Background: an optimization exercise with open tools, aiming at small area. Do not read the settings as production practice.
RTL that was checked went through simulation tests only; none was proved equivalent to the original.
Some runs may be left out. An edit can pass the tests and still lose a function that they never use.
Function not checked in runs 2, 3 and 5 to 8: the RTL went through the layout flow alone.
No activity file was given, so power comes from the tool's default toggle rates.

Figure 1. CTS result over the die (run 1).
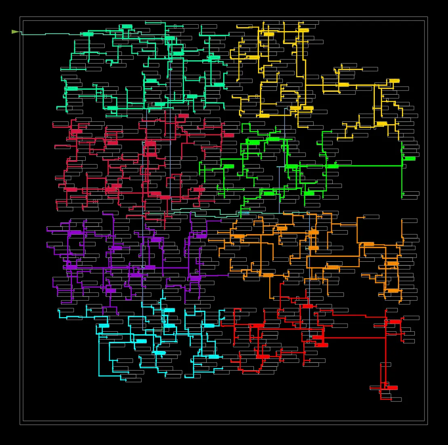
Figure 2. I/O pins on the die edge (run 1).
Scale: 1.5 px per µm. Pins as bars across the die edge, other pins in grey.
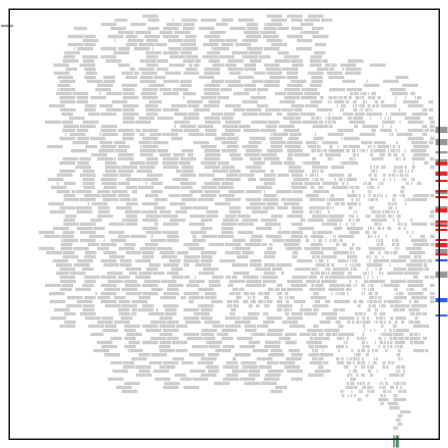
Figure 3. Routed clock nets over the placement (run 1).
Scale: 2 px per µm.
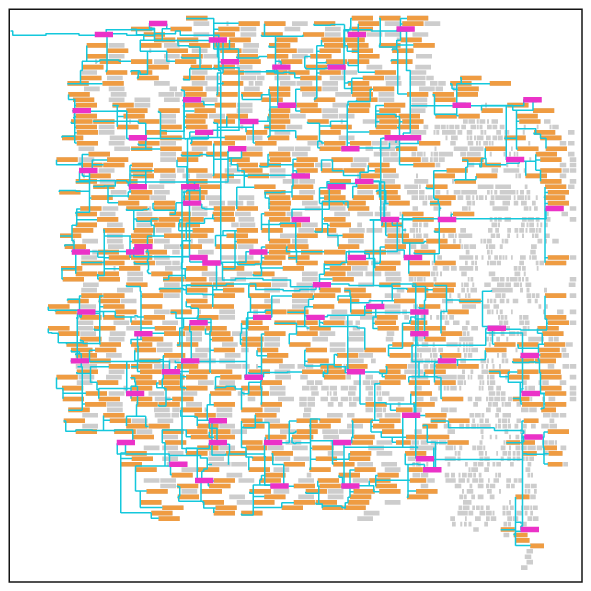
`flow/design.v`:
```
`timescale 1ns / 1ps
module full_adder(a,b,c,s,cout
    );
        input a,b,c;
        output s,cout;
        wire s,cout;
        assign s=a^b^c;
        assign cout=(a&b)|(b&c)|(c&a);
endmodule
`timescale 1ns / 1ps
module sixteen_arithmetic(A,B,op,R
    );
        input [15:0]A;
        input [15:0]B;
        input op;
        output [15:0]R;
        wire [15:0]R;
        wire [15:0]C;
        full_adder F00(A[0],op^B[0],op,R[0],C[0]);
        full_adder F01(A[1],op^B[1],C[0],R[1],C[1]);
        full_adder F02(A[2],op^B[2],C[1],R[2],C[2]);
        full_adder F03(A[3],op^B[3],C[2],R[3],C[3]);
        full_adder F04(A[4],op^B[4],C[3],R[4],C[4]);
        full_adder F05(A[5],op^B[5],C[4],R[5],C[5]);
        full_adder F06(A[6],op^B[6],C[5],R[6],C[6]);
        full_adder F07(A[7],op^B[7],C[6],R[7],C[7]);
        full_adder F08(A[8],op^B[8],C[7],R[8],C[8]);
        full_adder F09(A[9],op^B[9],C[8],R[9],C[9]);
        full_adder F10(A[10],op^B[10],C[9],R[10],C[10]);
        full_adder F11(A[11],op^B[11],C[10],R[11],C[11]);
        full_adder F12(A[12],op^B[12],C[11],R[12],C[12]);
        full_adder F13(A[13],op^B[13],C[12],R[13],C[13]);
        full_adder F14(A[14],op^B[14],C[13],R[14],C[14]);
        full_adder F15(A[15],op^B[15],C[14],R[15],C[15]);
endmodule 
`timescale 1ns / 1ps
module left_shift(clk,A,shift,R
    );
        input clk; 
        input [15:0]A;
        input [3:0]shift;
        output [15:0]R;
        reg [15:0]R;
        always@(posedge clk) begin
                if(shift==0) begin
                        R<=A;
                end
                else if(shift==1) begin
                        R[15:1]<=A[14:0];
                        R[0]<=0;
                end
                else if(shift==2) begin
                        R[15:2]<=A[13:0];
                        R[1:0]<=0;
                end
                else if(shift==3) begin
                        R[15:3]<=A[12:0];
                        R[2:0]<=0;
                end
                else if(shift==4) begin
                        R[15:4]<=A[11:0];
                        R[3:0]<=0;
                end
                else if(shift==5) begin
                        R[15:5]<=A[10:0];
                        R[4:0]<=0;
                end
                else if(shift==6) begin
                        R[15:6]<=A[9:0];
                        R[5:0]<=0;
                end
                else if(shift==7) begin
                        R[15:7]<=A[8:0];
                        R[6:0]<=0;
                end
                else if(shift==8) begin
                        R[15:8]<=A[7:0];
                        R[7:0]<=0;
                end
                else if(shift==9) begin
                        R[15:9]<=A[6:0];
                        R[8:0]<=0;
                end
                else if(shift==10) begin
                        R[15:10]<=A[5:0];
                        R[9:0]<=0;
                end
                else if(shift==11) begin
                        R[15:11]<=A[4:0];
                        R[10:0]<=0;
                end
                else if(shift==12) begin
                        R[15:12]<=A[3:0];
                        R[11:0]<=0;
                end
                else if(shift==13) begin
                        R[15:13]<=A[14:0];
                        R[12:0]<=0;
                end
                else if(shift==14) begin
                        R[15:14]<=A[1:0];
                        R[13:0]<=0;
                end
                else if(shift==15) begin
                        R[15]<=A[0];
                        R[14:0]<=0;
                end
        end
endmodule
`timescale 1ns / 1ps
module detector(clk,rot_a,rot_b,rot
    );
        input clk,rot_a,rot_b;
        output rot;
        reg rot;
        always@(posedge clk) begin
                if(rot_a==1'b1 & rot_b==1'b1) begin
                        rot <= 1'b1;
                end
                else if(rot_a==1'b0 & rot_b==1'b0)      begin
                        rot <= 1'b0;
                end
        end
endmodule
`timescale 1ns / 1ps
module rf_interface(bits,clk,rot,reset,line1,line2
    );
        input [3:0]bits;
        input clk,rot,reset;
        output [127:0]line1;
        output [127:0]line2;
        reg [127:0]line1;
        reg [127:0]line2;
        reg prev;
        reg [4:0]state;
        reg [3:0]count;
        reg op;
        reg [15:0]r_data1;
        reg [15:0]r_data2;
        reg [15:0]w_data;
        reg [4:0]r_addr1;
        reg [4:0]r_addr2;
        reg [4:0]w_addr;
        reg [3:0]shift;
        reg [15:0]mem_block[0:31];
        wire [15:0]op_res;
        wire [15:0]s_result;
        always@(posedge clk) begin
                prev<=rot;
                if(reset==1) begin
                        count<=0;
                        state<=0;
                end
                else if(prev==0 & rot==1) begin
                        if(state==0) begin
                                if(bits[2:0]==0) begin
                                        state<=1;
                                end
                                else if(bits[2:0]==1) begin
                                        state<=2;
                                end
                                else if(bits[2:0]==2) begin
                                        state<=3;
                                end
                                else if(bits[2:0]==3) begin
                                        state<=4;
                                end
                                else if(bits[2:0]==4) begin
                                        state<=5;
                                end
                                else if(bits[2:0]==5) begin
                                        state<=6;
                                end
                                else if(bits[2:0]==6) begin
                                        state<=7;
                                end
                                else if(bits[2:0]==7) begin
                                        state<=8;
                                end
                        end
                        else if(state==1) begin
                                if(count==0) begin
                                        w_addr[3:0]<=bits[3:0];
                                        count<=1;
                                end
                                else if(count==1) begin
                                        w_addr[4]<=bits[0];
                                        count<=2;
                                end
                                else if(count==2) begin
                                        w_data[3:0]<=bits[3:0];
                                        count<=3;
                                end
                                else if(count==3) begin
                                        w_data[7:4]<=bits[3:0];
                                        count<=4;
                                end
                                else if(count==4) begin
                                        w_data[11:8]<=bits[3:0];
                                        count<=5;
                                end
                                else if(count==5) begin
                                        w_data[15:12]<=bits[3:0];
                                        count<=0;
                                        state<=9;
                                end
                        end
                        else if(state==2) begin
                                if(count==0) begin
                                        r_addr1[3:0]<=bits[3:0];
                                        count<=1;
                                end
                                if(count==1) begin
                                        r_addr1[4]<=bits[0];
                                        count<=0;
                                        state<=10;
                                end
                        end
                        else if(state==3) begin
                                if(count==0) begin
                                        r_addr1[3:0]<=bits[3:0];
                                        count<=1;
                                end
                                if(count==1) begin
                                        r_addr1[4]<=bits[0];
                                        count<=2;
                                end
                                if(count==2) begin
                                        r_addr2[3:0]<=bits[3:0];
                                        count<=3;
                                end
                                if(count==3) begin
                                        r_addr2[4]<=bits[0];
                                        count<=0;
                                        state<=11;
                                end
                        end
                        else if(state==4) begin
                                if(count==0) begin
                                        r_addr1[3:0]<=bits[3:0];
                                        count<=1;
                                end
                                if(count==1) begin
                                        r_addr1[4]<=bits[0];
                                        count<=2;
                                end
                                if(count==2) begin
                                        w_addr[3:0]<=bits[3:0];
                                        count<=3;
                                end
                                if(count==3) begin
                                        w_addr[4]<=bits[0];
                                        count<=4;
                                end
                                if(count==4) begin
                                        w_data[3:0]<=bits[3:0];
                                        count<=5;
                                end
                                if(count==5) begin
                                        w_data[7:4]<=bits[3:0];
                                        count<=6;
                                end
                                if(count==6) begin
                                        w_data[11:8]<=bits[3:0];
                                        count<=7;
                                end
                                if(count==7) begin
                                        w_data[15:12]<=bits[3:0];
                                        count<=0;
                                        state<=12;
                                end
                        end
                        else if(state==5) begin
                                if(count==0) begin
                                        r_addr1[3:0]<=bits[3:0];
                                        count<=1;
                                end
                                if(count==1) begin
                                        r_addr1[4]<=bits[0];
                                        count<=2;
                                end
                                if(count==2) begin
                                        r_addr2[3:0]<=bits[3:0];
                                        count<=3;
                                end
                                if(count==3) begin
                                        r_addr2[4]<=bits[0];
                                        count<=4;
                                end
                                if(count==4) begin
                                        w_addr[3:0]<=bits[3:0];
                                        count<=5;
                                end
                                if(count==5) begin
                                        w_addr[4]<=bits[0];
                                        count<=6;
                                end
                                if(count==6) begin
                                        w_data[3:0]<=bits[3:0];
                                        count<=7;
                                end
                                if(count==7) begin
                                        w_data[7:4]<=bits[3:0];
                                        count<=8;
                                end
                                if(count==8) begin
                                        w_data[11:8]<=bits[3:0];
                                        count<=9;
                                end
                                if(count==9) begin
                                        w_data[15:12]<=bits[3:0];
                                        count<=0;
                                        state<=13;
                                end
                        end
                        else if(state==6) begin
                                if(count==0) begin
                                        r_addr1[3:0]<=bits[3:0];
                                        count<=1;
                                end
                                if(count==1) begin
                                        r_addr1[4]<=bits[0];
                                        count<=2;
                                end
                                if(count==2) begin
                                        r_addr2[3:0]<=bits[3:0];
                                        count<=3;
                                end
                                if(count==3) begin
                                        r_addr2[4]<=bits[0];
                                        count<=4;
                                end
                                if(count==4) begin
                                        w_addr[3:0]<=bits[3:0];
                                        count<=5;
                                end
                                if(count==5) begin
                                        w_addr[4]<=bits[0];
                                        count<=0;
                                        state<=14;
                                end
                        end
                        else if(state==7) begin
                                if(count==0) begin
                                        r_addr1[3:0]<=bits[3:0];
                                        count<=1;
                                end
                                if(count==1) begin
                                        r_addr1[4]<=bits[0];
                                        count<=2;
                                end
                                if(count==2) begin
                                        r_addr2[3:0]<=bits[3:0];
                                        count<=3;
                                end
                                if(count==3) begin
                                        r_addr2[4]<=bits[0];
                                        count<=4;
                                end
                                if(count==4) begin
                                        w_addr[3:0]<=bits[3:0];
                                        count<=5;
                                end
                                if(count==5) begin
                                        w_addr[4]<=bits[0];
                                        count<=0;
                                        state<=15;
                                end
                        end
                        else if(state==8) begin
                                if(count==0) begin
                                        r_addr1[3:0]<=bits[3:0];
                                        count<=1;
                                end
                                if(count==1) begin
                                        r_addr1[4]<=bits[0];
                                        count<=2;
                                end
                                if(count==2) begin
                                        w_addr[3:0]<=bits[3:0];
                                        count<=3;
                                end
                                if(count==3) begin
                                        w_addr[4]<=bits[0];
                                        count<=4;
                                end
                                if(count==4) begin
                                        shift[3:0]<=bits[3:0];
                                        count<=0;
                                        state<=16;
                                end
                        end
                        else if(state==9) begin
                                mem_block[w_addr]<=w_data;
                                state<=17;
                        end
                        else if(state==10) begin
                                r_data1<=mem_block[r_addr1];
                                state<=18;
                        end
                        else if(state==11) begin
                                r_data1<=mem_block[r_addr1];
                                r_data2<=mem_block[r_addr2];
                                state<=19;
                        end
                        else if(state==12) begin
                                r_data1<=mem_block[r_addr1];
                                mem_block[w_addr]<=w_data;
                                state<=20;
                        end
                        else if(state==13) begin
                                r_data1<=mem_block[r_addr1];
                                r_data2<=mem_block[r_addr2];
                                mem_block[w_addr]<=w_data;
                                state<=21;
                        end
                        else if(state==14) begin
                                r_data1<=mem_block[r_addr1];
                                r_data2<=mem_block[r_addr2];
                                op<=0;
                                state<=22;
                        end
                        else if(state==15) begin
                                r_data1<=mem_block[r_addr1];
                                r_data2<=mem_block[r_addr2];
                                op<=1;
                                state<=23;
                        end
                        else if(state==16) begin
                                r_data1<=mem_block[r_addr1];
                                state<=24;
                        end
                        else if(state==17) begin
                                line1[127:40]<=88'h3030303030303030303030;
                                line1[39:32]<=w_addr[4]?8'b00110001:8'b00110000;
                                line1[31:24]<=w_addr[3]?8'b00110001:8'b00110000;
                                line1[23:16]<=w_addr[2]?8'b00110001:8'b00110000;
                                line1[15:8]<=w_addr[1]?8'b00110001:8'b00110000;
                                line1[7:0]<=w_addr[0]?8'b00110001:8'b00110000;
                                line2[127:120]<=w_data[15]?8'b00110001:8'b00110000;
                                line2[119:112]<=w_data[14]?8'b00110001:8'b00110000;
                                line2[111:104]<=w_data[13]?8'b00110001:8'b00110000;
                                line2[103:96]<=w_data[12]?8'b00110001:8'b00110000;
                                line2[95:88]<=w_data[11]?8'b00110001:8'b00110000;
                                line2[87:80]<=w_data[10]?8'b00110001:8'b00110000;
                                line2[79:72]<=w_data[9]?8'b00110001:8'b00110000;
                                line2[71:64]<=w_data[8]?8'b00110001:8'b00110000;
                                line2[63:56]<=w_data[7]?8'b00110001:8'b00110000;
                                line2[55:48]<=w_data[6]?8'b00110001:8'b00110000;
                                line2[47:40]<=w_data[5]?8'b00110001:8'b00110000;
                                line2[39:32]<=w_data[4]?8'b00110001:8'b00110000;
                                line2[31:24]<=w_data[3]?8'b00110001:8'b00110000;
                                line2[23:16]<=w_data[2]?8'b00110001:8'b00110000;
                                line2[15:8]<=w_data[1]?8'b00110001:8'b00110000;
                                line2[7:0]<=w_data[0]?8'b00110001:8'b00110000;
                                state<=0;
                        end
                        else if(state==18) begin
                                line1[127:40]<=88'h3030303030303030303030;
                                line1[39:32]<=r_addr1[4]?8'b00110001:8'b00110000;
                                line1[31:24]<=r_addr1[3]?8'b00110001:8'b00110000;
                                line1[23:16]<=r_addr1[2]?8'b00110001:8'b00110000;
                                line1[15:8]<=r_addr1[1]?8'b00110001:8'b00110000;
                                line1[7:0]<=r_addr1[0]?8'b00110001:8'b00110000;
                                line2[127:120]<=r_data1[15]?8'b00110001:8'b00110000;
                                line2[119:112]<=r_data1[14]?8'b00110001:8'b00110000;
                                line2[111:104]<=r_data1[13]?8'b00110001:8'b00110000;
                                line2[103:96]<=r_data1[12]?8'b00110001:8'b00110000;
                                line2[95:88]<=r_data1[11]?8'b00110001:8'b00110000;
                                line2[87:80]<=r_data1[10]?8'b00110001:8'b00110000;
                                line2[79:72]<=r_data1[9]?8'b00110001:8'b00110000;
                                line2[71:64]<=r_data1[8]?8'b00110001:8'b00110000;
                                line2[63:56]<=r_data1[7]?8'b00110001:8'b00110000;
                                line2[55:48]<=r_data1[6]?8'b00110001:8'b00110000;
                                line2[47:40]<=r_data1[5]?8'b00110001:8'b00110000;
                                line2[39:32]<=r_data1[4]?8'b00110001:8'b00110000;
                                line2[31:24]<=r_data1[3]?8'b00110001:8'b00110000;
                                line2[23:16]<=r_data1[2]?8'b00110001:8'b00110000;
                                line2[15:8]<=r_data1[1]?8'b00110001:8'b00110000;
                                line2[7:0]<=r_data1[0]?8'b00110001:8'b00110000;
                                state<=0;
                        end
                        else if(state==19) begin
                                line1[127:120]<=r_data1[15]?8'b00110001:8'b00110000;
                                line1[119:112]<=r_data1[14]?8'b00110001:8'b00110000;
                                line1[111:104]<=r_data1[13]?8'b00110001:8'b00110000;
                                line1[103:96]<=r_data1[12]?8'b00110001:8'b00110000;
                                line1[95:88]<=r_data1[11]?8'b00110001:8'b00110000;
                                line1[87:80]<=r_data1[10]?8'b00110001:8'b00110000;
                                line1[79:72]<=r_data1[9]?8'b00110001:8'b00110000;
                                line1[71:64]<=r_data1[8]?8'b00110001:8'b00110000;
                                line1[63:56]<=r_data1[7]?8'b00110001:8'b00110000;
                                line1[55:48]<=r_data1[6]?8'b00110001:8'b00110000;
                                line1[47:40]<=r_data1[5]?8'b00110001:8'b00110000;
                                line1[39:32]<=r_data1[4]?8'b00110001:8'b00110000;
                                line1[31:24]<=r_data1[3]?8'b00110001:8'b00110000;
                                line1[23:16]<=r_data1[2]?8'b00110001:8'b00110000;
                                line1[15:8]<=r_data1[1]?8'b00110001:8'b00110000;
                                line1[7:0]<=r_data1[0]?8'b00110001:8'b00110000;
                                line2[127:120]<=r_data2[15]?8'b00110001:8'b00110000;
                                line2[119:112]<=r_data2[14]?8'b00110001:8'b00110000;
                                line2[111:104]<=r_data2[13]?8'b00110001:8'b00110000;
                                line2[103:96]<=r_data2[12]?8'b00110001:8'b00110000;
                                line2[95:88]<=r_data2[11]?8'b00110001:8'b00110000;
                                line2[87:80]<=r_data2[10]?8'b00110001:8'b00110000;
                                line2[79:72]<=r_data2[9]?8'b00110001:8'b00110000;
                                line2[71:64]<=r_data2[8]?8'b00110001:8'b00110000;
                                line2[63:56]<=r_data2[7]?8'b00110001:8'b00110000;
                                line2[55:48]<=r_data2[6]?8'b00110001:8'b00110000;
                                line2[47:40]<=r_data2[5]?8'b00110001:8'b00110000;
                                line2[39:32]<=r_data2[4]?8'b00110001:8'b00110000;
                                line2[31:24]<=r_data2[3]?8'b00110001:8'b00110000;
                                line2[23:16]<=r_data2[2]?8'b00110001:8'b00110000;
                                line2[15:8]<=r_data2[1]?8'b00110001:8'b00110000;
                                line2[7:0]<=r_data2[0]?8'b00110001:8'b00110000;
                                state<=0;
                        end
                        else if(state==20) begin
                                line1[127:40]<=88'h3030303030303030303030;
                                line1[39:32]<=r_addr1[4]?8'b00110001:8'b00110000;
                                line1[31:24]<=r_addr1[3]?8'b00110001:8'b00110000;
                                line1[23:16]<=r_addr1[2]?8'b00110001:8'b00110000;
                                line1[15:8]<=r_addr1[1]?8'b00110001:8'b00110000;
                                line1[7:0]<=r_addr1[0]?8'b00110001:8'b00110000;
                                line2[127:120]<=r_data1[15]?8'b00110001:8'b00110000;
                                line2[119:112]<=r_data1[14]?8'b00110001:8'b00110000;
                                line2[111:104]<=r_data1[13]?8'b00110001:8'b00110000;
                                line2[103:96]<=r_data1[12]?8'b00110001:8'b00110000;
                                line2[95:88]<=r_data1[11]?8'b00110001:8'b00110000;
                                line2[87:80]<=r_data1[10]?8'b00110001:8'b00110000;
                                line2[79:72]<=r_data1[9]?8'b00110001:8'b00110000;
                                line2[71:64]<=r_data1[8]?8'b00110001:8'b00110000;
                                line2[63:56]<=r_data1[7]?8'b00110001:8'b00110000;
                                line2[55:48]<=r_data1[6]?8'b00110001:8'b00110000;
                                line2[47:40]<=r_data1[5]?8'b00110001:8'b00110000;
                                line2[39:32]<=r_data1[4]?8'b00110001:8'b00110000;
                                line2[31:24]<=r_data1[3]?8'b00110001:8'b00110000;
                                line2[23:16]<=r_data1[2]?8'b00110001:8'b00110000;
                                line2[15:8]<=r_data1[1]?8'b00110001:8'b00110000;
                                line2[7:0]<=r_data1[0]?8'b00110001:8'b00110000;
                                state<=0;
                        end
                        else if(state==21) begin
                                line1[127:120]<=r_data1[15]?8'b00110001:8'b00110000;
                                line1[119:112]<=r_data1[14]?8'b00110001:8'b00110000;
                                line1[111:104]<=r_data1[13]?8'b00110001:8'b00110000;
                                line1[103:96]<=r_data1[12]?8'b00110001:8'b00110000;
                                line1[95:88]<=r_data1[11]?8'b00110001:8'b00110000;
                                line1[87:80]<=r_data1[10]?8'b00110001:8'b00110000;
                                line1[79:72]<=r_data1[9]?8'b00110001:8'b00110000;
                                line1[71:64]<=r_data1[8]?8'b00110001:8'b00110000;
                                line1[63:56]<=r_data1[7]?8'b00110001:8'b00110000;
                                line1[55:48]<=r_data1[6]?8'b00110001:8'b00110000;
                                line1[47:40]<=r_data1[5]?8'b00110001:8'b00110000;
                                line1[39:32]<=r_data1[4]?8'b00110001:8'b00110000;
                                line1[31:24]<=r_data1[3]?8'b00110001:8'b00110000;
                                line1[23:16]<=r_data1[2]?8'b00110001:8'b00110000;
                                line1[15:8]<=r_data1[1]?8'b00110001:8'b00110000;
                                line1[7:0]<=r_data1[0]?8'b00110001:8'b00110000;
                                line2[127:120]<=r_data2[15]?8'b00110001:8'b00110000;
                                line2[119:112]<=r_data2[14]?8'b00110001:8'b00110000;
                                line2[111:104]<=r_data2[13]?8'b00110001:8'b00110000;
                                line2[103:96]<=r_data2[12]?8'b00110001:8'b00110000;
                                line2[95:88]<=r_data2[11]?8'b00110001:8'b00110000;
                                line2[87:80]<=r_data2[10]?8'b00110001:8'b00110000;
                                line2[79:72]<=r_data2[9]?8'b00110001:8'b00110000;
                                line2[71:64]<=r_data2[8]?8'b00110001:8'b00110000;
                                line2[63:56]<=r_data2[7]?8'b00110001:8'b00110000;
                                line2[55:48]<=r_data2[6]?8'b00110001:8'b00110000;
                                line2[47:40]<=r_data2[5]?8'b00110001:8'b00110000;
                                line2[39:32]<=r_data2[4]?8'b00110001:8'b00110000;
                                line2[31:24]<=r_data2[3]?8'b00110001:8'b00110000;
                                line2[23:16]<=r_data2[2]?8'b00110001:8'b00110000;
                                line2[15:8]<=r_data2[1]?8'b00110001:8'b00110000;
                                line2[7:0]<=r_data2[0]?8'b00110001:8'b00110000;
                                state<=0;
                        end
                        else if(state==22) begin
                                mem_block[w_addr]<=op_res;
                                line1[127:40]<=88'h3030303030303030303030;
                                line1[39:32]<=w_addr[4]?8'b00110001:8'b00110000;
                                line1[31:24]<=w_addr[3]?8'b00110001:8'b00110000;
                                line1[23:16]<=w_addr[2]?8'b00110001:8'b00110000;
                                line1[15:8]<=w_addr[1]?8'b00110001:8'b00110000;
                                line1[7:0]<=w_addr[0]?8'b00110001:8'b00110000;
                                line2[127:120]<=op_res[15]?8'b00110001:8'b00110000;
                                line2[119:112]<=op_res[14]?8'b00110001:8'b00110000;
                                line2[111:104]<=op_res[13]?8'b00110001:8'b00110000;
                                line2[103:96]<=op_res[12]?8'b00110001:8'b00110000;
                                line2[95:88]<=op_res[11]?8'b00110001:8'b00110000;
                                line2[87:80]<=op_res[10]?8'b00110001:8'b00110000;
                                line2[79:72]<=op_res[9]?8'b00110001:8'b00110000;
                                line2[71:64]<=op_res[8]?8'b00110001:8'b00110000;
                                line2[63:56]<=op_res[7]?8'b00110001:8'b00110000;
                                line2[55:48]<=op_res[6]?8'b00110001:8'b00110000;
                                line2[47:40]<=op_res[5]?8'b00110001:8'b00110000;
                                line2[39:32]<=op_res[4]?8'b00110001:8'b00110000;
                                line2[31:24]<=op_res[3]?8'b00110001:8'b00110000;
                                line2[23:16]<=op_res[2]?8'b00110001:8'b00110000;
                                line2[15:8]<=op_res[1]?8'b00110001:8'b00110000;
                                line2[7:0]<=op_res[0]?8'b00110001:8'b00110000;
                                state<=0;
                        end
                        else if(state==23) begin
                                mem_block[w_addr]<=op_res;
                                line1[127:40]<=88'h3030303030303030303030;
                                line1[39:32]<=w_addr[4]?8'b00110001:8'b00110000;
                                line1[31:24]<=w_addr[3]?8'b00110001:8'b00110000;
                                line1[23:16]<=w_addr[2]?8'b00110001:8'b00110000;
                                line1[15:8]<=w_addr[1]?8'b00110001:8'b00110000;
                                line1[7:0]<=w_addr[0]?8'b00110001:8'b00110000;
                                line2[127:120]<=op_res[15]?8'b00110001:8'b00110000;
                                line2[119:112]<=op_res[14]?8'b00110001:8'b00110000;
                                line2[111:104]<=op_res[13]?8'b00110001:8'b00110000;
                                line2[103:96]<=op_res[12]?8'b00110001:8'b00110000;
                                line2[95:88]<=op_res[11]?8'b00110001:8'b00110000;
                                line2[87:80]<=op_res[10]?8'b00110001:8'b00110000;
                                line2[79:72]<=op_res[9]?8'b00110001:8'b00110000;
                                line2[71:64]<=op_res[8]?8'b00110001:8'b00110000;
                                line2[63:56]<=op_res[7]?8'b00110001:8'b00110000;
                                line2[55:48]<=op_res[6]?8'b00110001:8'b00110000;
                                line2[47:40]<=op_res[5]?8'b00110001:8'b00110000;
                                line2[39:32]<=op_res[4]?8'b00110001:8'b00110000;
                                line2[31:24]<=op_res[3]?8'b00110001:8'b00110000;
                                line2[23:16]<=op_res[2]?8'b00110001:8'b00110000;
                                line2[15:8]<=op_res[1]?8'b00110001:8'b00110000;
                                line2[7:0]<=op_res[0]?8'b00110001:8'b00110000;
                                state<=0;
                        end
                        else if(state==24) begin
                                mem_block[w_addr]<=s_result;
                                line1[127:40]<=88'h3030303030303030303030;
                                line1[39:32]<=w_addr[4]?8'b00110001:8'b00110000;
                                line1[31:24]<=w_addr[3]?8'b00110001:8'b00110000;
                                line1[23:16]<=w_addr[2]?8'b00110001:8'b00110000;
                                line1[15:8]<=w_addr[1]?8'b00110001:8'b00110000;
                                line1[7:0]<=w_addr[0]?8'b00110001:8'b00110000;
                                line2[127:120]<=s_result[15]?8'b00110001:8'b00110000;
                                line2[119:112]<=s_result[14]?8'b00110001:8'b00110000;
                                line2[111:104]<=s_result[13]?8'b00110001:8'b00110000;
                                line2[103:96]<=s_result[12]?8'b00110001:8'b00110000;
                                line2[95:88]<=s_result[11]?8'b00110001:8'b00110000;
                                line2[87:80]<=s_result[10]?8'b00110001:8'b00110000;
                                line2[79:72]<=s_result[9]?8'b00110001:8'b00110000;
                                line2[71:64]<=s_result[8]?8'b00110001:8'b00110000;
                                line2[63:56]<=s_result[7]?8'b00110001:8'b00110000;
                                line2[55:48]<=s_result[6]?8'b00110001:8'b00110000;
                                line2[47:40]<=s_result[5]?8'b00110001:8'b00110000;
                                line2[39:32]<=s_result[4]?8'b00110001:8'b00110000;
                                line2[31:24]<=s_result[3]?8'b00110001:8'b00110000;
                                line2[23:16]<=s_result[2]?8'b00110001:8'b00110000;
                                line2[15:8]<=s_result[1]?8'b00110001:8'b00110000;
                                line2[7:0]<=s_result[0]?8'b00110001:8'b00110000;
                                state<=0;
                        end
                end
        end
        sixteen_arithmetic S0(r_data1,r_data2,op,op_res);
        left_shift LEFT(clk,r_data1,shift,s_result);
endmodule
module rf_top(clk, reset, rot_a, rot_b, bits, line1, line2);
        input clk, reset, rot_a, rot_b;
        input [3:0] bits;
        output [15:0] line1;
        output [15:0] line2;
        wire rot;
        wire [127:0] text1;
        wire [127:0] text2;
        detector D0(clk, rot_a, rot_b, rot);
        rf_interface I0(bits, clk, rot, reset, text1, text2);
        genvar c;
        generate
                for (c = 0; c < 16; c = c + 1) begin : g_digit
                        assign line1[c] = text1[8*c];
                        assign line2[c] = text2[8*c];
                end
        endgenerate
endmodule
```
`flow/run.sh`:
```
#!/bin/bash
# synth_recipe.tcl (not shown) runs the flow's synth.tcl, then flattens the netlist and writes it again
# the make line also repeats each setting of config.mk as NAME=value (left out here)
make -C /OpenROAD-flow-scripts/flow DESIGN_CONFIG=/design/flow/config.mk WORK_HOME=/design/flow/orfs CLKGATE_MAP_FILE= SYNTH_SCRIPT=/design/flow/synth_recipe.tcl finish
```
`flow/config.mk`:
```
export PLATFORM = sky130hd
export DESIGN_NAME = rf_top
export DESIGN_NICKNAME = rf_top
export VERILOG_FILES = /design/flow/design.v
export SDC_FILE = /design/flow/constraint.sdc
export NUM_CORES = 4
export LEC_CHECK = 0
export CAP_MARGIN = 20
export CORE_MARGIN = 2
export CORE_UTILIZATION = 40
export SLEW_MARGIN = 20
```
`flow/constraint.sdc`:
```
create_clock -name core_clock -period 7.5 [get_ports {clk}]
set_input_delay 1.5000 -clock core_clock [delete_from_list [all_inputs] [get_ports {clk}]]
set_output_delay 1.5000 -clock core_clock [all_outputs]
set_load 0.01 [all_outputs]
```
==> results.txt, run 1 <==
R2R Path End=I0.mem_block[0][15]; internal power=~6.0 mW; FFs w/ async S/R, synth=0%; M1 wire length=35,400 µm; most used routing layer=met2; worst-case hold path end point=I0.prev; comb pwr=about 0.37 mW; Ys Warns=3; start of the worst register-to-register path=I0.r_data2[0]; CP Data Required Time=7.86 ns; Clock Sinks=approximately 650; GR met3 Demand/Resource=3.90%; R2R depth=22; Total GRT Usage=a little over a fifth; # rows=~100; Hold Crit Start=D0.rot; delay-heaviest family, CP=adder cells; Global Route met2 Usage=36.3%; Setup Buffers After CTS=0; outcome=timing/DRC/antenna clean; worst hold slack=0.407 ns; Reg clk slew, reported paths=about 0.06 ns; Post-Syn Area per Cell=around 18 µm²; arrival time worst endpoint=approximately 7.6 ns; met3 wire length=around 6800 µm; hold path depth=0; R2R Setup Slk=~0.24 ns; Clock Path Buffers=3; flops & latches, synth=649; fin crit period=~7.3 ns; sequential area share after synthesis=between 60% and 70%; via-per-instance ratio=6.25; final worst slack=0.238 ns; CP max FO=32; CP Capture Type=flip-flop; power per cell area=between 200 and 250 nW/µm²; Flop pwr share=51.2%; DR WL/cell=between 30 and 40 µm; Comb pwr share=4.8%; M1 GR Usage=a little under 30%; crit path buf inv count=2; HPWL after DPL=about 52,000 µm; Pwr top=sequential cells; Hold-fix buffers, CTS=0; Synth cell types=78; first-pass GRT wire length=approximately 130,000 µm; switching power=roughly 1.7 mW; Initial DRC Count=between 1,500 and 2,000; CP cell instances=mux2_2 > fa_1 > inv_1 > fa_1 > fa_1 > fa_1 > fa_1 > fa_1 > fa_1 > fa_2 > fa_1 > fa_1 > fa_1 > fa_1 > fa_1 > fa_1 > xor2_1 > xnor2_1 > nor2_1 > a21oi_2 > a21oi_2 > buf_12; number of synthesized flops with an enable pin=628; largest net degree at the start of global routing=slightly above 100; most frequent cell after synthesis=edfxtp_1; startpoint types=flip-flop; Yosys top cell area share=between 50 and 60%; post-synthesis cell area=approximately 32,000 µm²; maximum clock frequency=~140 MHz; worst setup path endpoint=I0.mem_block[0][15]; cell count along the critical path=22; total power=~8 mW; Slew @ Worst Pin=about 1.0 ns; Hold Fails Final Rpt=0; DRC viols=0; Post-DRT Antenna Nets=0; max-slew violations=0; pre-CTS WS=-0.231 ns; critical path's most frequent cell=fa_1; Slowest-stage cell, CP=edfxtp_1; Setup Crit Path Kind=reg2reg; I/O pin total=40; Vias=~18,000; Pleak=approximately 11 nW; CP max stage delay=about 0.42 ns; power in sequential cells=3.98 mW; Sw Share=between 20 and 25%; largest area contributor in the netlist=edfxtp_1; PostCTS Resize Cnt=1; max layer used=met5; number of antenna violations at the first check in global routing=2; Total Die Area=between 80,000 and 90,000 µm²; Period Utilization, post-route=approximately 97%; maximum VDD drop=roughly 0.16 mV; HP Class=reg2reg; Area Overhead vs Synth=13.4%; # nets final=about 1,800
About Figure 1:
H-Tree Depth: 3
Root Driver: clkbuf_16

About Figure 2:
Red marks `line2`, pins 16, direction output, edge east. Blue marks `bits`, pins 4, direction input, edge east. Green marks `rot_b`, pins 1, direction input, edge south.
port bufs: 39
Die H: 286 µm
die width: 286 µm

About Figure 3:
Orange marks flip-flops, count 649. Magenta marks clock drivers, count 73. Cyan marks clock wires, length 8,300 µm.
There are 74 routed clock nets.
Clk network pwr share: 44.0%
clock skew: 0.0223 ns
clock network power: 3.42 mW
Worst-Skew Late Latency: 0.63 ns

run 1: registers in the layout, indices dropped and copies added, names as in the netlist, 4 cells and up, named ones only:
signal / flops
I0.w_data: 16
I0.w_addr: 5
I0.r_addr2: 5
I0.shift: 4
I0.line2: 16
I0.mem_block: 512
I0.r_data1: 16
I0.r_addr1: 5
I0.state: 5
I0.line1: 16
I0.LEFT.R: 16
I0.count: 4
I0.r_data2: 16
run 1: per-stage QoR:
stage                     util, %  setup TNS [ns]  std cells  instance area (µm²)
after detailed placement     42.7           -7.36       2789                33600
after CTS                    45.6               0       2918                35900
after global placement       42.7           -1.83       2789                33600
after global routing         45.7         -0.0909       2921                36000
after floorplan                 -               0       1795                31800
final                        45.7               0       2921                36000
run 1: logic make-up after synthesis:
kind of cell	synth area share (%)
compound gates	4.80
xor+xnor	0.635
mux	26.3
buf+inv	2.23
other cells	0.0118
fa+ha+maj	0.915
simple gates	4.31
flops	60.8
run 1: placed cells by master, fill, tap and decap left out, types with 9 or more instances in the layout:
cell and instances:
nor2b_1 13, a22oi_1 10, nor3_1 13, buf_4 43, mux4_2 327, nand2_1 49
inv_1 28, dfxtp_1 10, a211oi_1 27, a21oi_1 45, clkinv_1 14, mux2_2 62
nand3_1 12, o21ai_0 34, nand3b_1 10, a31oi_1 10, clkinv_2 12, clkdlybuf4s50_1 39
fa_1 13, xnor2_1 20, edfxtp_1 628, clkbuf_16 74, nor2_4 32, o22ai_1 9
nor2_1 86, o211ai_1 9, conb_1 16, a21o_1 11, mux2i_1 26, a21oi_2 15
clkbuf_1 16
run 1: area by class of cell:
cell class | count | area, µm²
Inverter | 29 | 109
Multi-Input combinational cell | 977 | 12200
Timing Repair Buffer | 87 | 792
Clock inverter | 39 | 367
Sequential cell | 649 | 19300
Clock buffer | 90 | 1910
Tap cell | 1050 | 1310
Fill cell | 6591 | 42800
run 1: worst reg2reg max path: stages, from the launching register on:
cell,delay (ns)
edfxtp_1,0.42
mux2_2,0.26
fa_1,0.17
inv_1,0.05
fa_1,0.41
fa_1,0.42
fa_1,0.42
fa_1,0.40
fa_1,0.40
fa_1,0.42
fa_2,0.37
fa_1,0.39
fa_1,0.39
fa_1,0.39
fa_1,0.40
fa_1,0.42
fa_1,0.41
xor2_1,0.17
xnor2_1,0.20
nor2_1,0.07
a21oi_2,0.14
a21oi_2,0.09
buf_12,0.20
Figure 4. Cell sizes after repair (run 1).
Scale: 2 px per µm.
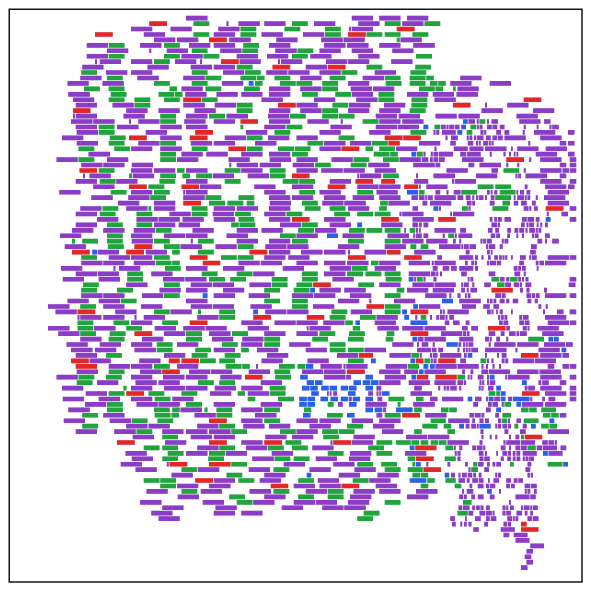

## Run 2: files that changed since run 1, shown whole
==> flow/design.v <==
module full_adder(a, b, c, s, cout);
        input a, b, c;
        output s, cout;
        assign s = a ^ b ^ c;
        assign cout = (a & b) | (b & c) | (c & a);
endmodule
module sixteen_arithmetic(A, B, op, R);
        input [15:0] A;
        input [15:0] B;
        input op;
        output [15:0] R;
        assign R = A + (B ^ {16{op}}) + {15'b0, op};
endmodule
module left_shift(A, shift, R);
        input [15:0] A;
        input [3:0] shift;
        output [15:0] R;
        assign R = A << shift;
endmodule
module detector(clk, rot_a, rot_b, rot);
        input clk, rot_a, rot_b;
        output rot;
        reg rot;
        always @(posedge clk) begin
                if (rot_a & rot_b)
                        rot <= 1'b1;
                else if (~rot_a & ~rot_b)
                        rot <= 1'b0;
        end
endmodule
module rf_interface(bits, clk, rot, reset, line1, line2);
        input [3:0] bits;
        input clk, rot, reset;
        output [15:0] line1;
        output [15:0] line2;
        reg [15:0] line1;
        reg [15:0] line2;
        reg prev;
        reg [3:0] cnt;
        reg [2:0] cmd;
        reg [4:0] fa;
        reg [4:0] ga;
        reg [4:0] ha;
        reg [15:0] d;
        reg [15:0] mem [0:31];
        wire step = rot & ~prev;
        wire c0 = (cmd == 3'd0);
        wire c1 = (cmd == 3'd1);
        wire c2 = (cmd == 3'd2);
        wire c3 = (cmd == 3'd3);
        wire c4 = (cmd == 3'd4);
        wire c56 = (cmd == 3'd5) | (cmd == 3'd6);
        wire c7 = (cmd == 3'd7);
        reg [3:0] ecnt;
        always @(*) begin
                case (cmd)
                        3'd0: ecnt = 4'd7;
                        3'd1: ecnt = 4'd3;
                        3'd2: ecnt = 4'd5;
                        3'd3: ecnt = 4'd9;
                        3'd4: ecnt = 4'd11;
                        3'd7: ecnt = 4'd6;
                        default: ecnt = 4'd7;
                endcase
        end
        wire idle = (cnt == 4'd0);
        wire exec = ~idle & (cnt == ecnt);
        wire disp = ~idle & (cnt == ecnt + 4'd1);
        wire sw = (ga == ha);           
        wire aw = (fa == ha);           
        wire rsel_g = disp ? (c2 | c56 | (c4 & ~sw)) : (c4 & sw);
        wire [4:0] raddr = rsel_g ? ga : fa;
        wire [31:0] rsel = 32'd1 << raddr;
        reg [15:0] rdata;
        integer i;
        always @(*) begin
                rdata = 16'd0;
                for (i = 0; i < 32; i = i + 1)
                        rdata = rdata | (mem[i] & {16{rsel[i]}});
        end
        wire [15:0] sum;
        wire [15:0] shl;
        sixteen_arithmetic S0(d, rdata, ~cmd[0], sum);
        left_shift LEFT(d, ha[3:0], shl);
        wire [15:0] res = c7 ? shl : (c56 ? sum : d);
        wire we = step & ~reset & ((exec & (c0 | c3 | c4)) | (disp & (c56 | c7)));
        wire [4:0] waddr = c0 ? fa : ((c3 | c7) ? ga : ha);
        wire [31:0] wsel = {32{we}} & (32'd1 << waddr);
        wire l1addr = ~(c2 | c4);
        wire [4:0] l1a = (c56 ? ha : (c7 ? ga : fa));
        wire l1r = c4 & sw & ~aw;
        wire l2r = c0 | c2 | (c4 & ~sw);
        always @(posedge clk) begin
                prev <= rot;
                if (reset)
                        cnt <= 4'd0;
                else if (step) begin
                        if (idle) begin
                                cmd <= bits[2:0];
                                cnt <= 4'd1;
                        end else if (disp)
                                cnt <= 4'd0;
                        else
                                cnt <= cnt + 4'd1;
                end
                if (step) begin
                        if (cnt == 4'd1) fa[3:0] <= bits;
                        if (cnt == 4'd2) fa[4] <= bits[0];
                        if (cnt == 4'd3) ga[3:0] <= bits;
                        if (cnt == 4'd4) ga[4] <= bits[0];
                        if (cnt == 4'd5) ha[3:0] <= bits;
                        if (cnt == 4'd6) ha[4] <= bits[0];
                        d <= exec ? rdata : {bits, d[15:4]};
                end
                for (i = 0; i < 32; i = i + 1)
                        mem[i] <= (mem[i] & ~{16{wsel[i]}}) | (res & {16{wsel[i]}});
                if (step & ~reset & disp) begin
                        line1 <= l1addr ? {11'b0, l1a} : (l1r ? rdata : d);
                        line2 <= l2r ? rdata : res;
                end
        end
endmodule
module rf_top(clk, reset, rot_a, rot_b, bits, line1, line2);
        input clk, reset, rot_a, rot_b;
        input [3:0] bits;
        output [15:0] line1;
        output [15:0] line2;
        wire rot;
        detector D0(clk, rot_a, rot_b, rot);
        rf_interface I0(bits, clk, rot, reset, line1, line2);
endmodule
==> flow/config.mk <==
export PLATFORM = sky130hd
export DESIGN_NAME = rf_top
export DESIGN_NICKNAME = rf_top
export VERILOG_FILES = /design/flow/design.v
export SDC_FILE = /design/flow/constraint.sdc
export NUM_CORES = 4
export LEC_CHECK = 0
export ABC_AREA = 1
export CAP_MARGIN = 20
export CORE_MARGIN = 2
export CORE_UTILIZATION = 40
export CTS_BUF_LIST = sky130_fd_sc_hd__clkbuf_8
export CTS_CLUSTER_DIAMETER = 80
export CTS_CLUSTER_SIZE = 14
export SLEW_MARGIN = 20
Figure 5. Cell sizes after repair (run 2).
Scale: 2 px per µm.
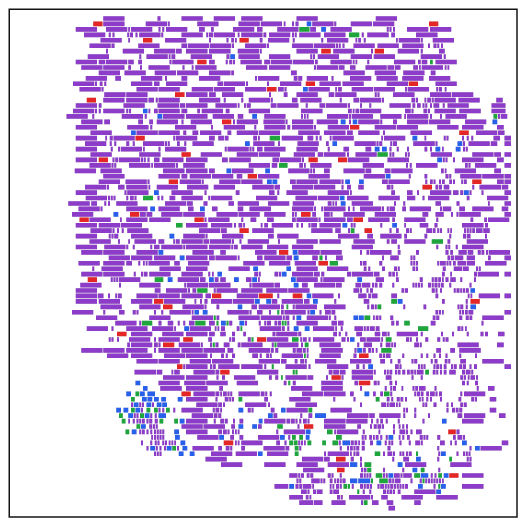
Purple marks _0 and _1 cells, cells 1,898, share 87%. Red marks _6 and larger, cells 56, share 2.6%. Blue marks _3 and _4 cells, cells 138, share 6.3%. Green marks _2 cells, cells 91, share 4.2%.
post-route cell area: 27,800 µm²
final worst slack: 0.545 ns
Area Overhead vs Synth: 12.0%
Plain + repair buffers: 165

Figure 6. Routed clock nets over the placement (run 2).
Scale: 2 px per µm.
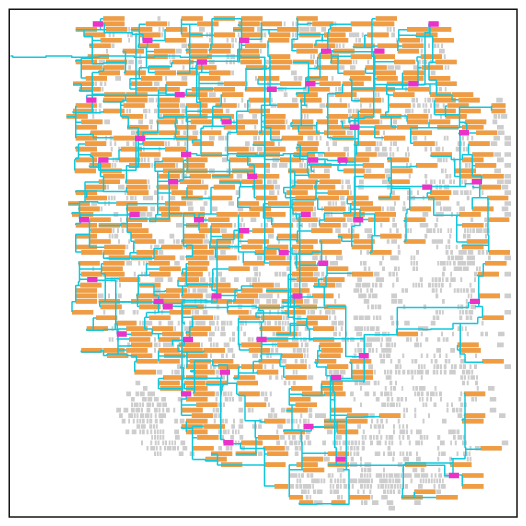
Cyan marks clock wires, length 6,780 µm. Magenta marks clock drivers, count 49. Orange marks flip-flops, count 584.
There are 50 routed clock nets.
clock network power: 1.71 mW
Worst-Skew Late Latency: 0.70 ns
Clk network pwr share: 28.6%
clock skew: 0.0535 ns

==> run 2 against run 1 <==
  * Synthesized cell count grew 13%
  * Utilization shrank 0.43 points
  * Wire length decreased by 5.4%
  * Highest routed layer is now met4
  * Power fell by 23%
  * Sequential power shrank 7.0%
  * First-iteration DRC count increased by 28%
  * Clock power down about 50%
  * Sequential share of layout area rose by 9.2 points
  * Flip-flop and latch count is 65 lower
==> results.txt, run 2 <==
total power=5.98 mW (was 7.77 mW); power per cell area=215 nW/µm² (was 216 nW/µm²); Total Die Area=64,100 µm² (was 81,600 µm²); Hold-fix buffers, CTS=0 (unchanged); Comb pwr share=9.5% (was 4.8%); DRC viols=0 (unchanged); hold path depth=0 (unchanged); Ys Warns=3 (unchanged); Vias=17,400 (was 18,300); worst-case hold path end point=I0.prev (unchanged); internal power=4.45 mW (was 6.05 mW); Synth cell types=53 (was 78); Sw Share=25.5% (was 22.1%); Clock Sinks=584 (was 649); largest area contributor in the netlist=edfxtp_1 (unchanged); Slowest-stage cell, CP=edfxtp_1 (unchanged); R2R depth=43 (was 22); flops & latches, synth=584 (was 649); arrival time worst endpoint=7.34 ns (was 7.62 ns); Setup Crit Path Kind=reg2reg (unchanged); first-pass GRT wire length=118,000 µm (was 130,000 µm); DP Cell Count=2,881 (was 2,789); outcome=timing/DRC/antenna clean (unchanged); fin cells=2,973 (was 2,921); Pleak=9.98 nW (was 11.1 nW); Synth Area in Compound Gates=9.29% (was 4.80%); Reg clk slew, reported paths=0.09 ns (was 0.06 ns); number of synthesized flops with an enable pin=578 (was 628); post-synthesis cell area=24,800 µm² (was 31,700 µm²); sequential area share after synthesis=70.4% (was 60.8%); CP max FO=32 (unchanged); worst hold slack=0.377 ns (was 0.407 ns); Flop pwr share=62.0% (was 51.2%); fin crit period=6.95 ns (was 7.26 ns); startpoint types=flip-flop (unchanged); adder-cell share of the synthesized area=1.18% (was 0.915%); DR WL/cell=28.2 µm (was 30.4 µm); Post-Syn Area per Cell=12.3 µm² (was 17.8 µm²); critical path's most frequent cell=nand2_1 (was fa_1); largest net degree at the start of global routing=34 (was 101); Slew @ Worst Pin=1.18 ns (was 1.04 ns); CP Capture Type=flip-flop (unchanged); post-synthesis mux area share=0.121% (was 26.3%); R2R Setup Slk=0.55 ns (was 0.24 ns)
run 2: critical path, delay by kind of cell (launching register included):
family | cells | cell delay [ns]
AOI/OAI and AO/OA | 7 | 1.24
buffers and inverters | 8 | 1.13
DFF | 1 | 0.48
and+or+nand+nor | 23 | 2.72
adders and majority gates | 2 | 0.70
xor gates and xnor gates | 3 | 0.33
run 2: what timing repair did:
item                       4_1_cts  5_1_grt
setup buffers                    0       11
gates resized for setup          1       24
setup endpoints to repair       32      197
cloned                           0        1
pin swaps                        0        1
run 2: routing by layer:
layer	track usage, %	up-vias	part of all wire (%)
met1	35.4	8670	40
met3	5.14	157	9.7
met2	42.5	999	47
li1	-	7587	-
met4	8.17	0	3.6
met5	0	-	0
run 2: metrics by stage:
| stage | cell area (µm²) | setup TNS [ns] | util, % |
|---|---|---|---|
| 6_report | 27800 | 0 | 45.2 |
| 4_1_cts | 27600 | 0 | 44.9 |
| 2_1_floorplan | 24800 | 0 | - |
| 3_5_place_dp | 26800 | -0.213 | 43.6 |
| 3_3_place_gp | 26800 | 0 | 43.5 |
| 5_1_grt | 27800 | 0 | 45.2 |
run 2: kinds of logic after synthesis:
logic type	count (synthesis)
AOI/OAI and AO/OA	333
DFF	584
buffers and inverters	235
adders and majority gates	23
muxes	3
xor gates and xnor gates	30
and+or+nand+nor	807
run 2: cell type report:
| class | count | area, µm² | area share, % |
|---|---|---|---|
| clock buffers | 49 | 674 | 2.42 |
| clock inverters | 30 | 163 | 0.585 |
| inverters | 158 | 609 | 2.19 |
| multi-input cells | 1197 | 6540 | 23.5 |
| flip-flops and latches | 584 | 17500 | 62.8 |
| well taps | 790 | 988 | 3.55 |
| repair buffers | 165 | 1360 | 4.88 |
run 2: power groups by stage:
stage	sequential, mW	combinational, mW	clock (mW)
finish	3.70	0.565	1.71
global route	3.70	0.610	1.84
CTS	3.70	0.552	1.73
detailed placement	3.78	0.550	0
global placement	3.78	0.548	0
floorplan	3.78	0.307	0
run 2: how the worst max path moves through the flow:
stage	from	end	slack, ns	depth (start not counted)
4_1_cts	I0.cmd[1]	flip-flop	0.12	42
3_3_place_gp	I0.cmd[1]	flip-flop	0.14	41
3_5_place_dp	I0.cmd[1]	flip-flop	-0.008	41
6_report	I0.cmd[1]	flip-flop	0.55	43
5_1_grt	I0.cmd[1]	flip-flop	0.03	43
2_1_floorplan	I0.cmd[1]	flip-flop	1.18	40
Figure 7. I/O pins on the die edge (run 2).
Scale: 2 px per µm. Pins as bars across the die edge, other pins in grey.
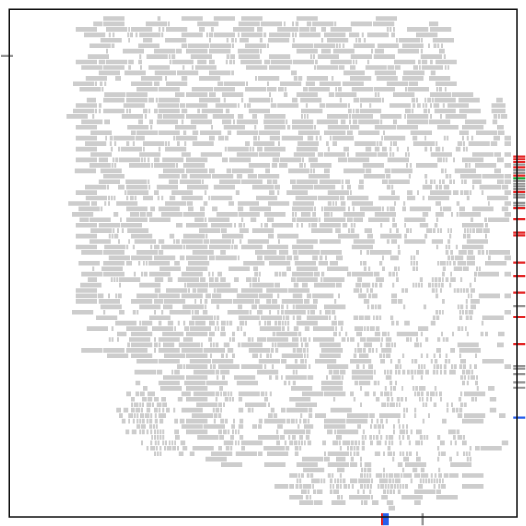

==> run 2 -> run 3 <==
--- a/flow/config.mk
+++ b/flow/config.mk
@@ -11,5 +11,4 @@
 export CORE_UTILIZATION = 40
-export CTS_BUF_LIST = sky130_fd_sc_hd__clkbuf_8
-export CTS_CLUSTER_DIAMETER = 80
-export CTS_CLUSTER_SIZE = 14
+export CTS_CLUSTER_DIAMETER = 100
+export CTS_CLUSTER_SIZE = 22
 export SLEW_MARGIN = 20
Figure 8. I/O pins on the die edge (run 3).
Scale: 2 px per µm. Pins as bars across the die edge, other pins in grey.
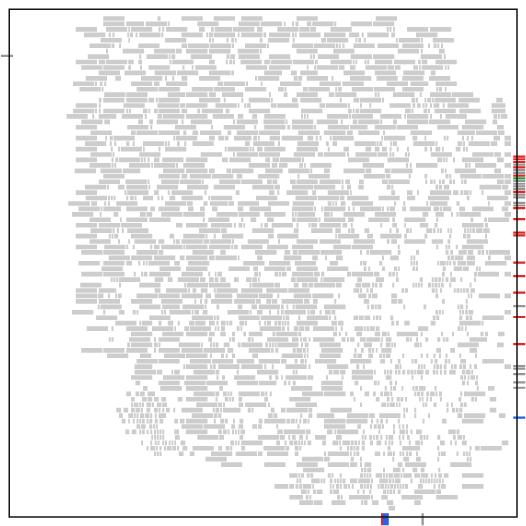
Red marks `line2`, pins 16, direction output, edge 15 east, 1 south. Green marks `rot_b`, pins 1, direction input, edge east. Blue marks `bits`, pins 4, direction input, edge 3 south, 1 east.
All pins by edge: 34 east, 5 south, 1 west.
die width: 253 µm
Die H: 253 µm

==> run 3 against run 2 <==
  * Critical path depth down 3
  * Non-clock buffer count up 1
  * Largest cell class unchanged
  * Sequential power about the same
  * Wire length down 0.45%
  * Via count down 0.41%
  * Critical path type unchanged
  * Cell count down 0.71%
  * Worst hold slack about the same
  * Combinational power about the same
  * First-iteration DRC count down 0.40%
  * Power up 2.4%
  * Synthesized area unchanged
==> results.txt, run 3 <==
arrival time worst endpoint=7.36 ns (was 7.34 ns); most frequent cell after synthesis=edfxtp_1 (unchanged); start of the worst register-to-register path=I0.cmd[1] (unchanged); post-synthesis cell area=24,800 µm² (unchanged); # rows=91 (unchanged); outcome=timing/DRC/antenna clean (unchanged); DRC viols=0 (unchanged); Clock Path Buffers=3 (unchanged); maximum VDD drop=0.186 mV (was 0.114 mV); worst hold slack=0.377 ns (about the same); Slew @ Worst Pin=1.13 ns (was 1.18 ns); Root Driver=clkbuf_16 (was clkbuf_8); Setup crit start=I0.cmd[1] (unchanged); fin crit period=7.00 ns (was 6.95 ns); Hold Crit Start=D0.rot (unchanged); clock skew=0.0369 ns (was 0.0535 ns); fillers=5,544 (was 5,570); critical path's most frequent cell=nor2_1 (was nand2_1); number of antenna violations at the first check in global routing=0 (unchanged); fin cells=2,952 (was 2,973); setup tns final=0 ns (unchanged); CP max FO=32 (unchanged); final core utilization=45.4% (was 45.2%); I/O pin total=40 (unchanged); number of synthesized flops with an enable pin=578 (unchanged); internal power=4.63 mW (was 4.45 mW); pre-CTS WS=-0.00790 ns (unchanged); DP Cell Count=2,881 (unchanged); Post-DRT Antenna Nets=0 (unchanged); max-slew violations=0 (unchanged); Initial DRC Count=2,496 (was 2,506); Ys Warns=3 (unchanged); CP Capture Type=flip-flop (unchanged); # nets final=2,168 (was 2,185); port bufs=39 (unchanged); DR WL/cell=28.3 µm (was 28.2 µm); HPWL after DPL=56,300 µm (unchanged); Total GRT Usage=26.0% (was 26.1%); Sw Share=24.4% (was 25.5%); FFs w/ async S/R, synth=0% (unchanged); Reg clk slew, reported paths=0.09 ns (about the same); sequential area share after synthesis=70.4% (unchanged); Post-Syn Area per Cell=12.3 µm² (unchanged); via-per-instance ratio=5.87 (was 5.86); Worst-Skew Late Latency=0.65 ns (was 0.70 ns); startpoint types=flip-flop (unchanged); total power=6.12 mW (was 5.98 mW); Clock Sinks=584 (unchanged)
Figure 9. Cell sizes after repair (run 3).
Scale: 2 px per µm.
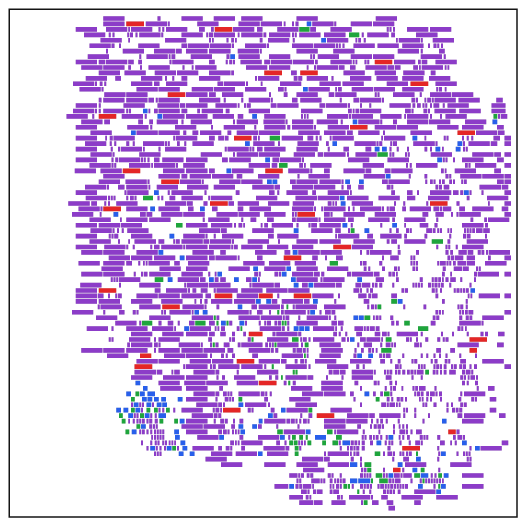
Purple marks _0 and _1 cells, cells 1,900, share 88%. Green marks _2 cells, cells 88, share 4.1%. Red marks _6 and larger, cells 37, share 1.7%. Blue marks _3 and _4 cells, cells 137, share 6.3%.
post-route cell area: 27,900 µm²
Plain + repair buffers: 166
Area Overhead vs Synth: 12.3%
final worst slack: 0.502 ns

-- run 3: cell counts after synthesis --
Identical to the previous run, type by type.
-- run 3: area by class of cell --
cell class | count | area (µm²) | area share [%]
Sequential cell | 584 | 17500 | 62.7
Multi-Input combinational cell | 1197 | 6540 | 23.4
Timing Repair Buffer | 166 | 1360 | 4.88
Tap cell | 790 | 988 | 3.54
Clock buffer | 53 | 858 | 3.08
Inverter | 158 | 607 | 2.18
Clock inverter | 4 | 58.8 | 0.211
-- run 3: timing repair --
| action | CTS | global route |
|---|---|---|
| gates resized for setup | 1 | 20 |
| endpoints found under the setup margin | 32 | 164 |
| hold buffers | 0 | 0 |
| pin swaps | 0 | 1 |
| buffers inserted | 0 | 12 |
| gates cloned | 0 | 1 |
-- run 3: worst paths after layout --
| path | endpoint | slack, ns | depth (start not counted) |
|---|---|---|---|
| worst max-delay path | flip-flop | 0.50 | 40 |
| worst max register to register | flip-flop | 0.50 | 40 |
| worst min register to register | I0.prev | 0.38 | 0 |
| worst min-delay path | I0.prev | 0.38 | 0 |
-- run 3: layer usage --
metal	up-vias	global-route usage [%]	routed length, µm
met3	143	4.11	7820
met2	995	42.6	39100
li1	7559	-	-
met4	0	7.84	2930
met5	-	0	0
met1	8645	35.6	33600
-- run 3: power groups by stage --
stage	clock, mW	sequential, mW	combinational [mW]
after floorplan	0	3.78	0.307
after global placement	0	3.78	0.548
after detailed placement	0	3.78	0.550
after CTS	1.88	3.70	0.552
after global routing	1.98	3.70	0.609
final	1.86	3.70	0.562
-- run 3: cells by family after synthesis --
family	count (synthesis)	share of synthesized area, %
buffers and inverters	235	3.95
adders and majority gates	23	1.18
xor gates and xnor gates	30	1.06
AOI/OAI and AO/OA	333	9.29
DFF	584	70.4
and+or+nand+nor	807	14.0
muxes	3	0.121
-- run 3: critical path: cells and delay by family, from the launching register on --
| family | cells | cell delay [ns] |
|---|---|---|
| and+or+nand+nor | 20 | 2.55 |
| adders and majority gates | 2 | 0.61 |
| buffers and inverters | 8 | 1.22 |
| AOI/OAI and AO/OA | 7 | 1.37 |
| DFF | 1 | 0.48 |
| xor gates and xnor gates | 3 | 0.43 |
Figure 10. Routed clock nets over the placement (run 3).
Scale: 2 px per µm.
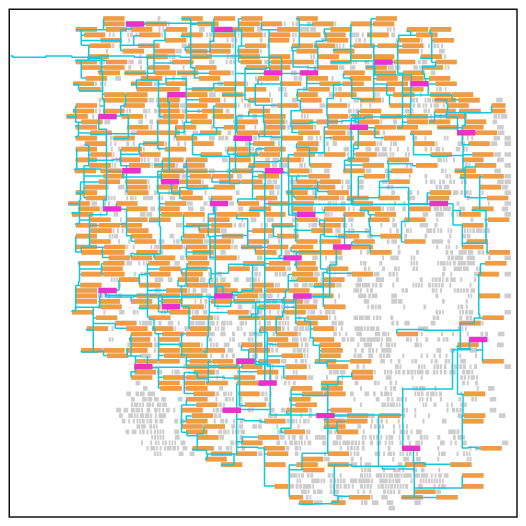

==> run 3 -> run 4 <==
--- a/flow/design.v
+++ b/flow/design.v
@@ -11,3 +11,10 @@
         output [15:0] R;
-        assign R = A + (B ^ {16{op}}) + {15'b0, op};
+        wire [16:0] C;
+        assign C[0] = op;
+        genvar i;
+        generate
+                for (i = 0; i < 16; i = i + 1) begin : g_fa
+                        full_adder F(A[i], B[i] ^ op, C[i], R[i], C[i+1]);
+                end
+        endgenerate
 endmodule
@@ -38,2 +45,3 @@
         reg prev;
+        reg par;
         reg [3:0] cnt;
@@ -44,6 +52,4 @@
         reg [15:0] d;
-        reg [15:0] mem [0:31];
         wire step = rot & ~prev;
         wire c0 = (cmd == 3'd0);
-        wire c1 = (cmd == 3'd1);
         wire c2 = (cmd == 3'd2);
@@ -73,9 +79,17 @@
         wire [31:0] rsel = 32'd1 << raddr;
-        reg [15:0] rdata;
-        integer i;
-        always @(*) begin
-                rdata = 16'd0;
-                for (i = 0; i < 32; i = i + 1)
-                        rdata = rdata | (mem[i] & {16{rsel[i]}});
-        end
+        wire [15:0] raw [0:31];
+        wire [15:0] rraw;
+        genvar k, j;
+        generate
+                for (j = 0; j < 16; j = j + 1) begin : g_rd
+                        wire [10:0] n;
+                        for (k = 0; k < 10; k = k + 1) begin : g_t
+                                rd3 U(rsel[3*k], raw[3*k][j], rsel[3*k+1], raw[3*k+1][j],
+                                      rsel[3*k+2], raw[3*k+2][j], n[k]);
+                        end
+                        rd2 V(rsel[30], raw[30][j], rsel[31], raw[31][j], n[10]);
+                        assign rraw[j] = ~&n;
+                end
+        endgenerate
+        wire [15:0] rdata = rraw ^ {16{par}};
         wire [15:0] sum;
@@ -88,2 +102,16 @@
         wire [31:0] wsel = {32{we}} & (32'd1 << waddr);
+        wire [15:0] wcol = res ^ {16{par}};
+        genvar r, b;
+        generate
+                for (r = 0; r < 32; r = r + 1) begin : g_row
+                        reg [15:0] q;
+                        wire [15:0] nxt;
+                        for (b = 0; b < 16; b = b + 1) begin : g_bit
+                                rf_bit U(q[b], wsel[r], ~wsel[r], wcol[b], nxt[b]);
+                        end
+                        always @(posedge clk)
+                                q <= nxt;
+                        assign raw[r] = q;
+                end
+        endgenerate
         wire l1addr = ~(c2 | c4);
@@ -94,2 +122,3 @@
                 prev <= rot;
+                par <= ~par;
                 if (reset)
@@ -114,4 +143,2 @@
                 end
-                for (i = 0; i < 32; i = i + 1)
-                        mem[i] <= (mem[i] & ~{16{wsel[i]}}) | (res & {16{wsel[i]}});
                 if (step & ~reset & disp) begin
@@ -121,2 +148,17 @@
         end
+endmodule
+module rf_bit(q, sel, nsel, c, y);
+        input q, sel, nsel, c;
+        output y;
+        assign y = ~((q | sel) & (nsel | c));
+endmodule
+module rd3(a1, b1, a2, b2, a3, b3, y);
+        input a1, b1, a2, b2, a3, b3;
+        output y;
+        assign y = ~((a1 & b1) | (a2 & b2) | (a3 & b3));
+endmodule
+module rd2(a1, b1, a2, b2, y);
+        input a1, b1, a2, b2;
+        output y;
+        assign y = ~((a1 & b1) | (a2 & b2));
 endmodule
--- a/flow/config.mk
+++ b/flow/config.mk
@@ -7,3 +7,2 @@
 export LEC_CHECK = 0
-export ABC_AREA = 1
 export CAP_MARGIN = 20
@@ -12,3 +11,4 @@
 export CTS_CLUSTER_DIAMETER = 100
-export CTS_CLUSTER_SIZE = 22
+export CTS_CLUSTER_SIZE = 26
 export SLEW_MARGIN = 20
+export SYNTH_HIERARCHICAL = 1
Figure 11. Routed clock nets over the placement (run 4).
Scale: 2 px per µm.
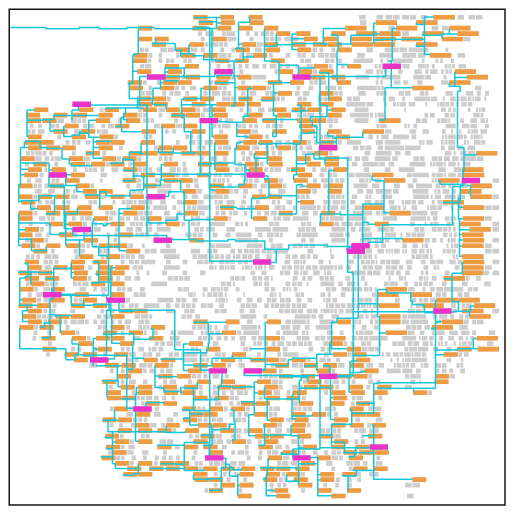
Magenta marks clock drivers, count 27. Cyan marks clock wires, length 6,260 µm. Orange marks flip-flops, count 585.
Position of the flops: all over the die.
clock skew: 0.0303 ns
Clk network pwr share: 29.5%
Worst-Skew Late Latency: 0.63 ns
clock network power: 1.70 mW

Figure 12. Cell sizes after repair (run 4).
Scale: 2 px per µm.
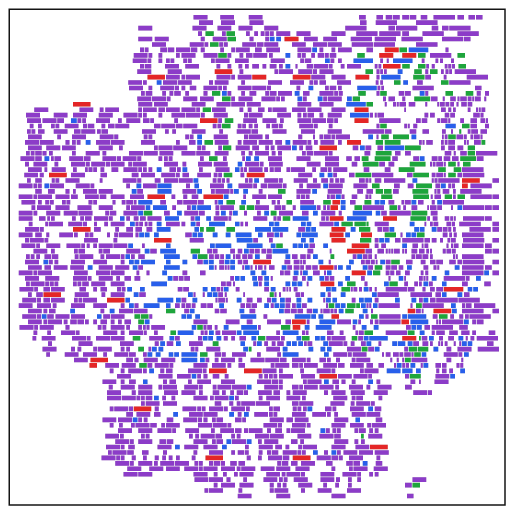
Green marks _2 cells, cells 138, share 5.5%. Blue marks _3 and _4 cells, cells 378, share 15%. Red marks _6 and larger, cells 57, share 2.3%. Purple marks _0 and _1 cells, cells 1,924, share 77%.
Plain + repair buffers: 388
final worst slack: -2.87 ns

==> run 4 against run 3 <==
  * The layout now fails its checks (setup timing)
  * Global-route usage is 0.92 points higher
  * Final area is 4.6% higher
  * Synthesized cell count is 7.1% higher
==> results.txt, run 4 <==
power per cell area=198 nW/µm² (was 220 nW/µm²); via-per-instance ratio=6.61 (was 5.87); leading cell type in the layout, fill and taps excluded=dfxtp_1 (was edfxtp_1); R2R depth=39 (was 40); most frequent cell after synthesis=dfxtp_1 (was edfxtp_1); final setup vio count=309 (was 0); Largest register FFs=512; worst hold slack=0.395 ns (was 0.377 ns); Clock Sinks=585 (was 584); final worst slack=-2.87 ns (was 0.502 ns); leading cell types in the layout, fill and taps excluded=dfxtp_1, o22ai_1, buf_4, a222oi_1, edfxtp_1 (was edfxtp_1, nand2_1, inv_1, buf_4, nor2_1); Die H=247 µm (was 253 µm); maximum VDD drop=0.179 mV (was 0.186 mV); Post-DRT Antenna Nets=0 (unchanged); Root Driver=clkbuf_16 (unchanged); crit path buf inv count=6 (was 8); Sw Share=26.4% (was 24.4%); H-Tree Depth=1 (unchanged); hold path depth=0 (unchanged); post-synthesis cell area=23,600 µm² (was 24,800 µm²); Slew @ Worst Pin=1.10 ns (was 1.13 ns); startpoint types=flip-flop (unchanged); DR WL/cell=25.8 µm (was 28.3 µm); Hold-fix buffers, CTS=0 (unchanged); Most flops, register=I0.g_row.q; DRC viols=0 (unchanged); comb pwr=0.743 mW (was 0.562 mW); pre-CTS WS=-3.44 ns (was -0.00790 ns); post-synthesis mux area share=5.02% (was 0.121%); HP Class=reg2reg (unchanged); Synth Area in Compound Gates=29.5% (was 9.29%); outcome=complete, but fails checks (was timing/DRC/antenna clean); Area Overhead vs Synth=23.5% (was 12.3%); Failed Checks=setup timing; simple-gate share of the synthesized area=6.89% (was 14.0%); FFs w/ async S/R, synth=0% (unchanged); Vias=21,600 (was 17,300); total power=5.78 mW (was 6.12 mW); Setup Crit Path Kind=reg2reg (unchanged); maximum clock frequency=96.4 MHz (was 143 MHz); power in sequential cells=3.33 mW (was 3.70 mW); number of antenna violations at the first check in global routing=1 (was 0); delay-heaviest family, CP=adder cells (was simple AND/OR/NAND/NOR gates)
[run 4: cell types whose count changed after synthesis, moves of 40 or more]
cell / change
nor3_1: +45
nor2_1: -79
a222oi_1: +160
mux2i_1: +68
o22ai_1: +516
a22o_1: -65
a221oi_1: -40
nand2_1: -420
inv_1: -121
edfxtp_1: -512
nand4_1: -41
nand3_1: -57
dfxtp_1: +513
[run 4: timing repair]
item                                    4_1_cts  5_1_grt
pin swaps                                    10        3
cloned                                        1        0
endpoints found under the setup margin      362      329
setup buffers                                 7        0
resized for setup                            13        5
[run 4: Yosys stat by module, one instance, submodules excluded, a selection]
module | flip-flops and latches | cells | copies in the design | cell area [µm²]
sixteen_arithmetic | 0 | 18 | 1 | 171
left_shift | 0 | 99 | 1 | 722
rd2 | 0 | 1 | 16 | 12.5
detector | 1 | 2 | 1 | 31.3
rf_interface | 584 | 1336 | 1 | 17400
rd3 | 0 | 1 | 160 | 10.0
full_adder | 0 | 1 | 16 | 20.0
rf_bit | 0 | 1 | 512 | 6.26
[run 4: stage by stage]
stage,cell area (µm²),setup TNS [ns],cells
after global routing,29200,-552.03,3270
after CTS,29100,-452.83,3268
after floorplan,24300,-456.07,2159
after global placement,28100,-613.71,3221
after detailed placement,28200,-651.55,3222
final,29200,-455.84,3270
[run 4: layout make-up]
cell class / instances / area (µm²)
Clock buffer: 31 / 691
Clock inverter: 7 / 75.1
Fill cell: 5257 / 29500
Inverter: 13 / 48.8
Multi-Input combinational cell: 1473 / 11700
Sequential cell: 585 / 12400
Tap cell: 773 / 967
Timing Repair Buffer: 388 / 3300
[run 4: path summary, 6_finish.rpt]
check | start | end | slack, ns
min reg2reg | D0.rot | I0.prev | 0.39
min | D0.rot | I0.prev | 0.39
max | I0.cmd[1] | I0.g_row[11].q[15] | -2.87
max reg2reg | I0.cmd[1] | I0.g_row[11].q[15] | -2.87
[run 4: routing by layer]
| metal | vias up | global-route usage (%) | share of wire [%] |
|---|---|---|---|
| li1 | 9730 | - | - |
| met1 | 10700 | 38.3 | 44 |
| met2 | 995 | 40.8 | 44 |
| met3 | 134 | 4.89 | 8.1 |
| met4 | 0 | 9.34 | 3.7 |
| met5 | - | 0 | 0 |
[run 4: cells by family after synthesis]
group / after synthesis
AO/OA/AOI/OAI: 964
flip-flops: 585
AND/OR/NAND/NOR: 310
multiplexers: 111
buffers and inverters: 101
XOR/XNOR: 66
adder cells (fa/ha/maj): 22
Figure 13. I/O pins on the die edge (run 4).
Scale: 2 px per µm. Pins as bars across the die edge, other pins in grey.
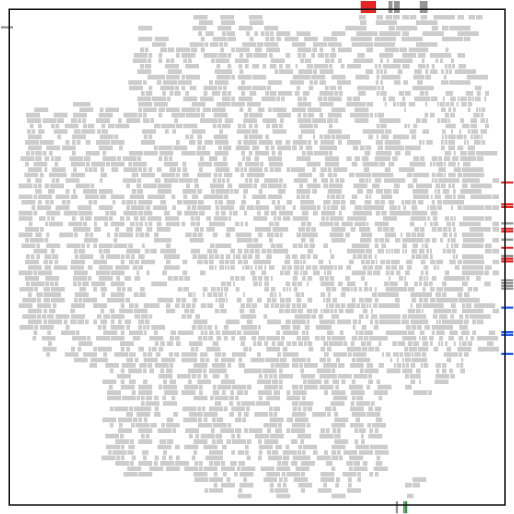

==> run 4 -> run 5 <==
--- a/flow/design.v
+++ b/flow/design.v
@@ -6,12 +6,14 @@
 endmodule
-module sixteen_arithmetic(A, B, op, R);
-        input [15:0] A;
-        input [15:0] B;
-        input op;
-        output [15:0] R;
-        wire [16:0] C;
-        assign C[0] = op;
+module sixteen_arithmetic(A, B, op, cin, R, cout);
+        input [7:0] A;
+        input [7:0] B;
+        input op, cin;
+        output [7:0] R;
+        output cout;
+        wire [8:0] C;
+        assign C[0] = cin;
+        assign cout = C[8];
         genvar i;
         generate
-                for (i = 0; i < 16; i = i + 1) begin : g_fa
+                for (i = 0; i < 8; i = i + 1) begin : g_fa
                         full_adder F(A[i], B[i] ^ op, C[i], R[i], C[i+1]);
@@ -46,2 +48,4 @@
         reg par;
+        reg ex1;
+        reg c8;
         reg [3:0] cnt;
@@ -94,7 +98,11 @@
         wire [15:0] rdata = rraw ^ {16{par}};
-        wire [15:0] sum;
+        wire sub = ~cmd[0];
+        wire [7:0] sum_lo;
+        wire [7:0] sum_hi;
+        wire cout_lo, cout_hi;
         wire [15:0] shl;
-        sixteen_arithmetic S0(d, rdata, ~cmd[0], sum);
+        sixteen_arithmetic S0(d[7:0], rdata[7:0], sub, sub, sum_lo, cout_lo);
+        sixteen_arithmetic S1(d[15:8], rdata[15:8], sub, c8, sum_hi, cout_hi);
         left_shift LEFT(d, ha[3:0], shl);
-        wire [15:0] res = c7 ? shl : (c56 ? sum : d);
+        wire [15:0] res = c7 ? shl : (c56 ? {sum_hi, d[7:0]} : d);
         wire we = step & ~reset & ((exec & (c0 | c3 | c4)) | (disp & (c56 | c7)));
@@ -123,2 +131,3 @@
                 par <= ~par;
+                ex1 <= step & exec;
                 if (reset)
@@ -142,2 +151,5 @@
                         d <= exec ? rdata : {bits, d[15:4]};
+                end else if (ex1 & c56) begin
+                        d[7:0] <= sum_lo;
+                        c8 <= cout_lo;
                 end
@@ -148,7 +160,2 @@
         end
-endmodule
-module rf_bit(q, sel, nsel, c, y);
-        input q, sel, nsel, c;
-        output y;
-        assign y = ~((q | sel) & (nsel | c));
 endmodule
@@ -164,2 +171,7 @@
 endmodule
+module rf_bit(q, sel, nsel, c, y);
+        input q, sel, nsel, c;
+        output y;
+        assign y = ~((q | sel) & (nsel | c));
+endmodule
 module rf_top(clk, reset, rot_a, rot_b, bits, line1, line2);
Figure 14. I/O pins on the die edge (run 5).
Scale: 2 px per µm. Pins as bars across the die edge, other pins in grey.
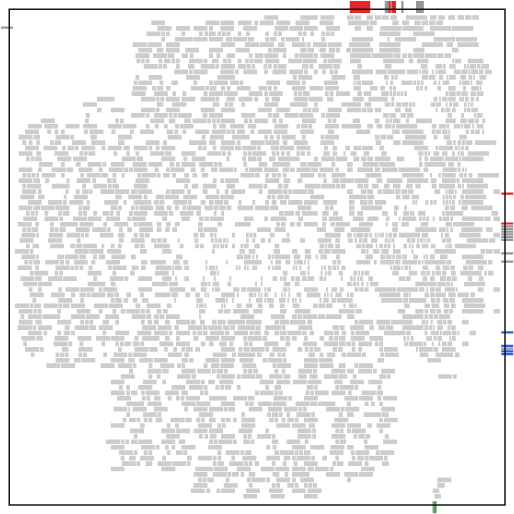
Blue marks `bits`, pins 4, direction input, edge east. Green marks `rot_b`, pins 1, direction input, edge south. Red marks `line2`, pins 16, direction output, edge 14 north, 2 east.
All pins by edge: 22 north, 15 east, 2 south, 1 west.
Die H: 247 µm
die width: 247 µm

==> run 5 against run 4 <==
  * The layout still fails its checks (setup timing)
  * Global-route usage increased by 0.76 points
  * First-iteration DRC count increased by 5.7%
  * Clock power increased by 5%
  * Cell count decreased by 3.9%
  * Largest cell class unchanged
  * Combinational power decreased by 11%
  * Synthesized area about the same
  * Critical endpoint is now I0.g_row[26].q[15]
  * Clock skew increased by 0.0085 ns
  * Flip-flop and latch count increased by 2
  * Sequential share of layout area increased by 1.7 points
  * Critical path depth decreased by 10
  * Highest routed layer unchanged
  * Final area decreased by 3.5%
  * Count of clock-buffer cells in the layout increased by 2
==> results.txt, run 5 <==
Global Route met2 Usage=41.8% (was 40.8%); leading cell types in the layout, fill and taps excluded=dfxtp_1, o22ai_1, buf_4, a222oi_1, nor2_1 (was dfxtp_1, o22ai_1, buf_4, a222oi_1, edfxtp_1); I/O pin total=40 (unchanged); max layer used=met4 (unchanged); Most flops, register=I0.g_row.q (unchanged); most used routing layer=met2 (unchanged); startpoint types=flip-flop (unchanged); met3 wire length=7010 µm (was 6860 µm); maximum clock frequency=130 MHz (was 96.4 MHz); # nets final=2,389 (was 2,517); Root Driver=clkbuf_16 (unchanged); # rows=89 (unchanged); Slew @ Worst Pin=1.16 ns (was 1.10 ns); Area Overhead vs Synth=19.0% (was 23.5%); Slowest-stage cell, CP=a222oi_1 (was fa_1); final worst slack=-0.170 ns (was -2.87 ns); Pwr top=sequential cells (unchanged); sequential area share after synthesis=52.5% (was 52.4%); final setup vio count=32 (was 309); power in sequential cells=3.31 mW (was 3.33 mW); max-slew violations=0 (unchanged); total power=5.75 mW (was 5.78 mW); FFs w/ async S/R, synth=0% (unchanged); Ys Warns=8 (unchanged); start of the worst register-to-register path=I0.cmd[2] (was I0.cmd[1]); Synth cell types=70 (was 77); H-Tree Depth=1 (unchanged); M1 GR Usage=39.6% (was 38.3%); Clock Path Buffers=3 (unchanged); maximum VDD drop=0.187 mV (was 0.179 mV); fillers=5,320 (was 5,257); DRC viols=0 (unchanged); post-route cell area=28,100 µm² (was 29,200 µm²); internal power=4.25 mW (about the same); Clock Sinks=587 (was 585); clock skew=0.0388 ns (was 0.0303 ns); clock network power=1.79 mW (was 1.70 mW); Flop pwr share=57.4% (was 57.6%); R2R Path End=I0.g_row[26].q[15] (was I0.g_row[11].q[15]); Yosys top cell area share=44.0% (about the same); port bufs=39 (unchanged); largest net degree at the start of global routing=33 (was 43); Initial DRC Count=3,008 (was 2,846); hold path depth=0 (unchanged); post-synthesis cell area=23,700 µm² (was 23,600 µm²); CP max FO=17 (was 13); arrival time worst endpoint=8.14 ns (was 10.84 ns); Hold Fails Final Rpt=0 (unchanged); largest area contributor in the netlist=dfxtp_1 (unchanged); number of antenna violations at the first check in global routing=0 (was 1); GR met3 Demand/Resource=3.07% (was 4.89%); delay-heaviest family, CP=adder cells (unchanged); Pleak=9.69 nW (was 10.2 nW); Failed Checks=setup timing (unchanged); R2R Setup Slk=-0.17 ns (was -2.87 ns); first-pass GRT wire length=130,000 µm (was 128,000 µm); Total Die Area=61,100 µm² (was 61,000 µm²); Post-Syn Area per Cell=10.9 µm² (about the same); sequential cell area=12,400 µm² (about the same); Sw Share=26.2% (was 26.4%); fin crit period=7.67 ns (was 10.37 ns); critical path's most frequent cell=fa_2 (unchanged); Hold Crit Start=D0.rot (unchanged); outcome=complete, but fails checks (unchanged); Period Utilization, post-route=102% (was 138%); Setup Crit Path Kind=reg2reg (unchanged); CP max stage delay=0.48 ns (was 0.46 ns)
Figure 15. Signal metal coverage by tile (run 5).
Scale: 1.5 px per µm. The die is cut into 25 by 25 equal tiles; dark purple is low, yellow is high, scaled to the fullest tile. Values are wire area over tile area, all layers added.
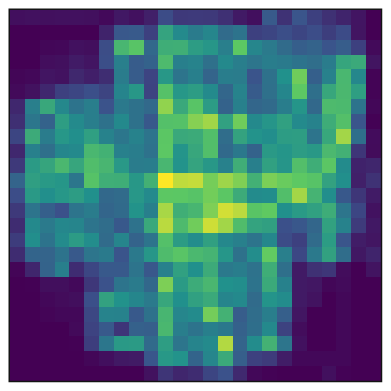
The fullest tile reaches 0.68. 12% of the tiles are nearly empty. The mean over all tiles is 0.24. The densest ninth of the die: centre.
DR WL/cell: 27.5 µm
Total GRT Usage: 27.6%
Vias: 21,400
final WL: 86,400 µm

==> run 5: cell types whose count changed in the layout (fill, tap and decap cells not counted), moves of 13 or more <==
cell,previous run,this run
a211oi_4,8,25
a22oi_1,41,22
a31oi_1,1,14
buf_4,323,188
mux2_2,36,19
mux2i_1,39,77
nand3_1,34,49
nor2_1,49,105
nor3_1,53,35
o211ai_1,11,39
o21ai_0,41,25
==> run 5: per-module statistics from Yosys (local to each module, per instance), a selection <==
module,cells inside,copies in the design
left_shift,99,1
rd2,1,16
rd3,1,160
sixteen_arithmetic,9,2
full_adder,1,16
rf_interface,1351,1
==> run 5: cells by family after synthesis <==
group,count (synthesis),synth area share [%]
AOI/OAI and AO/OA,907,27.8
xor gates and xnor gates,65,2.41
adders and majority gates,22,1.67
buffers and inverters,108,2.18
DFF,587,52.5
muxes,140,6.20
and+or+nand+nor,345,7.21
==> run 5: stage by stage <==
| step | hold WS (ns) | setup WS [ns] | std cells | util [%] | TNS, ns |
|---|---|---|---|---|---|
| 2_1_floorplan | 0.357 | 0.0175 | 2174 | - | 0 |
| 3_3_place_gp | 0.418 | -0.0819 | 3092 | 45.7 | -2.35 |
| 3_5_place_dp | 0.417 | -0.188 | 3095 | 46.0 | -5.40 |
| 4_1_cts | 0.434 | -0.131 | 3138 | 47.6 | -3.11 |
| 5_1_grt | 0.438 | -0.356 | 3142 | 47.9 | -10.85 |
| 6_report | 0.408 | -0.170 | 3142 | 47.9 | -4.63 |
==> run 5: worst max-delay path by stage <==
stage,start,end,depth (start not counted)
3_5_place_dp,I0.cmd[2],I0.g_row[29].q[15],28
5_1_grt,I0.cmd[2],I0.g_row[26].q[15],29
3_3_place_gp,I0.cmd[2],I0.g_row[12].q[15],28
2_1_floorplan,I0.cmd[2],I0.g_row[10].q[15],29
4_1_cts,I0.cmd[2],I0.g_row[29].q[15],29
6_report,I0.cmd[2],I0.g_row[26].q[15],29
==> run 5: layout make-up <==
type,count,share of cell area (%)
Tap cell,773,3.44
Sequential cell,587,44.1
Multi-Input combinational cell,1479,41.6
Timing Repair Buffer,245,7.57
Clock inverter,6,0.360
Inverter,19,0.253
Clock buffer,33,2.63
==> run 5: what timing repair did <==
item / in CTS / in global routing
endpoints found under the hold margin: 0 / 0
cloned: 1 / 0
buffers inserted: 3 / 4
pin swaps: 5 / 17
gates resized for setup: 11 / 16
setup endpoints to repair: 34 / 69
Figure 16. Routed clock nets over the placement (run 5).
Scale: 2 px per µm.
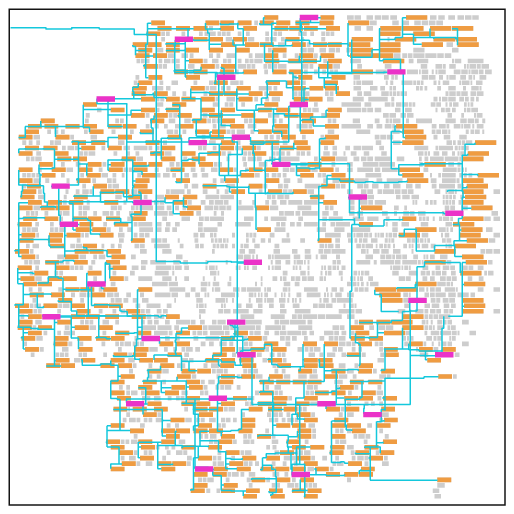

==> run 5 -> run 6 <==
--- a/flow/design.v
+++ b/flow/design.v
@@ -47,3 +47,2 @@
         reg prev;
-        reg par;
         reg ex1;
@@ -97,3 +96,3 @@
         endgenerate
-        wire [15:0] rdata = rraw ^ {16{par}};
+        wire [15:0] rdata = rraw;
         wire sub = ~cmd[0];
@@ -110,3 +109,3 @@
         wire [31:0] wsel = {32{we}} & (32'd1 << waddr);
-        wire [15:0] wcol = res ^ {16{par}};
+        wire [15:0] wcol = res;
         genvar r, b;
@@ -130,3 +129,2 @@
                 prev <= rot;
-                par <= ~par;
                 ex1 <= step & exec;
@@ -174,3 +172,3 @@
         output y;
-        assign y = ~((q | sel) & (nsel | c));
+        assign y = (q & nsel) | (c & sel);
 endmodule
Figure 17. Routed clock nets over the placement (run 6).
Scale: 2 px per µm.
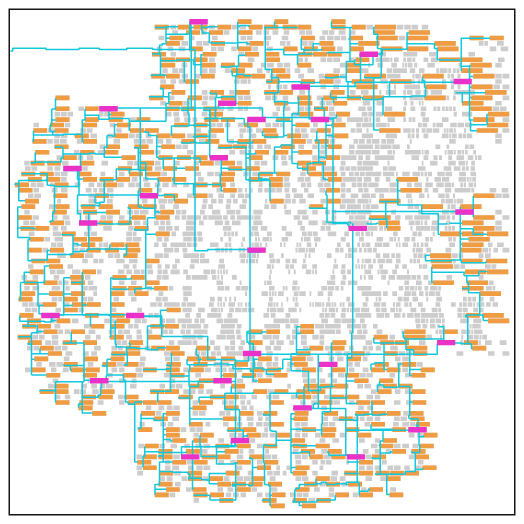
Cyan marks clock wires, length 6,190 µm. Magenta marks clock drivers, count 27. Orange marks flip-flops, count 586.
Position of the flops: all over the die.
clock network power: 1.71 mW
clock skew: 0.0206 ns
Clk network pwr share: 31.6%
Worst-Skew Late Latency: 0.61 ns

==> run 6 against run 5 <==
  * The layout still fails its checks (setup timing)
  * Non-clock buffer count is 17 higher
  * Count of clock-buffer cells in the layout shrank 3
  * Worst hold slack got worse by 0.013 ns
  * Critical endpoint is now I0.g_row[23].q[15]
  * Largest power group unchanged
  * Highest routed layer unchanged
==> results.txt, run 6 <==
final WL=88,800 µm (was 86,400 µm); Setup crit start=I0.cmd[1] (was I0.cmd[2]); # rows=90 (was 89); maximum VDD drop=0.201 mV (was 0.187 mV); setup tns final=-10.00 ns (was -4.63 ns); simple-gate share of the synthesized area=7.17% (was 7.21%); Area Overhead vs Synth=17.3% (was 19.0%); Initial Util=40.6% (was 40.2%); fin cells=3,132 (was 3,142); delay-heaviest family, CP=adder cells (unchanged); RSZ-0062 raised after global routing=true (unchanged); grt ovf=0 (unchanged); Vias=21,100 (was 21,400); Hold Crit Start=D0.rot (unchanged); Largest register FFs=512 (unchanged); post-synthesis mux area share=5.99% (was 6.20%); DP Cell Count=3,061 (was 3,095); Post-Syn Area per Cell=11.6 µm² (was 10.9 µm²); Die H=252 µm (was 247 µm); Initial DRC Count=2,854 (was 3,008); vias in the first global route=20,300 (was 20,400); die width=252 µm (was 247 µm); adder-cell share of the synthesized area=1.60% (was 1.67%); outcome=complete, but fails checks (unchanged); Core ar.=60,600 µm² (was 58,800 µm²); max-slew violations=0 (unchanged); HPWL after DPL=58,600 µm (was 58,400 µm); number of antenna violations at the first check in global routing=0 (unchanged); final setup vio count=66 (was 32); number of synthesized flops with an enable pin=67 (unchanged); Slew @ Worst Pin=1.26 ns (was 1.16 ns); most frequent cell after synthesis=dfxtp_1 (unchanged); total power=5.41 mW (was 5.75 mW); CTS tree=yes (unchanged); DRC viols=0 (unchanged); CP Capture Type=flip-flop (unchanged); HP Class=reg2reg (unchanged); worst hold slack=0.395 ns (was 0.408 ns); Synth Area in XOR/XNOR=1.14% (was 2.41%); flops & latches, synth=586 (was 587); Clock Path Buffers=3 (unchanged); I/O pin total=40 (unchanged); DR WL/cell=28.3 µm (was 27.5 µm); Comb pwr share=8.7% (was 11.5%); post-synthesis cell area=24,600 µm² (was 23,700 µm²); via-per-instance ratio=6.74 (was 6.82); CP max stage delay=0.46 ns (was 0.48 ns); Hold Fails Final Rpt=0 (unchanged); Ys Warns=8 (unchanged); Antenna diodes=0 (unchanged); Setup Crit Path Kind=reg2reg (unchanged); Failed Checks=setup timing (unchanged); Yosys top cell area share=42.2% (was 44.0%); fin crit period=7.79 ns (was 7.67 ns); Post-synth top flop=dfxtp_1 (unchanged); Most flops, register=I0.g_row.q (unchanged); Post-DRT Antenna Nets=0 (unchanged); Reg clk slew, reported paths=0.10 ns (about the same); switching power=1.37 mW (was 1.51 mW); layout cells sized above 1=18.6% (was 17.3%); crit path buf inv count=4 (unchanged); leading cell types in the layout, fill and taps excluded=dfxtp_1, a22o_1, buf_4, a222oi_1, nor2_1 (was dfxtp_1, o22ai_1, buf_4, a222oi_1, nor2_1); CP max FO=32 (was 17); leading cell type in the layout, fill and taps excluded=dfxtp_1 (unchanged); Pleak=10.5 nW (was 9.69 nW); Period Utilization, post-route=104% (was 102%); port bufs=39 (unchanged); largest area contributor in the netlist=dfxtp_1 (unchanged); internal power=4.04 mW (was 4.25 mW); maximum clock frequency=128 MHz (was 130 MHz); Flop pwr share=59.7% (was 57.4%); top cells by count, synth=dfxtp_1, a22o_1, a222oi_1, nor2_1, mux2i_1 (was dfxtp_1, o22ai_1, a222oi_1, mux2i_1, nor2_1); critical path's most frequent cell=fa_2 (unchanged); FFs w/ async S/R, synth=0% (unchanged); startpoint types=flip-flop (unchanged); Sw Share=25.3% (was 26.2%); sequential area share after synthesis=50.4% (was 52.5%); Total Die Area=63,500 µm² (was 61,100 µm²); CP Data Required Time=8.00 ns (was 7.97 ns); first-pass GRT wire length=133,000 µm (was 130,000 µm); R2R Setup Slk=-0.29 ns (was -0.17 ns); largest net degree at the start of global routing=34 (was 33); pre-CTS WS=-0.334 ns (was -0.188 ns); Total GRT Usage=27.1% (was 27.6%); final worst slack=-0.290 ns (was -0.170 ns); power per cell area=188 nW/µm² (was 204 nW/µm²); # nets final=2,372 (was 2,389); Synth cell types=70 (unchanged); Slowest-stage cell, CP=fa_1 (was a222oi_1); arrival time worst endpoint=8.29 ns (was 8.14 ns); Synth Area in Compound Gates=31.8% (was 27.8%); start of the worst register-to-register path=I0.cmd[1] (was I0.cmd[2]); Root Driver=clkbuf_16 (unchanged); largest family of logic cells by synthesized area=compound AO/OA/AOI/OAI gates (unchanged)
Figure 18. CTS result over the die (run 6).
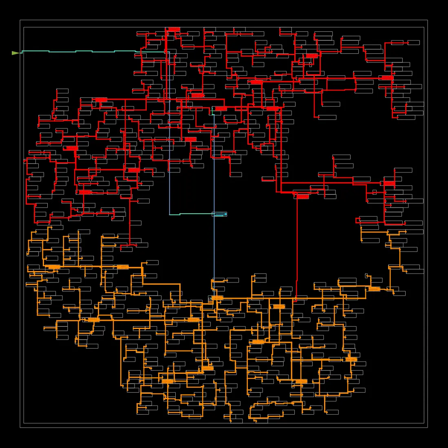
Clock Sinks: 586
H-Tree Depth: 1
sequential cell count: 586

run 6: final cells by class:
class | instances | area, µm²
fillers | 5489 | 31700
multi-input cells | 1451 | 12400
flip-flops and latches | 586 | 12400
repair buffers | 262 | 2210
well taps | 782 | 978
clock buffers | 30 | 687
clock inverters | 6 | 87.6
inverters | 15 | 56.3
run 6: per-module statistics from Yosys, one instance, submodules excluded, a selection:
module | times used | area, µm² | cells
rf_bit | 512 | 8.76 | 1
rf_interface | 1 | 17100 | 1303
full_adder | 16 | 20.0 | 1
rd2 | 16 | 12.5 | 1
detector | 1 | 31.3 | 2
left_shift | 1 | 722 | 99
sixteen_arithmetic | 2 | 81.3 | 9
rd3 | 160 | 10.0 | 1
run 6: cells by family after synthesis:
group | after synthesis
xor+xnor | 32
fa+ha+maj | 22
compound gates | 904
flops | 586
mux | 138
simple gates | 352
buf+inv | 92
run 6: per-stage QoR:
step | utilization (%) | area (µm²)
finish | 47.6 | 28800
detailed placement | 45.7 | 27700
CTS | 47.5 | 28800
global route | 47.6 | 28800
global placement | 45.5 | 27500
floorplan | - | 24900
run 6: path summary, 6_finish.rpt:
check / to / cells past startpoint
setup / recovery: I0.g_row[23].q[15] / 27
hold / removal: I0.prev / 0
setup reg to reg: I0.g_row[23].q[15] / 27
hold reg to reg: I0.prev / 0
run 6: per-layer routing:
metal	wire, µm	vias to the layer above	track usage (%)
met5	0	-	0
li1	-	9310	-
met1	39100	10600	39.1
met3	6890	142	3.16
met2	39200	1013	41.7
met4	3640	0	10.2
run 6: timing repair:
action                     in CTS  in global routing
setup endpoints to repair      61                 71
setup buffers                  31                  5
hold buffers                    0                  0
cloned                          2                  1
pin swaps                      11                 13
gates resized for setup        10                 10
run 6: power by group through the flow:
stage | clock network [mW] | logic (mW) | registers [mW]
after CTS | 1.75 | 0.457 | 3.23
after global placement | 0 | 0.438 | 3.30
after detailed placement | 0 | 0.450 | 3.30
final | 1.71 | 0.473 | 3.23
after global routing | 1.85 | 0.500 | 3.23
after floorplan | 0 | 0.254 | 3.29
Figure 19. I/O pins on the die edge (run 6).
Scale: 2 px per µm. Pins as bars across the die edge, other pins in grey.
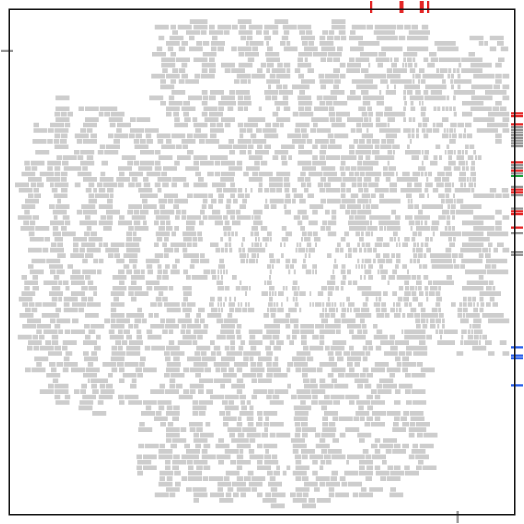

==> run 6 -> run 7 <==
--- a/flow/design.v
+++ b/flow/design.v
@@ -47,4 +47,6 @@
         reg prev;
-        reg ex1;
+        reg par;
+        reg stp1;
         reg c8;
+        reg xp, dp, rg;
         reg [3:0] cnt;
@@ -75,8 +77,10 @@
         wire idle = (cnt == 4'd0);
-        wire exec = ~idle & (cnt == ecnt);
-        wire disp = ~idle & (cnt == ecnt + 4'd1);
+        wire [3:0] cnt1 = cnt + 4'd1;
+        wire exec = xp;
+        wire disp = dp;
         wire sw = (ga == ha);           
         wire aw = (fa == ha);           
-        wire rsel_g = disp ? (c2 | c56 | (c4 & ~sw)) : (c4 & sw);
-        wire [4:0] raddr = rsel_g ? ga : fa;
+        wire [4:0] raddr = rg ? ga : fa;
+        wire rg_next = (c2 & (cnt1 == 4'd6)) | (c56 & (cnt1 >= 4'd6)) |
+                       (c4 & (((cnt1 == 4'd11) & sw) | ((cnt1 == 4'd12) & ~sw)));
         wire [31:0] rsel = 32'd1 << raddr;
@@ -96,3 +100,3 @@
         endgenerate
-        wire [15:0] rdata = rraw;
+        wire [15:0] rdata = rraw ^ {16{par}};
         wire sub = ~cmd[0];
@@ -105,3 +109,6 @@
         left_shift LEFT(d, ha[3:0], shl);
-        wire [15:0] res = c7 ? shl : (c56 ? {sum_hi, d[7:0]} : d);
+        wire [15:0] res = c7 ? shl : d;
+        wire ld_r = c56 ? (cnt == 4'd5) : exec;
+        wire add_hi = c56 & (cnt == 4'd6);
+        wire hold_d = c56 & exec;
         wire we = step & ~reset & ((exec & (c0 | c3 | c4)) | (disp & (c56 | c7)));
@@ -109,3 +116,3 @@
         wire [31:0] wsel = {32{we}} & (32'd1 << waddr);
-        wire [15:0] wcol = res;
+        wire [15:0] wcol = res ^ {16{par}};
         genvar r, b;
@@ -129,6 +136,9 @@
                 prev <= rot;
-                ex1 <= step & exec;
-                if (reset)
+                par <= ~par;
+                stp1 <= step;
+                if (reset) begin
                         cnt <= 4'd0;
-                else if (step) begin
+                        xp <= 1'b0;
+                        dp <= 1'b0;
+                end else if (step) begin
                         if (idle) begin
@@ -139,4 +149,8 @@
                         else
-                                cnt <= cnt + 4'd1;
-                end
+                                cnt <= cnt1;
+                        xp <= ~idle & ~disp & (cnt1 == ecnt);
+                        dp <= exec;
+                end
+                if (step)
+                        rg <= rg_next;
                 if (step) begin
@@ -148,4 +162,9 @@
                         if (cnt == 4'd6) ha[4] <= bits[0];
-                        d <= exec ? rdata : {bits, d[15:4]};
-                end else if (ex1 & c56) begin
+                        if (ld_r)
+                                d <= rdata;
+                        else if (add_hi)
+                                d[15:8] <= sum_hi;
+                        else if (~hold_d)
+                                d <= {bits, d[15:4]};
+                end else if (stp1 & c56 & (cnt == 4'd6)) begin
                         d[7:0] <= sum_lo;
@@ -172,3 +191,3 @@
         output y;
-        assign y = (q & nsel) | (c & sel);
+        assign y = ~((q | sel) & (nsel | c));
 endmodule
--- a/flow/config.mk
+++ b/flow/config.mk
@@ -7,3 +7,3 @@
 export LEC_CHECK = 0
-export CAP_MARGIN = 20
+export CAP_MARGIN = 0
 export CORE_MARGIN = 2
@@ -12,3 +12,4 @@
 export CTS_CLUSTER_SIZE = 26
-export SLEW_MARGIN = 20
+export GPL_TIMING_DRIVEN = 0
+export SLEW_MARGIN = 0
 export SYNTH_HIERARCHICAL = 1
Figure 20. I/O pins on the die edge (run 7).
Scale: 2 px per µm. Pins as bars across the die edge, other pins in grey.
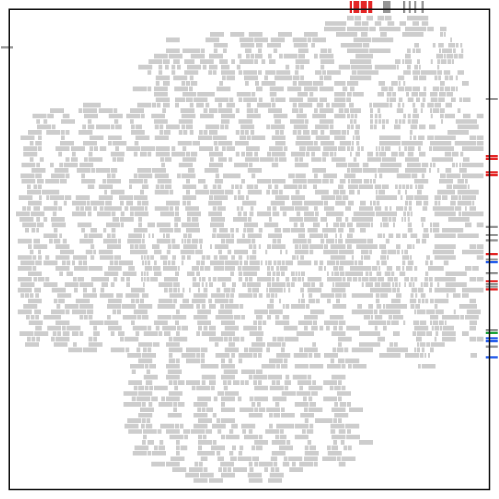
Blue marks `bits`, pins 4, direction input, edge east. Green marks `rot_b`, pins 1, direction input, edge east. Red marks `line2`, pins 16, direction output, edge 9 north, 7 east.
All pins by edge: 22 east, 17 north, 1 west.
Die H: 239 µm
die width: 239 µm

==> run 7 against run 6 <==
  * The run now finishes clean
  * Utilization fell by 1.9 points
  * Critical path depth fell by 8
  * Sequential share of layout area rose by 6.8 points
  * Clock power barely moved
  * Largest cell class is now registers
  * Die area fell by 9.8%
  * Global-route usage fell by 2.0 points
  * Final area fell by 13%
  * Worst hold slack improved by 0.0061 ns
==> results.txt, run 7 <==
outcome=timing/DRC/antenna clean (was complete, but fails checks); critical path's most frequent cell=fa_1 (was fa_2); Most flops, register=I0.g_row.q (unchanged); Core ar.=54,900 µm² (was 60,600 µm²); flops & latches, synth=590 (was 586); Reg clk slew, reported paths=0.10 ns (about the same); Hold Fails Final Rpt=0 (unchanged); CP Data Required Time=7.86 ns (was 8.00 ns); Post-Syn Area per Cell=11.2 µm² (was 11.6 µm²); via-per-instance ratio=6.81 (was 6.74); Ys Warns=8 (unchanged); most frequent cell after synthesis=dfxtp_1 (unchanged); layout cells sized above 1=10.0% (was 18.6%); Total Die Area=57,300 µm² (was 63,500 µm²); CP max stage delay=0.58 ns (was 0.46 ns); worst hold slack=0.401 ns (was 0.395 ns); maximum clock frequency=136 MHz (was 128 MHz); # rows=86 (was 90); final setup vio count=0 (was 66); Flop pwr share=59.8% (was 59.7%); HP Class=reg2reg (unchanged); DR WL/cell=26.5 µm (was 28.3 µm); Setup Crit Path Kind=reg2reg (unchanged); Sw Share=25.3% (about the same); Comb pwr share=9.7% (was 8.7%); internal power=4.14 mW (was 4.04 mW); CP Capture Type=flip-flop (unchanged); Vias=19,000 (was 21,100); number of antenna violations at the first check in global routing=0 (unchanged); setup tns final=0 ns (was -10.00 ns); Slowest-stage cell, CP=a222oi_1 (was fa_1); number of synthesized flops with an enable pin=68 (was 67); Largest register FFs=512 (unchanged); total power=5.54 mW (was 5.41 mW); Synth cell types=73 (was 70); startpoint types=flip-flop (unchanged); H-Tree Depth=1 (unchanged); DR WL met2=34,400 µm (was 39,200 µm); final core utilization=45.7% (was 47.6%); power per cell area=221 nW/µm² (was 188 nW/µm²); M1 wire length=30,900 µm (was 39,100 µm); grt ovf=0 (unchanged); post-synthesis cell area=22,200 µm² (was 24,600 µm²); Slew @ Worst Pin=1.38 ns (was 1.26 ns); DP Cell Count=2,753 (was 3,061); vias in the first global route=18,000 (was 20,300); largest net degree at the start of global routing=28 (was 34); fin crit period=7.34 ns (was 7.79 ns); Initial DRC Count=2,582 (was 2,854)
Figure 21. Routed clock nets over the placement (run 7).
Scale: 2 px per µm.
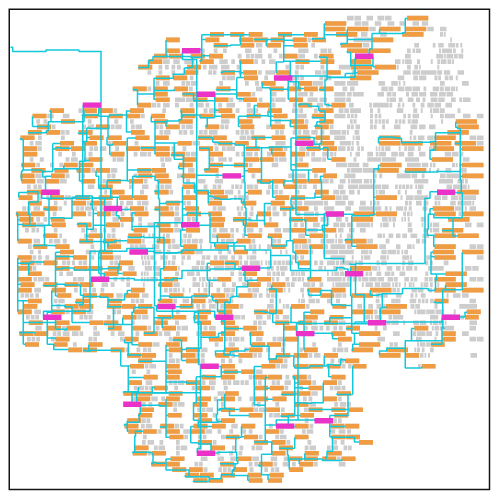
Magenta marks clock drivers, count 27. Cyan marks clock wires, length 6,040 µm. Orange marks flip-flops, count 590.
There are 28 routed clock nets.
Worst-Skew Late Latency: 0.63 ns
clock skew: 0.0247 ns
Clk network pwr share: 30.5%
clock network power: 1.69 mW

-- run 7: area by class of cell --
| type | instances | area [µm²] |
|---|---|---|
| well taps | 704 | 881 |
| fillers | 5080 | 29800 |
| clock inverters | 6 | 62.6 |
| flip-flops and latches | 590 | 12500 |
| clock buffers | 29 | 704 |
| plain buffers | 48 | 272 |
| repair buffers | 75 | 883 |
| inverters | 20 | 75.1 |
| multi-input cells | 1318 | 9720 |
-- run 7: final timing paths --
kind,startpoint,endpoint,slack (ns),cells past startpoint
setup / recovery,I0.rg,I0.d[7],0.16,19
hold reg to reg,D0.rot,I0.prev,0.40,0
hold / removal,D0.rot,I0.prev,0.40,0
setup reg to reg,I0.rg,I0.d[7],0.16,19
-- run 7: worst register-to-register path, cell delays in order (launching register included) --
cell      delay, ns
edfxtp_1       0.50
clkbuf_4       0.29
a31oi_4        0.45
nand2b_1       0.32
nor2_2         0.21
a222oi_1       0.58
nand4_1        0.34
nor3_1         0.52
xnor2_1        0.32
xor2_1         0.17
fa_1           0.47
fa_1           0.40
fa_1           0.39
fa_1           0.39
fa_1           0.39
fa_1           0.39
fa_1           0.39
fa_1           0.44
nand2_1        0.06
o21ai_0        0.07
-- run 7: repair_timing --
| item | in CTS | in global routing |
|---|---|---|
| hold buffers | 0 | 0 |
| setup buffers | 0 | 3 |
| setup endpoints to repair | 3 | 4 |
| resized for setup | 49 | 16 |
| hold endpoints to repair | 0 | 0 |
-- run 7: cells by family after synthesis --
| logic type | share of synthesized area [%] |
|---|---|
| XOR/XNOR | 2.49 |
| buffers and inverters | 1.56 |
| flip-flops | 56.4 |
| AO/OA/AOI/OAI | 27.0 |
| multiplexers | 3.51 |
| AND/OR/NAND/NOR | 7.27 |
| adder cells (fa/ha/maj) | 1.78 |
-- run 7: metal layers --
layer / vias up / GRT usage (%)
met5: - / 0
met4: 0 / 9.98
met3: 122 / 3.18
met2: 918 / 40.4
met1: 9506 / 34.3
li1: 8455 / -
-- run 7: power by group through the flow --
stage | sequential (mW) | combinational, mW | clock [mW]
2_1_floorplan | 3.36 | 0.292 | 0
3_3_place_gp | 3.38 | 0.439 | 0
3_5_place_dp | 3.38 | 0.514 | 0
4_1_cts | 3.31 | 0.522 | 1.72
5_1_grt | 3.32 | 0.568 | 1.82
6_report | 3.31 | 0.537 | 1.69
Figure 22. Cell sizes after repair (run 7).
Scale: 2 px per µm.
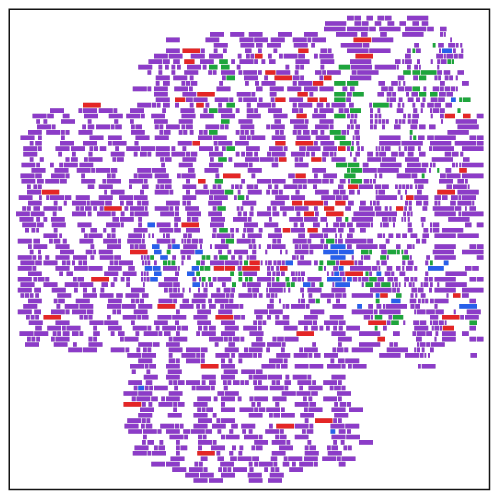

==> run 7 -> run 8 <==
--- a/flow/config.mk
+++ b/flow/config.mk
@@ -7,3 +7,3 @@
 export LEC_CHECK = 0
-export CAP_MARGIN = 0
+export CAP_MARGIN = 20
 export CORE_MARGIN = 2
@@ -12,4 +12,3 @@
 export CTS_CLUSTER_SIZE = 26
-export GPL_TIMING_DRIVEN = 0
-export SLEW_MARGIN = 0
+export SLEW_MARGIN = 20
 export SYNTH_HIERARCHICAL = 1
Figure 23. Cell sizes after repair (run 8).
Scale: 2 px per µm.
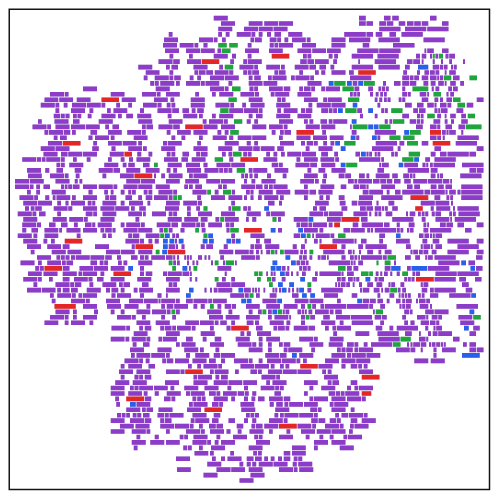
Red marks _6 and larger, cells 33, share 1.6%. Purple marks _0 and _1 cells, cells 1,875, share 91%. Green marks _2 cells, cells 91, share 4.4%. Blue marks _3 and _4 cells, cells 70, share 3.4%.
Area Overhead vs Synth: 11.2%
final worst slack: 0.336 ns

==> run 8 against run 7 <==
  * Synthesized area unchanged
  * Flip-flop and latch count unchanged
  * Critical path type unchanged
  * Combinational power decreased by about 10%
  * Worst hold slack improved by 0.0012 ns
  * Critical path depth rose by 2
==> results.txt, run 8 <==
final WL=72,200 µm (was 74,100 µm); CTS tree=yes (unchanged); vias in the first global route=17,900 (was 18,000); grt ovf=0 (unchanged); Hold Fails Final Rpt=0 (unchanged); number of antenna violations at the first check in global routing=0 (unchanged); first-pass GRT wire length=110,000 µm (was 111,000 µm); post-route cell area=24,600 µm² (was 25,100 µm²); HP Class=reg2reg (unchanged); CP Capture Type=flip-flop (unchanged); Worst-Skew Late Latency=0.61 ns (was 0.63 ns); Initial DRC Count=2,452 (was 2,582); clock skew=0.0176 ns (was 0.0247 ns); Reg clk slew, reported paths=0.11 ns (was 0.10 ns); pre-CTS WS=0.468 ns (was -0.378 ns); final core utilization=44.9% (was 45.7%); DP Cell Count=2,736 (was 2,753); leading cell types in the layout, fill and taps excluded=dfxtp_1, o22ai_1, a222oi_1, edfxtp_1, buf_4 (was dfxtp_1, o22ai_1, a222oi_1, edfxtp_1, nor2_1); layout cells sized above 1=9.38% (was 10.0%); Pleak=8.66 nW (was 8.74 nW); Ys Warns=8 (unchanged); Post-Syn Area per Cell=11.2 µm² (unchanged); Root Driver=clkbuf_16 (unchanged); FFs w/ async S/R, synth=0% (unchanged); most frequent cell after synthesis=dfxtp_1 (unchanged); DR WL/cell=26.0 µm (was 26.5 µm); fin crit period=7.16 ns (was 7.34 ns); top cells by count, synth=dfxtp_1, o22ai_1, a222oi_1, nor2_1, edfxtp_1 (unchanged); Largest register FFs=512 (unchanged); total power=5.52 mW (was 5.54 mW); Synth cell types=73 (unchanged); die width=239 µm (unchanged); Antenna diodes=0 (unchanged); # rows=86 (unchanged); Setup Buffers After CTS=0 (unchanged); setup tns final=0 ns (unchanged); largest area contributor in the netlist=dfxtp_1 (unchanged); Yosys top cell area share=47.2% (unchanged); Period Utilization, post-route=95.5% (was 97.9%); Setup crit start=I0.fa[3] (was I0.rg); dpl cell area=23,800 µm² (was 24,000 µm²); HPWL after DPL=49,000 µm (was 51,800 µm); PostCTS Resize Cnt=0 (was 49); Initial Util=40.4% (unchanged); H-Tree Depth=1 (unchanged); # nets final=2,091 (was 2,109); I/O pin total=40 (unchanged); Post-DRT Antenna Nets=0 (unchanged); startpoint types=flip-flop (unchanged); Vias=18,600 (was 19,000); power per cell area=224 nW/µm² (was 221 nW/µm²); outcome=timing/DRC/antenna clean (unchanged); Total GRT Usage=24.7% (was 25.1%); max-slew violations=0 (unchanged); Slew @ Worst Pin=1.14 ns (was 1.38 ns); fin cells=2,773 (was 2,790); Total Die Area=57,300 µm² (unchanged); Post-synth top flop=dfxtp_1 (unchanged); final setup vio count=0 (unchanged); port bufs=39 (unchanged); start of the worst register-to-register path=I0.fa[3] (was I0.rg); CP max FO=15 (was 16); worst hold slack=0.402 ns (was 0.401 ns); leading cell type in the layout, fill and taps excluded=dfxtp_1 (unchanged); DRC viols=0 (unchanged); CP Data Required Time=7.82 ns (was 7.86 ns); maximum VDD drop=0.203 mV (was 0.201 mV)
Figure 24. CTS result over the die (run 8).
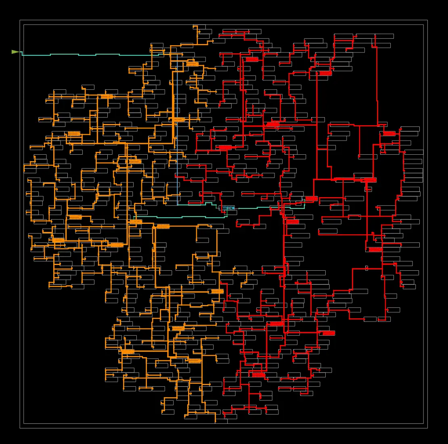
Clock Sinks: 590
sequential cell count: 590

==> run 8: cell counts after synthesis <==
Identical to the previous run, type by type.
==> run 8: per-layer routing <==
layer	track usage, %	part of all wire [%]	up-vias
met2	39.2	45	854
met3	3.34	7.1	136
li1	-	-	8396
met1	34.3	43	9223
met4	9.03	4.1	0
met5	0	0	-
==> run 8: worst paths after layout <==
path / end / slack [ns] / cells past startpoint
worst max-delay path: I0.d[7] / 0.34 / 21
worst min-delay path: I0.prev / 0.40 / 0
worst max register to register: I0.d[7] / 0.34 / 21
worst min register to register: I0.prev / 0.40 / 0
==> run 8: layout make-up <==
| cell class | instances | area, µm² |
|---|---|---|
| Clock buffer | 31 | 701 |
| Sequential cell | 590 | 12500 |
| Timing Repair Buffer | 105 | 890 |
| Inverter | 20 | 75.1 |
| Multi-Input combinational cell | 1318 | 9520 |
| Clock inverter | 5 | 75.1 |
| Tap cell | 704 | 881 |
| Fill cell | 5155 | 30200 |
==> run 8: cell families (layout without fill, tap and decap cells) <==
logic type | count (synthesis) | after routing | synth area share [%]
mux | 72 | 72 | 3.51
flops | 590 | 590 | 56.4
simple gates | 321 | 321 | 7.27
fa+ha+maj | 22 | 22 | 1.78
buf+inv | 69 | 161 | 1.56
xor+xnor | 63 | 63 | 2.49
compound gates | 840 | 840 | 27.0
==> run 8: worst max-delay path, stage by stage (launching register included) <==
cell and delay (ns):
edfxtp_1 0.51, nor3b_1 0.20, a31oi_1 0.55, nand2b_1 0.28, nor2_1 0.09, buf_4 0.20
a222oi_1 0.48, nand4_1 0.14, nor3_1 0.49, buf_4 0.21, xnor2_1 0.20, xor2_1 0.15
fa_1 0.44, fa_1 0.39, fa_1 0.39, fa_1 0.39, fa_1 0.40, fa_1 0.40
fa_1 0.39, fa_1 0.44, nand2_1 0.06, o21ai_0 0.09
==> run 8: power by group <==
part / internal [mW] / switching, mW / total (mW)
logic: 0.161 / 0.322 / 0.483
clock network: 0.712 / 1.00 / 1.72
registers: 3.25 / 0.0623 / 3.32
total: 4.13 / 1.39 / 5.52
==> run 8: modules after synthesis, one instance, submodules excluded, a selection <==
module              flops+latches  area (µm²)
detector                        1        31.3
full_adder                      0        20.0
left_shift                      0         722
rd2                             0        12.5
rd3                             0        10.0
rf_bit                          0        6.26
rf_interface                  589       15900
sixteen_arithmetic              0        81.3
Figure 25. I/O pins on the die edge (run 8).
Scale: 2 px per µm. Pins as bars across the die edge, other pins in grey.
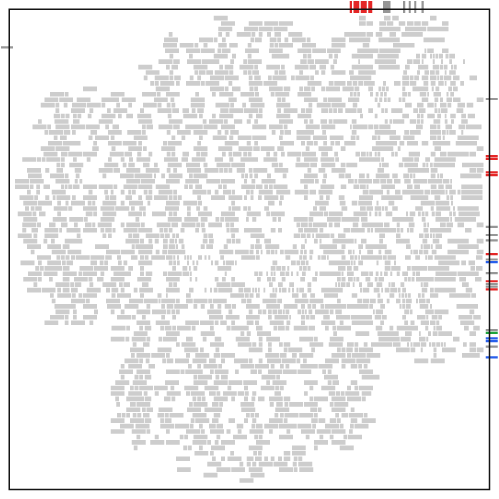

==> run 8 -> run 9 <==
--- a/flow/design.v
+++ b/flow/design.v
@@ -22,7 +22,7 @@
 endmodule
-module left_shift(A, shift, R);
+module left_shift(A, s, R);
         input [15:0] A;
-        input [3:0] shift;
+        input s;
         output [15:0] R;
-        assign R = A << shift;
+        assign R = s ? {A[7:0], 8'b0} : A;
 endmodule
@@ -105,8 +105,7 @@
         wire cout_lo, cout_hi;
-        wire [15:0] shl;
         sixteen_arithmetic S0(d[7:0], rdata[7:0], sub, sub, sum_lo, cout_lo);
         sixteen_arithmetic S1(d[15:8], rdata[15:8], sub, c8, sum_hi, cout_hi);
-        left_shift LEFT(d, ha[3:0], shl);
-        wire [15:0] res = c7 ? shl : d;
-        wire ld_r = c56 ? (cnt == 4'd5) : exec;
+        wire [15:0] res;
+        left_shift LEFT(d, c7 & ha[3], res);
+        wire ld_r = (c56 | c7) ? (cnt == 4'd5) : exec;
         wire add_hi = c56 & (cnt == 4'd6);
@@ -166,3 +165,5 @@
                                 d[15:8] <= sum_hi;
-                        else if (~hold_d)
+                        else if (c7 & exec) begin
+                                if (ha[1]) d <= {d[13:0], 2'b0};
+                        end else if (~hold_d)
                                 d <= {bits, d[15:4]};
@@ -171,2 +172,6 @@
                         c8 <= cout_lo;
+                end else if (stp1 & c7 & (cnt == 4'd6)) begin
+                        if (ha[0]) d <= {d[14:0], 1'b0};
+                end else if (stp1 & c7 & disp) begin
+                        if (ha[2]) d <= {d[11:0], 4'b0};
                 end
Figure 26. I/O pins on the die edge (run 9).
Scale: 2 px per µm. Pins as bars across the die edge, other pins in grey.
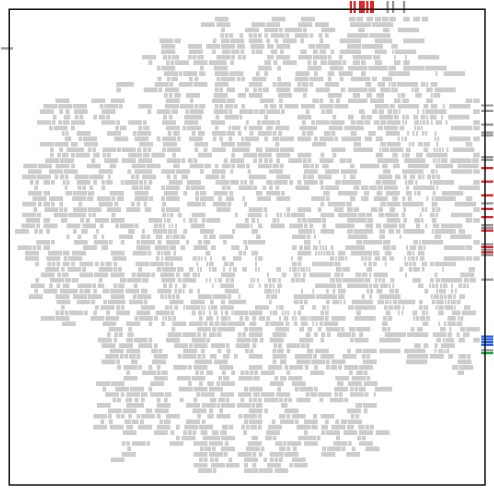
Blue marks `bits`, pins 4, direction input, edge east. Green marks `rot_b`, pins 1, direction input, edge east. Red marks `line2`, pins 16, direction output, edge 8 east, 8 north.
Die H: 237 µm
die width: 237 µm

Figure 27. Routed clock nets over the placement (run 9).
Scale: 2 px per µm.
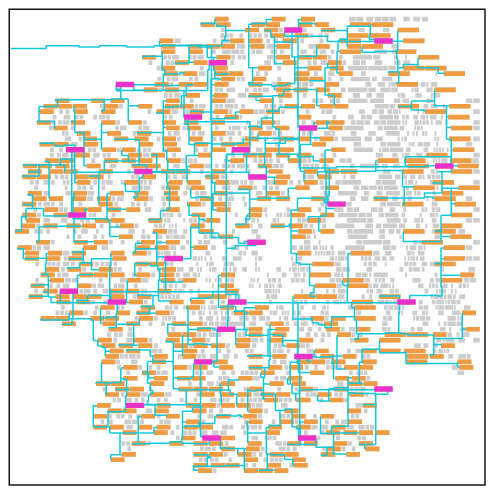
Orange marks flip-flops, count 590. Magenta marks clock drivers, count 26. Cyan marks clock wires, length 6,090 µm.
There are 27 routed clock nets. Position of the flops: all over the die.
Worst-Skew Late Latency: 0.61 ns
clock network power: 1.66 mW

==> run 9 against run 8 <==
  * Combinational power shrank 31%
  * Maximum frequency is 1.3% higher
  * Flip-flop and latch count unchanged
  * Utilization rose by 0.45 points
  * Sequential share of layout area is 0.49 points higher
  * Synthesized area down 1.9%
  * Via count down 0.50%
  * Count of clock-buffer cells in the layout unchanged
  * Highest routed layer is now met5
==> results.txt, run 9 <==
Initial DRC Count=2,519 (was 2,452); Setup Buffers After CTS=0 (unchanged); Clock Path Buffers=3 (unchanged); Hold Fails Final Rpt=0 (unchanged); HPWL after DPL=47,800 µm (was 49,000 µm); startpoint types=flip-flop (unchanged); largest net degree at the start of global routing=33 (was 34); DRC viols=0 (unchanged); switching power=1.24 mW (was 1.39 mW); Hold-fix buffers, CTS=0 (unchanged); top cells by count, synth=dfxtp_1, o22ai_1, a222oi_1, nor2_1, nand2_1 (was dfxtp_1, o22ai_1, a222oi_1, nor2_1, edfxtp_1); power in sequential cells=3.24 mW (was 3.32 mW); Core ar.=53,800 µm² (was 54,900 µm²); Setup crit start=I0.rg (was I0.fa[3]); Most flops, register=I0.g_row.q (unchanged); Root Driver=clkbuf_16 (unchanged); Post-DRT Antenna Nets=0 (unchanged); sequential area share after synthesis=57.5% (was 56.4%); layout cells sized above 1=9.23% (was 9.38%); # rows=85 (was 86); R2R Path End=I0.d[7] (unchanged); largest area contributor in the netlist=dfxtp_1 (unchanged); # nets final=2,049 (was 2,091); Pleak=8.31 nW (was 8.66 nW); RSZ-0062 raised after global routing=false (unchanged); number of antenna violations at the first check in global routing=1 (was 0); clock skew=0.0232 ns (was 0.0176 ns); worst setup path endpoint=I0.d[7] (unchanged); outcome=timing/DRC/antenna clean (unchanged); internal power=4.00 mW (was 4.13 mW); fillers=4,975 (was 5,155); CTS tree=yes (unchanged); maximum clock frequency=141 MHz (was 140 MHz); Post-synth top flop=dfxtp_1 (unchanged); DR WL/cell=26.2 µm (was 26.0 µm); FFs w/ async S/R, synth=0% (unchanged); Clk network pwr share=31.7% (was 31.1%); Comb pwr share=6.4% (was 8.8%); Yosys top cell area share=48.1% (was 47.2%); leading cell types in the layout, fill and taps excluded=dfxtp_1, o22ai_1, a222oi_1, nand2_1, nor2_1 (was dfxtp_1, o22ai_1, a222oi_1, edfxtp_1, buf_4); comb pwr=0.333 mW (was 0.483 mW)
run 9: logic make-up after synthesis:
logic type / share of synthesized area [%]
AOI/OAI and AO/OA: 26.4
DFF: 57.5
and+or+nand+nor: 7.93
xor gates and xnor gates: 2.54
muxes: 2.77
buffers and inverters: 1.05
adders and majority gates: 1.81
run 9: through the flow:
stage          power (mW)  utilization [%]  setup slack (ns)  std cells  area (µm²)
2_1_floorplan        3.49                -             0.964       1932       21700
3_3_place_gp         3.63             43.7             0.627       2684       23500
3_5_place_dp         3.63             43.8             0.545       2685       23500
4_1_cts              5.25             45.1             0.510       2718       24300
5_1_grt              5.40             45.3             0.102       2721       24400
6_report             5.23             45.3             0.429       2721       24400
run 9: worst min-delay path by stage:
stage	slack [ns]	end	cells after the start	from
final	0.39	I0.prev	0	D0.rot
after global routing	0.40	I0.prev	0	D0.rot
after CTS	0.39	I0.prev	0	D0.rot
after detailed placement	0.37	I0.prev	0	D0.rot
after global placement	0.36	I0.prev	0	D0.rot
after floorplan	0.36	I0.prev	0	D0.rot
run 9: layout make-up:
cell class | count | area share [%]
flip-flops and latches | 590 | 51.2
multi-input cells | 1295 | 38.5
repair buffers | 95 | 3.57
well taps | 696 | 3.57
clock buffers | 31 | 2.87
inverters | 12 | 0.185
clock inverters | 2 | 0.103
run 9: worst max-delay path, cell delays in order (launching register included):
cell	delay [ns]
edfxtp_1	0.71
mux2_2	0.43
nand2_1	0.17
nor2_1	0.25
a222oi_1	0.47
nand4_1	0.20
nor3_1	0.53
xnor2_1	0.26
xor2_1	0.21
fa_1	0.44
fa_1	0.40
fa_1	0.40
fa_1	0.40
fa_1	0.39
fa_1	0.39
fa_1	0.39
fa_1	0.43
a32oi_1	0.21
a31oi_1	0.10
run 9: per-module statistics from Yosys (local to each module, per instance), a selection:
module,cell area (µm²),cells inside,flops+latches
detector,31.3,2,1
rd2,12.5,1,0
rd3,10.0,1,0
rf_bit,6.26,1,0
rf_interface,16000,1190,589
full_adder,20.0,1,0
left_shift,194,18,0
sixteen_arithmetic,81.3,9,0
run 9: per-layer routing:
layer	track usage (%)	vias to the layer above	part of all wire, %
met3	3.79	114	7.6
met2	37.6	896	45
li1	-	8215	-
met4	9.24	2	3.7
met1	34.3	9289	44
met5	0	-	0.018
Figure 28. Signal metal coverage by tile (run 9).
Scale: 1.5 px per µm. The die is cut into 24 by 24 equal tiles; dark purple is low, yellow is high, scaled to the fullest tile. Values are wire area over tile area, all layers added.
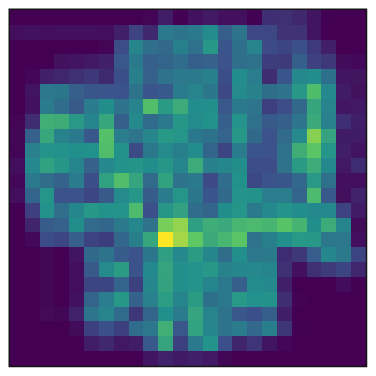

==> run 9 -> run 10 <==
--- a/flow/design.v
+++ b/flow/design.v
@@ -47,3 +47,2 @@
         reg prev;
-        reg par;
         reg stp1;
@@ -100,3 +99,3 @@
         endgenerate
-        wire [15:0] rdata = rraw ^ {16{par}};
+        wire [15:0] rdata = rraw;
         wire sub = ~cmd[0];
@@ -115,3 +114,3 @@
         wire [31:0] wsel = {32{we}} & (32'd1 << waddr);
-        wire [15:0] wcol = res ^ {16{par}};
+        wire [15:0] wcol = res;
         genvar r, b;
@@ -135,3 +134,2 @@
                 prev <= rot;
-                par <= ~par;
                 stp1 <= step;
@@ -196,3 +194,3 @@
         output y;
-        assign y = ~((q | sel) & (nsel | c));
+        assign y = (q & nsel) | (c & sel);
 endmodule
Figure 29. Signal metal coverage by tile (run 10).
Scale: 1.5 px per µm. The die is cut into 24 by 24 equal tiles; dark purple is low, yellow is high, scaled to the fullest tile. Values are wire area over tile area, all layers added.
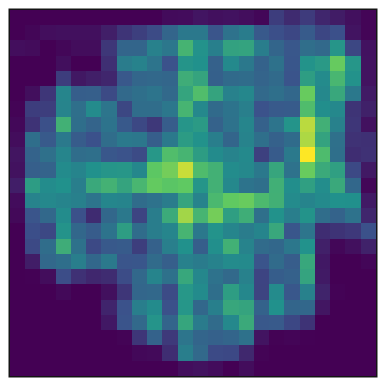
The mean over all tiles is 0.21. The fullest tile reaches 0.73. The densest ninth of the die: centre. The emptiest ninth of the die: south-west. 17% of the tiles are over half the peak. 21% of the tiles are nearly empty.
DR WL/cell: 26.7 µm
Vias: 18,600
Total GRT Usage: 24.1%

Figure 30. I/O pins on the die edge (run 10).
Scale: 2 px per µm. Pins as bars across the die edge, other pins in grey.
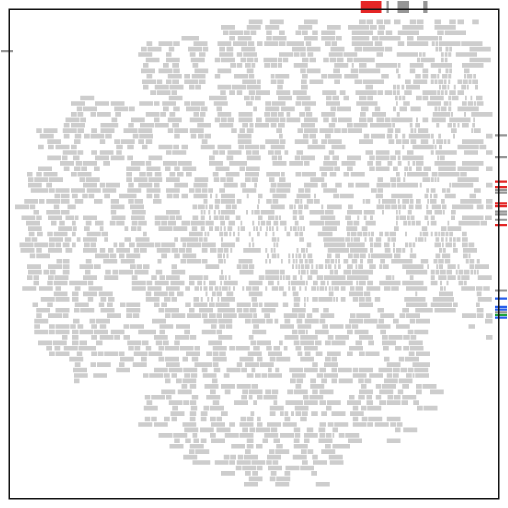
Blue marks `bits`, pins 4, direction input, edge east. Green marks `rot_b`, pins 1, direction input, edge east. Red marks `line2`, pins 16, direction output, edge 11 north, 5 east.
All pins by edge: 20 north, 19 east, 1 west.
die width: 244 µm
Die H: 244 µm

==> run 10 against run 9 <==
  * Register-to-register slack barely moved
  * First-iteration DRC count rose by 6.1%
  * Clock power barely moved
  * Highest routed layer is now met4
  * Die area rose by 5.8%
==> results.txt, run 10 <==
setup tns final=0 ns (unchanged); first-pass GRT wire length=113,000 µm (was 107,000 µm); vias in the first global route=18,000 (was 17,300); switching power=1.27 mW (was 1.24 mW); Reg clk slew, reported paths=0.11 ns (was 0.12 ns); FFs w/ async S/R, synth=0% (unchanged); PostCTS Resize Cnt=0 (unchanged); H-Tree Depth=1 (unchanged); Synth Area in XOR/XNOR=1.18% (was 2.54%); leading cell type in the layout, fill and taps excluded=dfxtp_1 (unchanged); Antenna diodes=0 (unchanged); largest area contributor in the netlist=dfxtp_1 (unchanged); HPWL after DPL=48,500 µm (was 47,800 µm); Sw Share=24.3% (was 23.7%); Synth cell types=71 (was 61); Setup Buffers After CTS=0 (unchanged); Most flops, register=I0.g_row.q (unchanged); # rows=87 (was 85); delay-heaviest family, CP=adder cells (unchanged); largest family of logic cells by synthesized area=compound AO/OA/AOI/OAI gates (unchanged); final WL=74,100 µm (was 71,400 µm); clock skew=0.0265 ns (was 0.0232 ns); sequential area share after synthesis=54.2% (was 57.5%); number of antenna violations at the first check in global routing=0 (was 1); Setup Crit Path Kind=reg2reg (unchanged); Flop pwr share=62.1% (was 61.9%); number of synthesized flops with an enable pin=68 (unchanged); outcome=timing/DRC/antenna clean (unchanged); leading cell types in the layout, fill and taps excluded=dfxtp_1, a22o_1, a222oi_1, nand2_1, nor2_1 (was dfxtp_1, o22ai_1, a222oi_1, nand2_1, nor2_1); simple-gate share of the synthesized area=7.79% (was 7.93%); Hold-fix buffers, CTS=0 (unchanged); Post-DRT Antenna Nets=0 (unchanged); post-synthesis mux area share=2.37% (was 2.77%); Yosys top cell area share=45.3% (was 48.1%); Synth Area in Compound Gates=31.5% (was 26.4%); Initial Util=40.7% (was 40.4%); most frequent cell after synthesis=dfxtp_1 (unchanged); Root Driver=clkbuf_16 (unchanged); DRC viols=0 (unchanged); layout cells sized above 1=9.55% (was 9.23%); maximum VDD drop=0.239 mV (was 0.138 mV); arrival time worst endpoint=7.42 ns (was 7.39 ns); total power=5.21 mW (was 5.23 mW); startpoint types=flip-flop (unchanged); Area Overhead vs Synth=10.3% (was 12.2%); CP max FO=16 (was 18); Slowest-stage cell, CP=a222oi_1 (was edfxtp_1); Period Utilization, post-route=94.4% (was 94.3%); via-per-instance ratio=6.71 (was 6.80); top cells by count, synth=dfxtp_1, a22o_1, a222oi_1, nor2_1, nand2_1 (was dfxtp_1, o22ai_1, a222oi_1, nor2_1, nand2_1); CP max stage delay=0.52 ns (was 0.71 ns); R2R Setup Slk=0.42 ns (was 0.43 ns); # nets final=2,039 (was 2,049); crit path buf inv count=1 (was 0); Clock Sinks=589 (was 590); post-route cell area=25,400 µm² (was 24,400 µm²); fin crit period=7.08 ns (was 7.07 ns); Post-Syn Area per Cell=12.0 µm² (was 11.3 µm²); Post-synth top flop=dfxtp_1 (unchanged); max-slew violations=0 (unchanged); Clock Path Buffers=3 (unchanged); dpl cell area=24,600 µm² (was 23,500 µm²); fillers=5,215 (was 4,975); CP Data Required Time=7.84 ns (was 7.82 ns); CTS tree=yes (unchanged); CP Capture Type=flip-flop (unchanged); power per cell area=205 nW/µm² (was 215 nW/µm²); CP cell instances=nor3b_1 > a31oi_1 > nor2_1 > a222oi_1 > nand4_1 > nor3_2 > inv_1 > xor2_1 > fa_1 > fa_1 > fa_1 > fa_1 > fa_1 > fa_1 > fa_1 > fa_1 > a22o_1 > a221oi_1 > a21oi_1 (was mux2_2 > nand2_1 > nor2_1 > a222oi_1 > nand4_1 > nor3_1 > xnor2_1 > xor2_1 > fa_1 > fa_1 > fa_1 > fa_1 > fa_1 > fa_1 > fa_1 > fa_1 > a32oi_1 > a31oi_1); adder-cell share of the synthesized area=1.71% (was 1.81%); Ys Warns=8 (unchanged); grt ovf=0 (unchanged); Clk network pwr share=32.5% (was 31.7%); Slew @ Worst Pin=1.11 ns (was 1.15 ns); Worst-Skew Late Latency=0.62 ns (was 0.61 ns); I/O pin total=40 (unchanged); Initial DRC Count=2,673 (was 2,519); final setup vio count=0 (unchanged); Core ar.=56,600 µm² (was 53,800 µm²)
## run 10: cell types whose count changed in the layout (fill, tap and decap cells not counted), moves of 7 or more
cell	delta
o211ai_1	-8
a22o_1	+517
xor2_4	-16
xnor2_1	-15
buf_4	+11
nand4_1	+15
mux2i_1	-9
o22ai_1	-516
nand3_1	-18
a21oi_1	+23
nor2_2	-8
nor4_4	+7
## run 10: worst register-to-register path, cell delays in order, from the launching register on
cell and delay, ns:
edfxtp_1 0.51, nor3b_1 0.20, a31oi_1 0.50, nor2_1 0.43, a222oi_1 0.52, nand4_1 0.22, nor3_2 0.40, inv_1 0.11
xor2_1 0.17, fa_1 0.42, fa_1 0.40, fa_1 0.40, fa_1 0.39, fa_1 0.40, fa_1 0.39, fa_1 0.41
fa_1 0.43, a22o_1 0.20, a221oi_1 0.25, a21oi_1 0.07
## run 10: final cells by class
cell class	instances	area (µm²)	share of cell area (%)
clock inverters	6	53.8	0.212
repair buffers	103	871	3.43
well taps	756	946	3.72
multi-input cells	1277	10300	40.6
inverters	12	45.0	0.177
clock buffers	33	698	2.75
flip-flops and latches	589	12500	49.1
## run 10: final timing paths
path	start	endpoint	cells past startpoint
max	I0.fa[0]	I0.d[7]	19
min	D0.rot	I0.prev	0
max reg2reg	I0.fa[0]	I0.d[7]	19
min reg2reg	D0.rot	I0.prev	0
## run 10: through the flow
| step | setup slack [ns] | cells | util (%) | hold WS (ns) |
|---|---|---|---|---|
| floorplan | 1.01 | 1919 | - | 0.357 |
| global placement | 0.291 | 2731 | 43.4 | 0.366 |
| detailed placement | 0.235 | 2732 | 43.4 | 0.378 |
| CTS | 0.220 | 2771 | 44.8 | 0.399 |
| global route | 0.123 | 2776 | 44.9 | 0.409 |
| finish | 0.424 | 2776 | 44.9 | 0.391 |
## run 10: power by group through the flow
stage,clock network (mW),registers [mW],logic (mW)
after floorplan,0,3.29,0.176
after global placement,0,3.31,0.273
after detailed placement,0,3.31,0.278
after CTS,1.72,3.23,0.279
after global routing,1.83,3.24,0.305
final,1.69,3.23,0.286
## run 10: per-layer routing
| metal | vias up | GRT usage (%) | share of wire, % |
|---|---|---|---|
| met5 | - | 0 | 0 |
| met4 | 0 | 11.0 | 5.2 |
| met3 | 148 | 3.14 | 7.9 |
| met2 | 913 | 35.6 | 43 |
| met1 | 9350 | 35.0 | 44 |
| li1 | 8207 | - | - |

port drivers added, routing unchanged:
Ports are ideal in the flow. The routed layouts listed here were re-timed in OpenROAD. Step 1: set_driving_cell puts a clkbuf_16 on clk and a buf_2 on each other input, an assumption about the parent block. Step 2 also shifts input and output timing later by t, the mid clock arrival at the registers, as if the neighbouring blocks saw the same clock. Three values: ideal, step 1, step 2; two values: the first two.
run | t, ns | setup WS [ns] | worst register clock-pin slew, ns
run 1 | 0.688 | 0.238 / 0.238 / 0.238 | 0.07 / 0.07
run 2 | 0.728 | 0.545 / 0.545 / 0.545 | 0.10 / 0.10
run 3 | 0.700 | 0.502 / 0.502 / 0.502 | 0.10 / 0.10
run 4 | 0.682 | -2.869 / -2.869 / -2.869 | 0.11 / 0.11
run 5 | 0.668 | -0.170 / -0.170 / -0.170 | 0.11 / 0.11
run 6 | 0.664 | -0.290 / -0.290 / -0.290 | 0.11 / 0.11
run 7 | 0.677 | 0.158 / 0.158 / 0.158 | 0.11 / 0.11
run 8 | 0.653 | 0.336 / 0.336 / 0.336 | 0.11 / 0.11
run 9 | 0.652 | 0.429 / 0.429 / 0.429 | 0.12 / 0.12
run 10 | 0.665 | 0.424 / 0.424 / 0.424 | 0.11 / 0.11
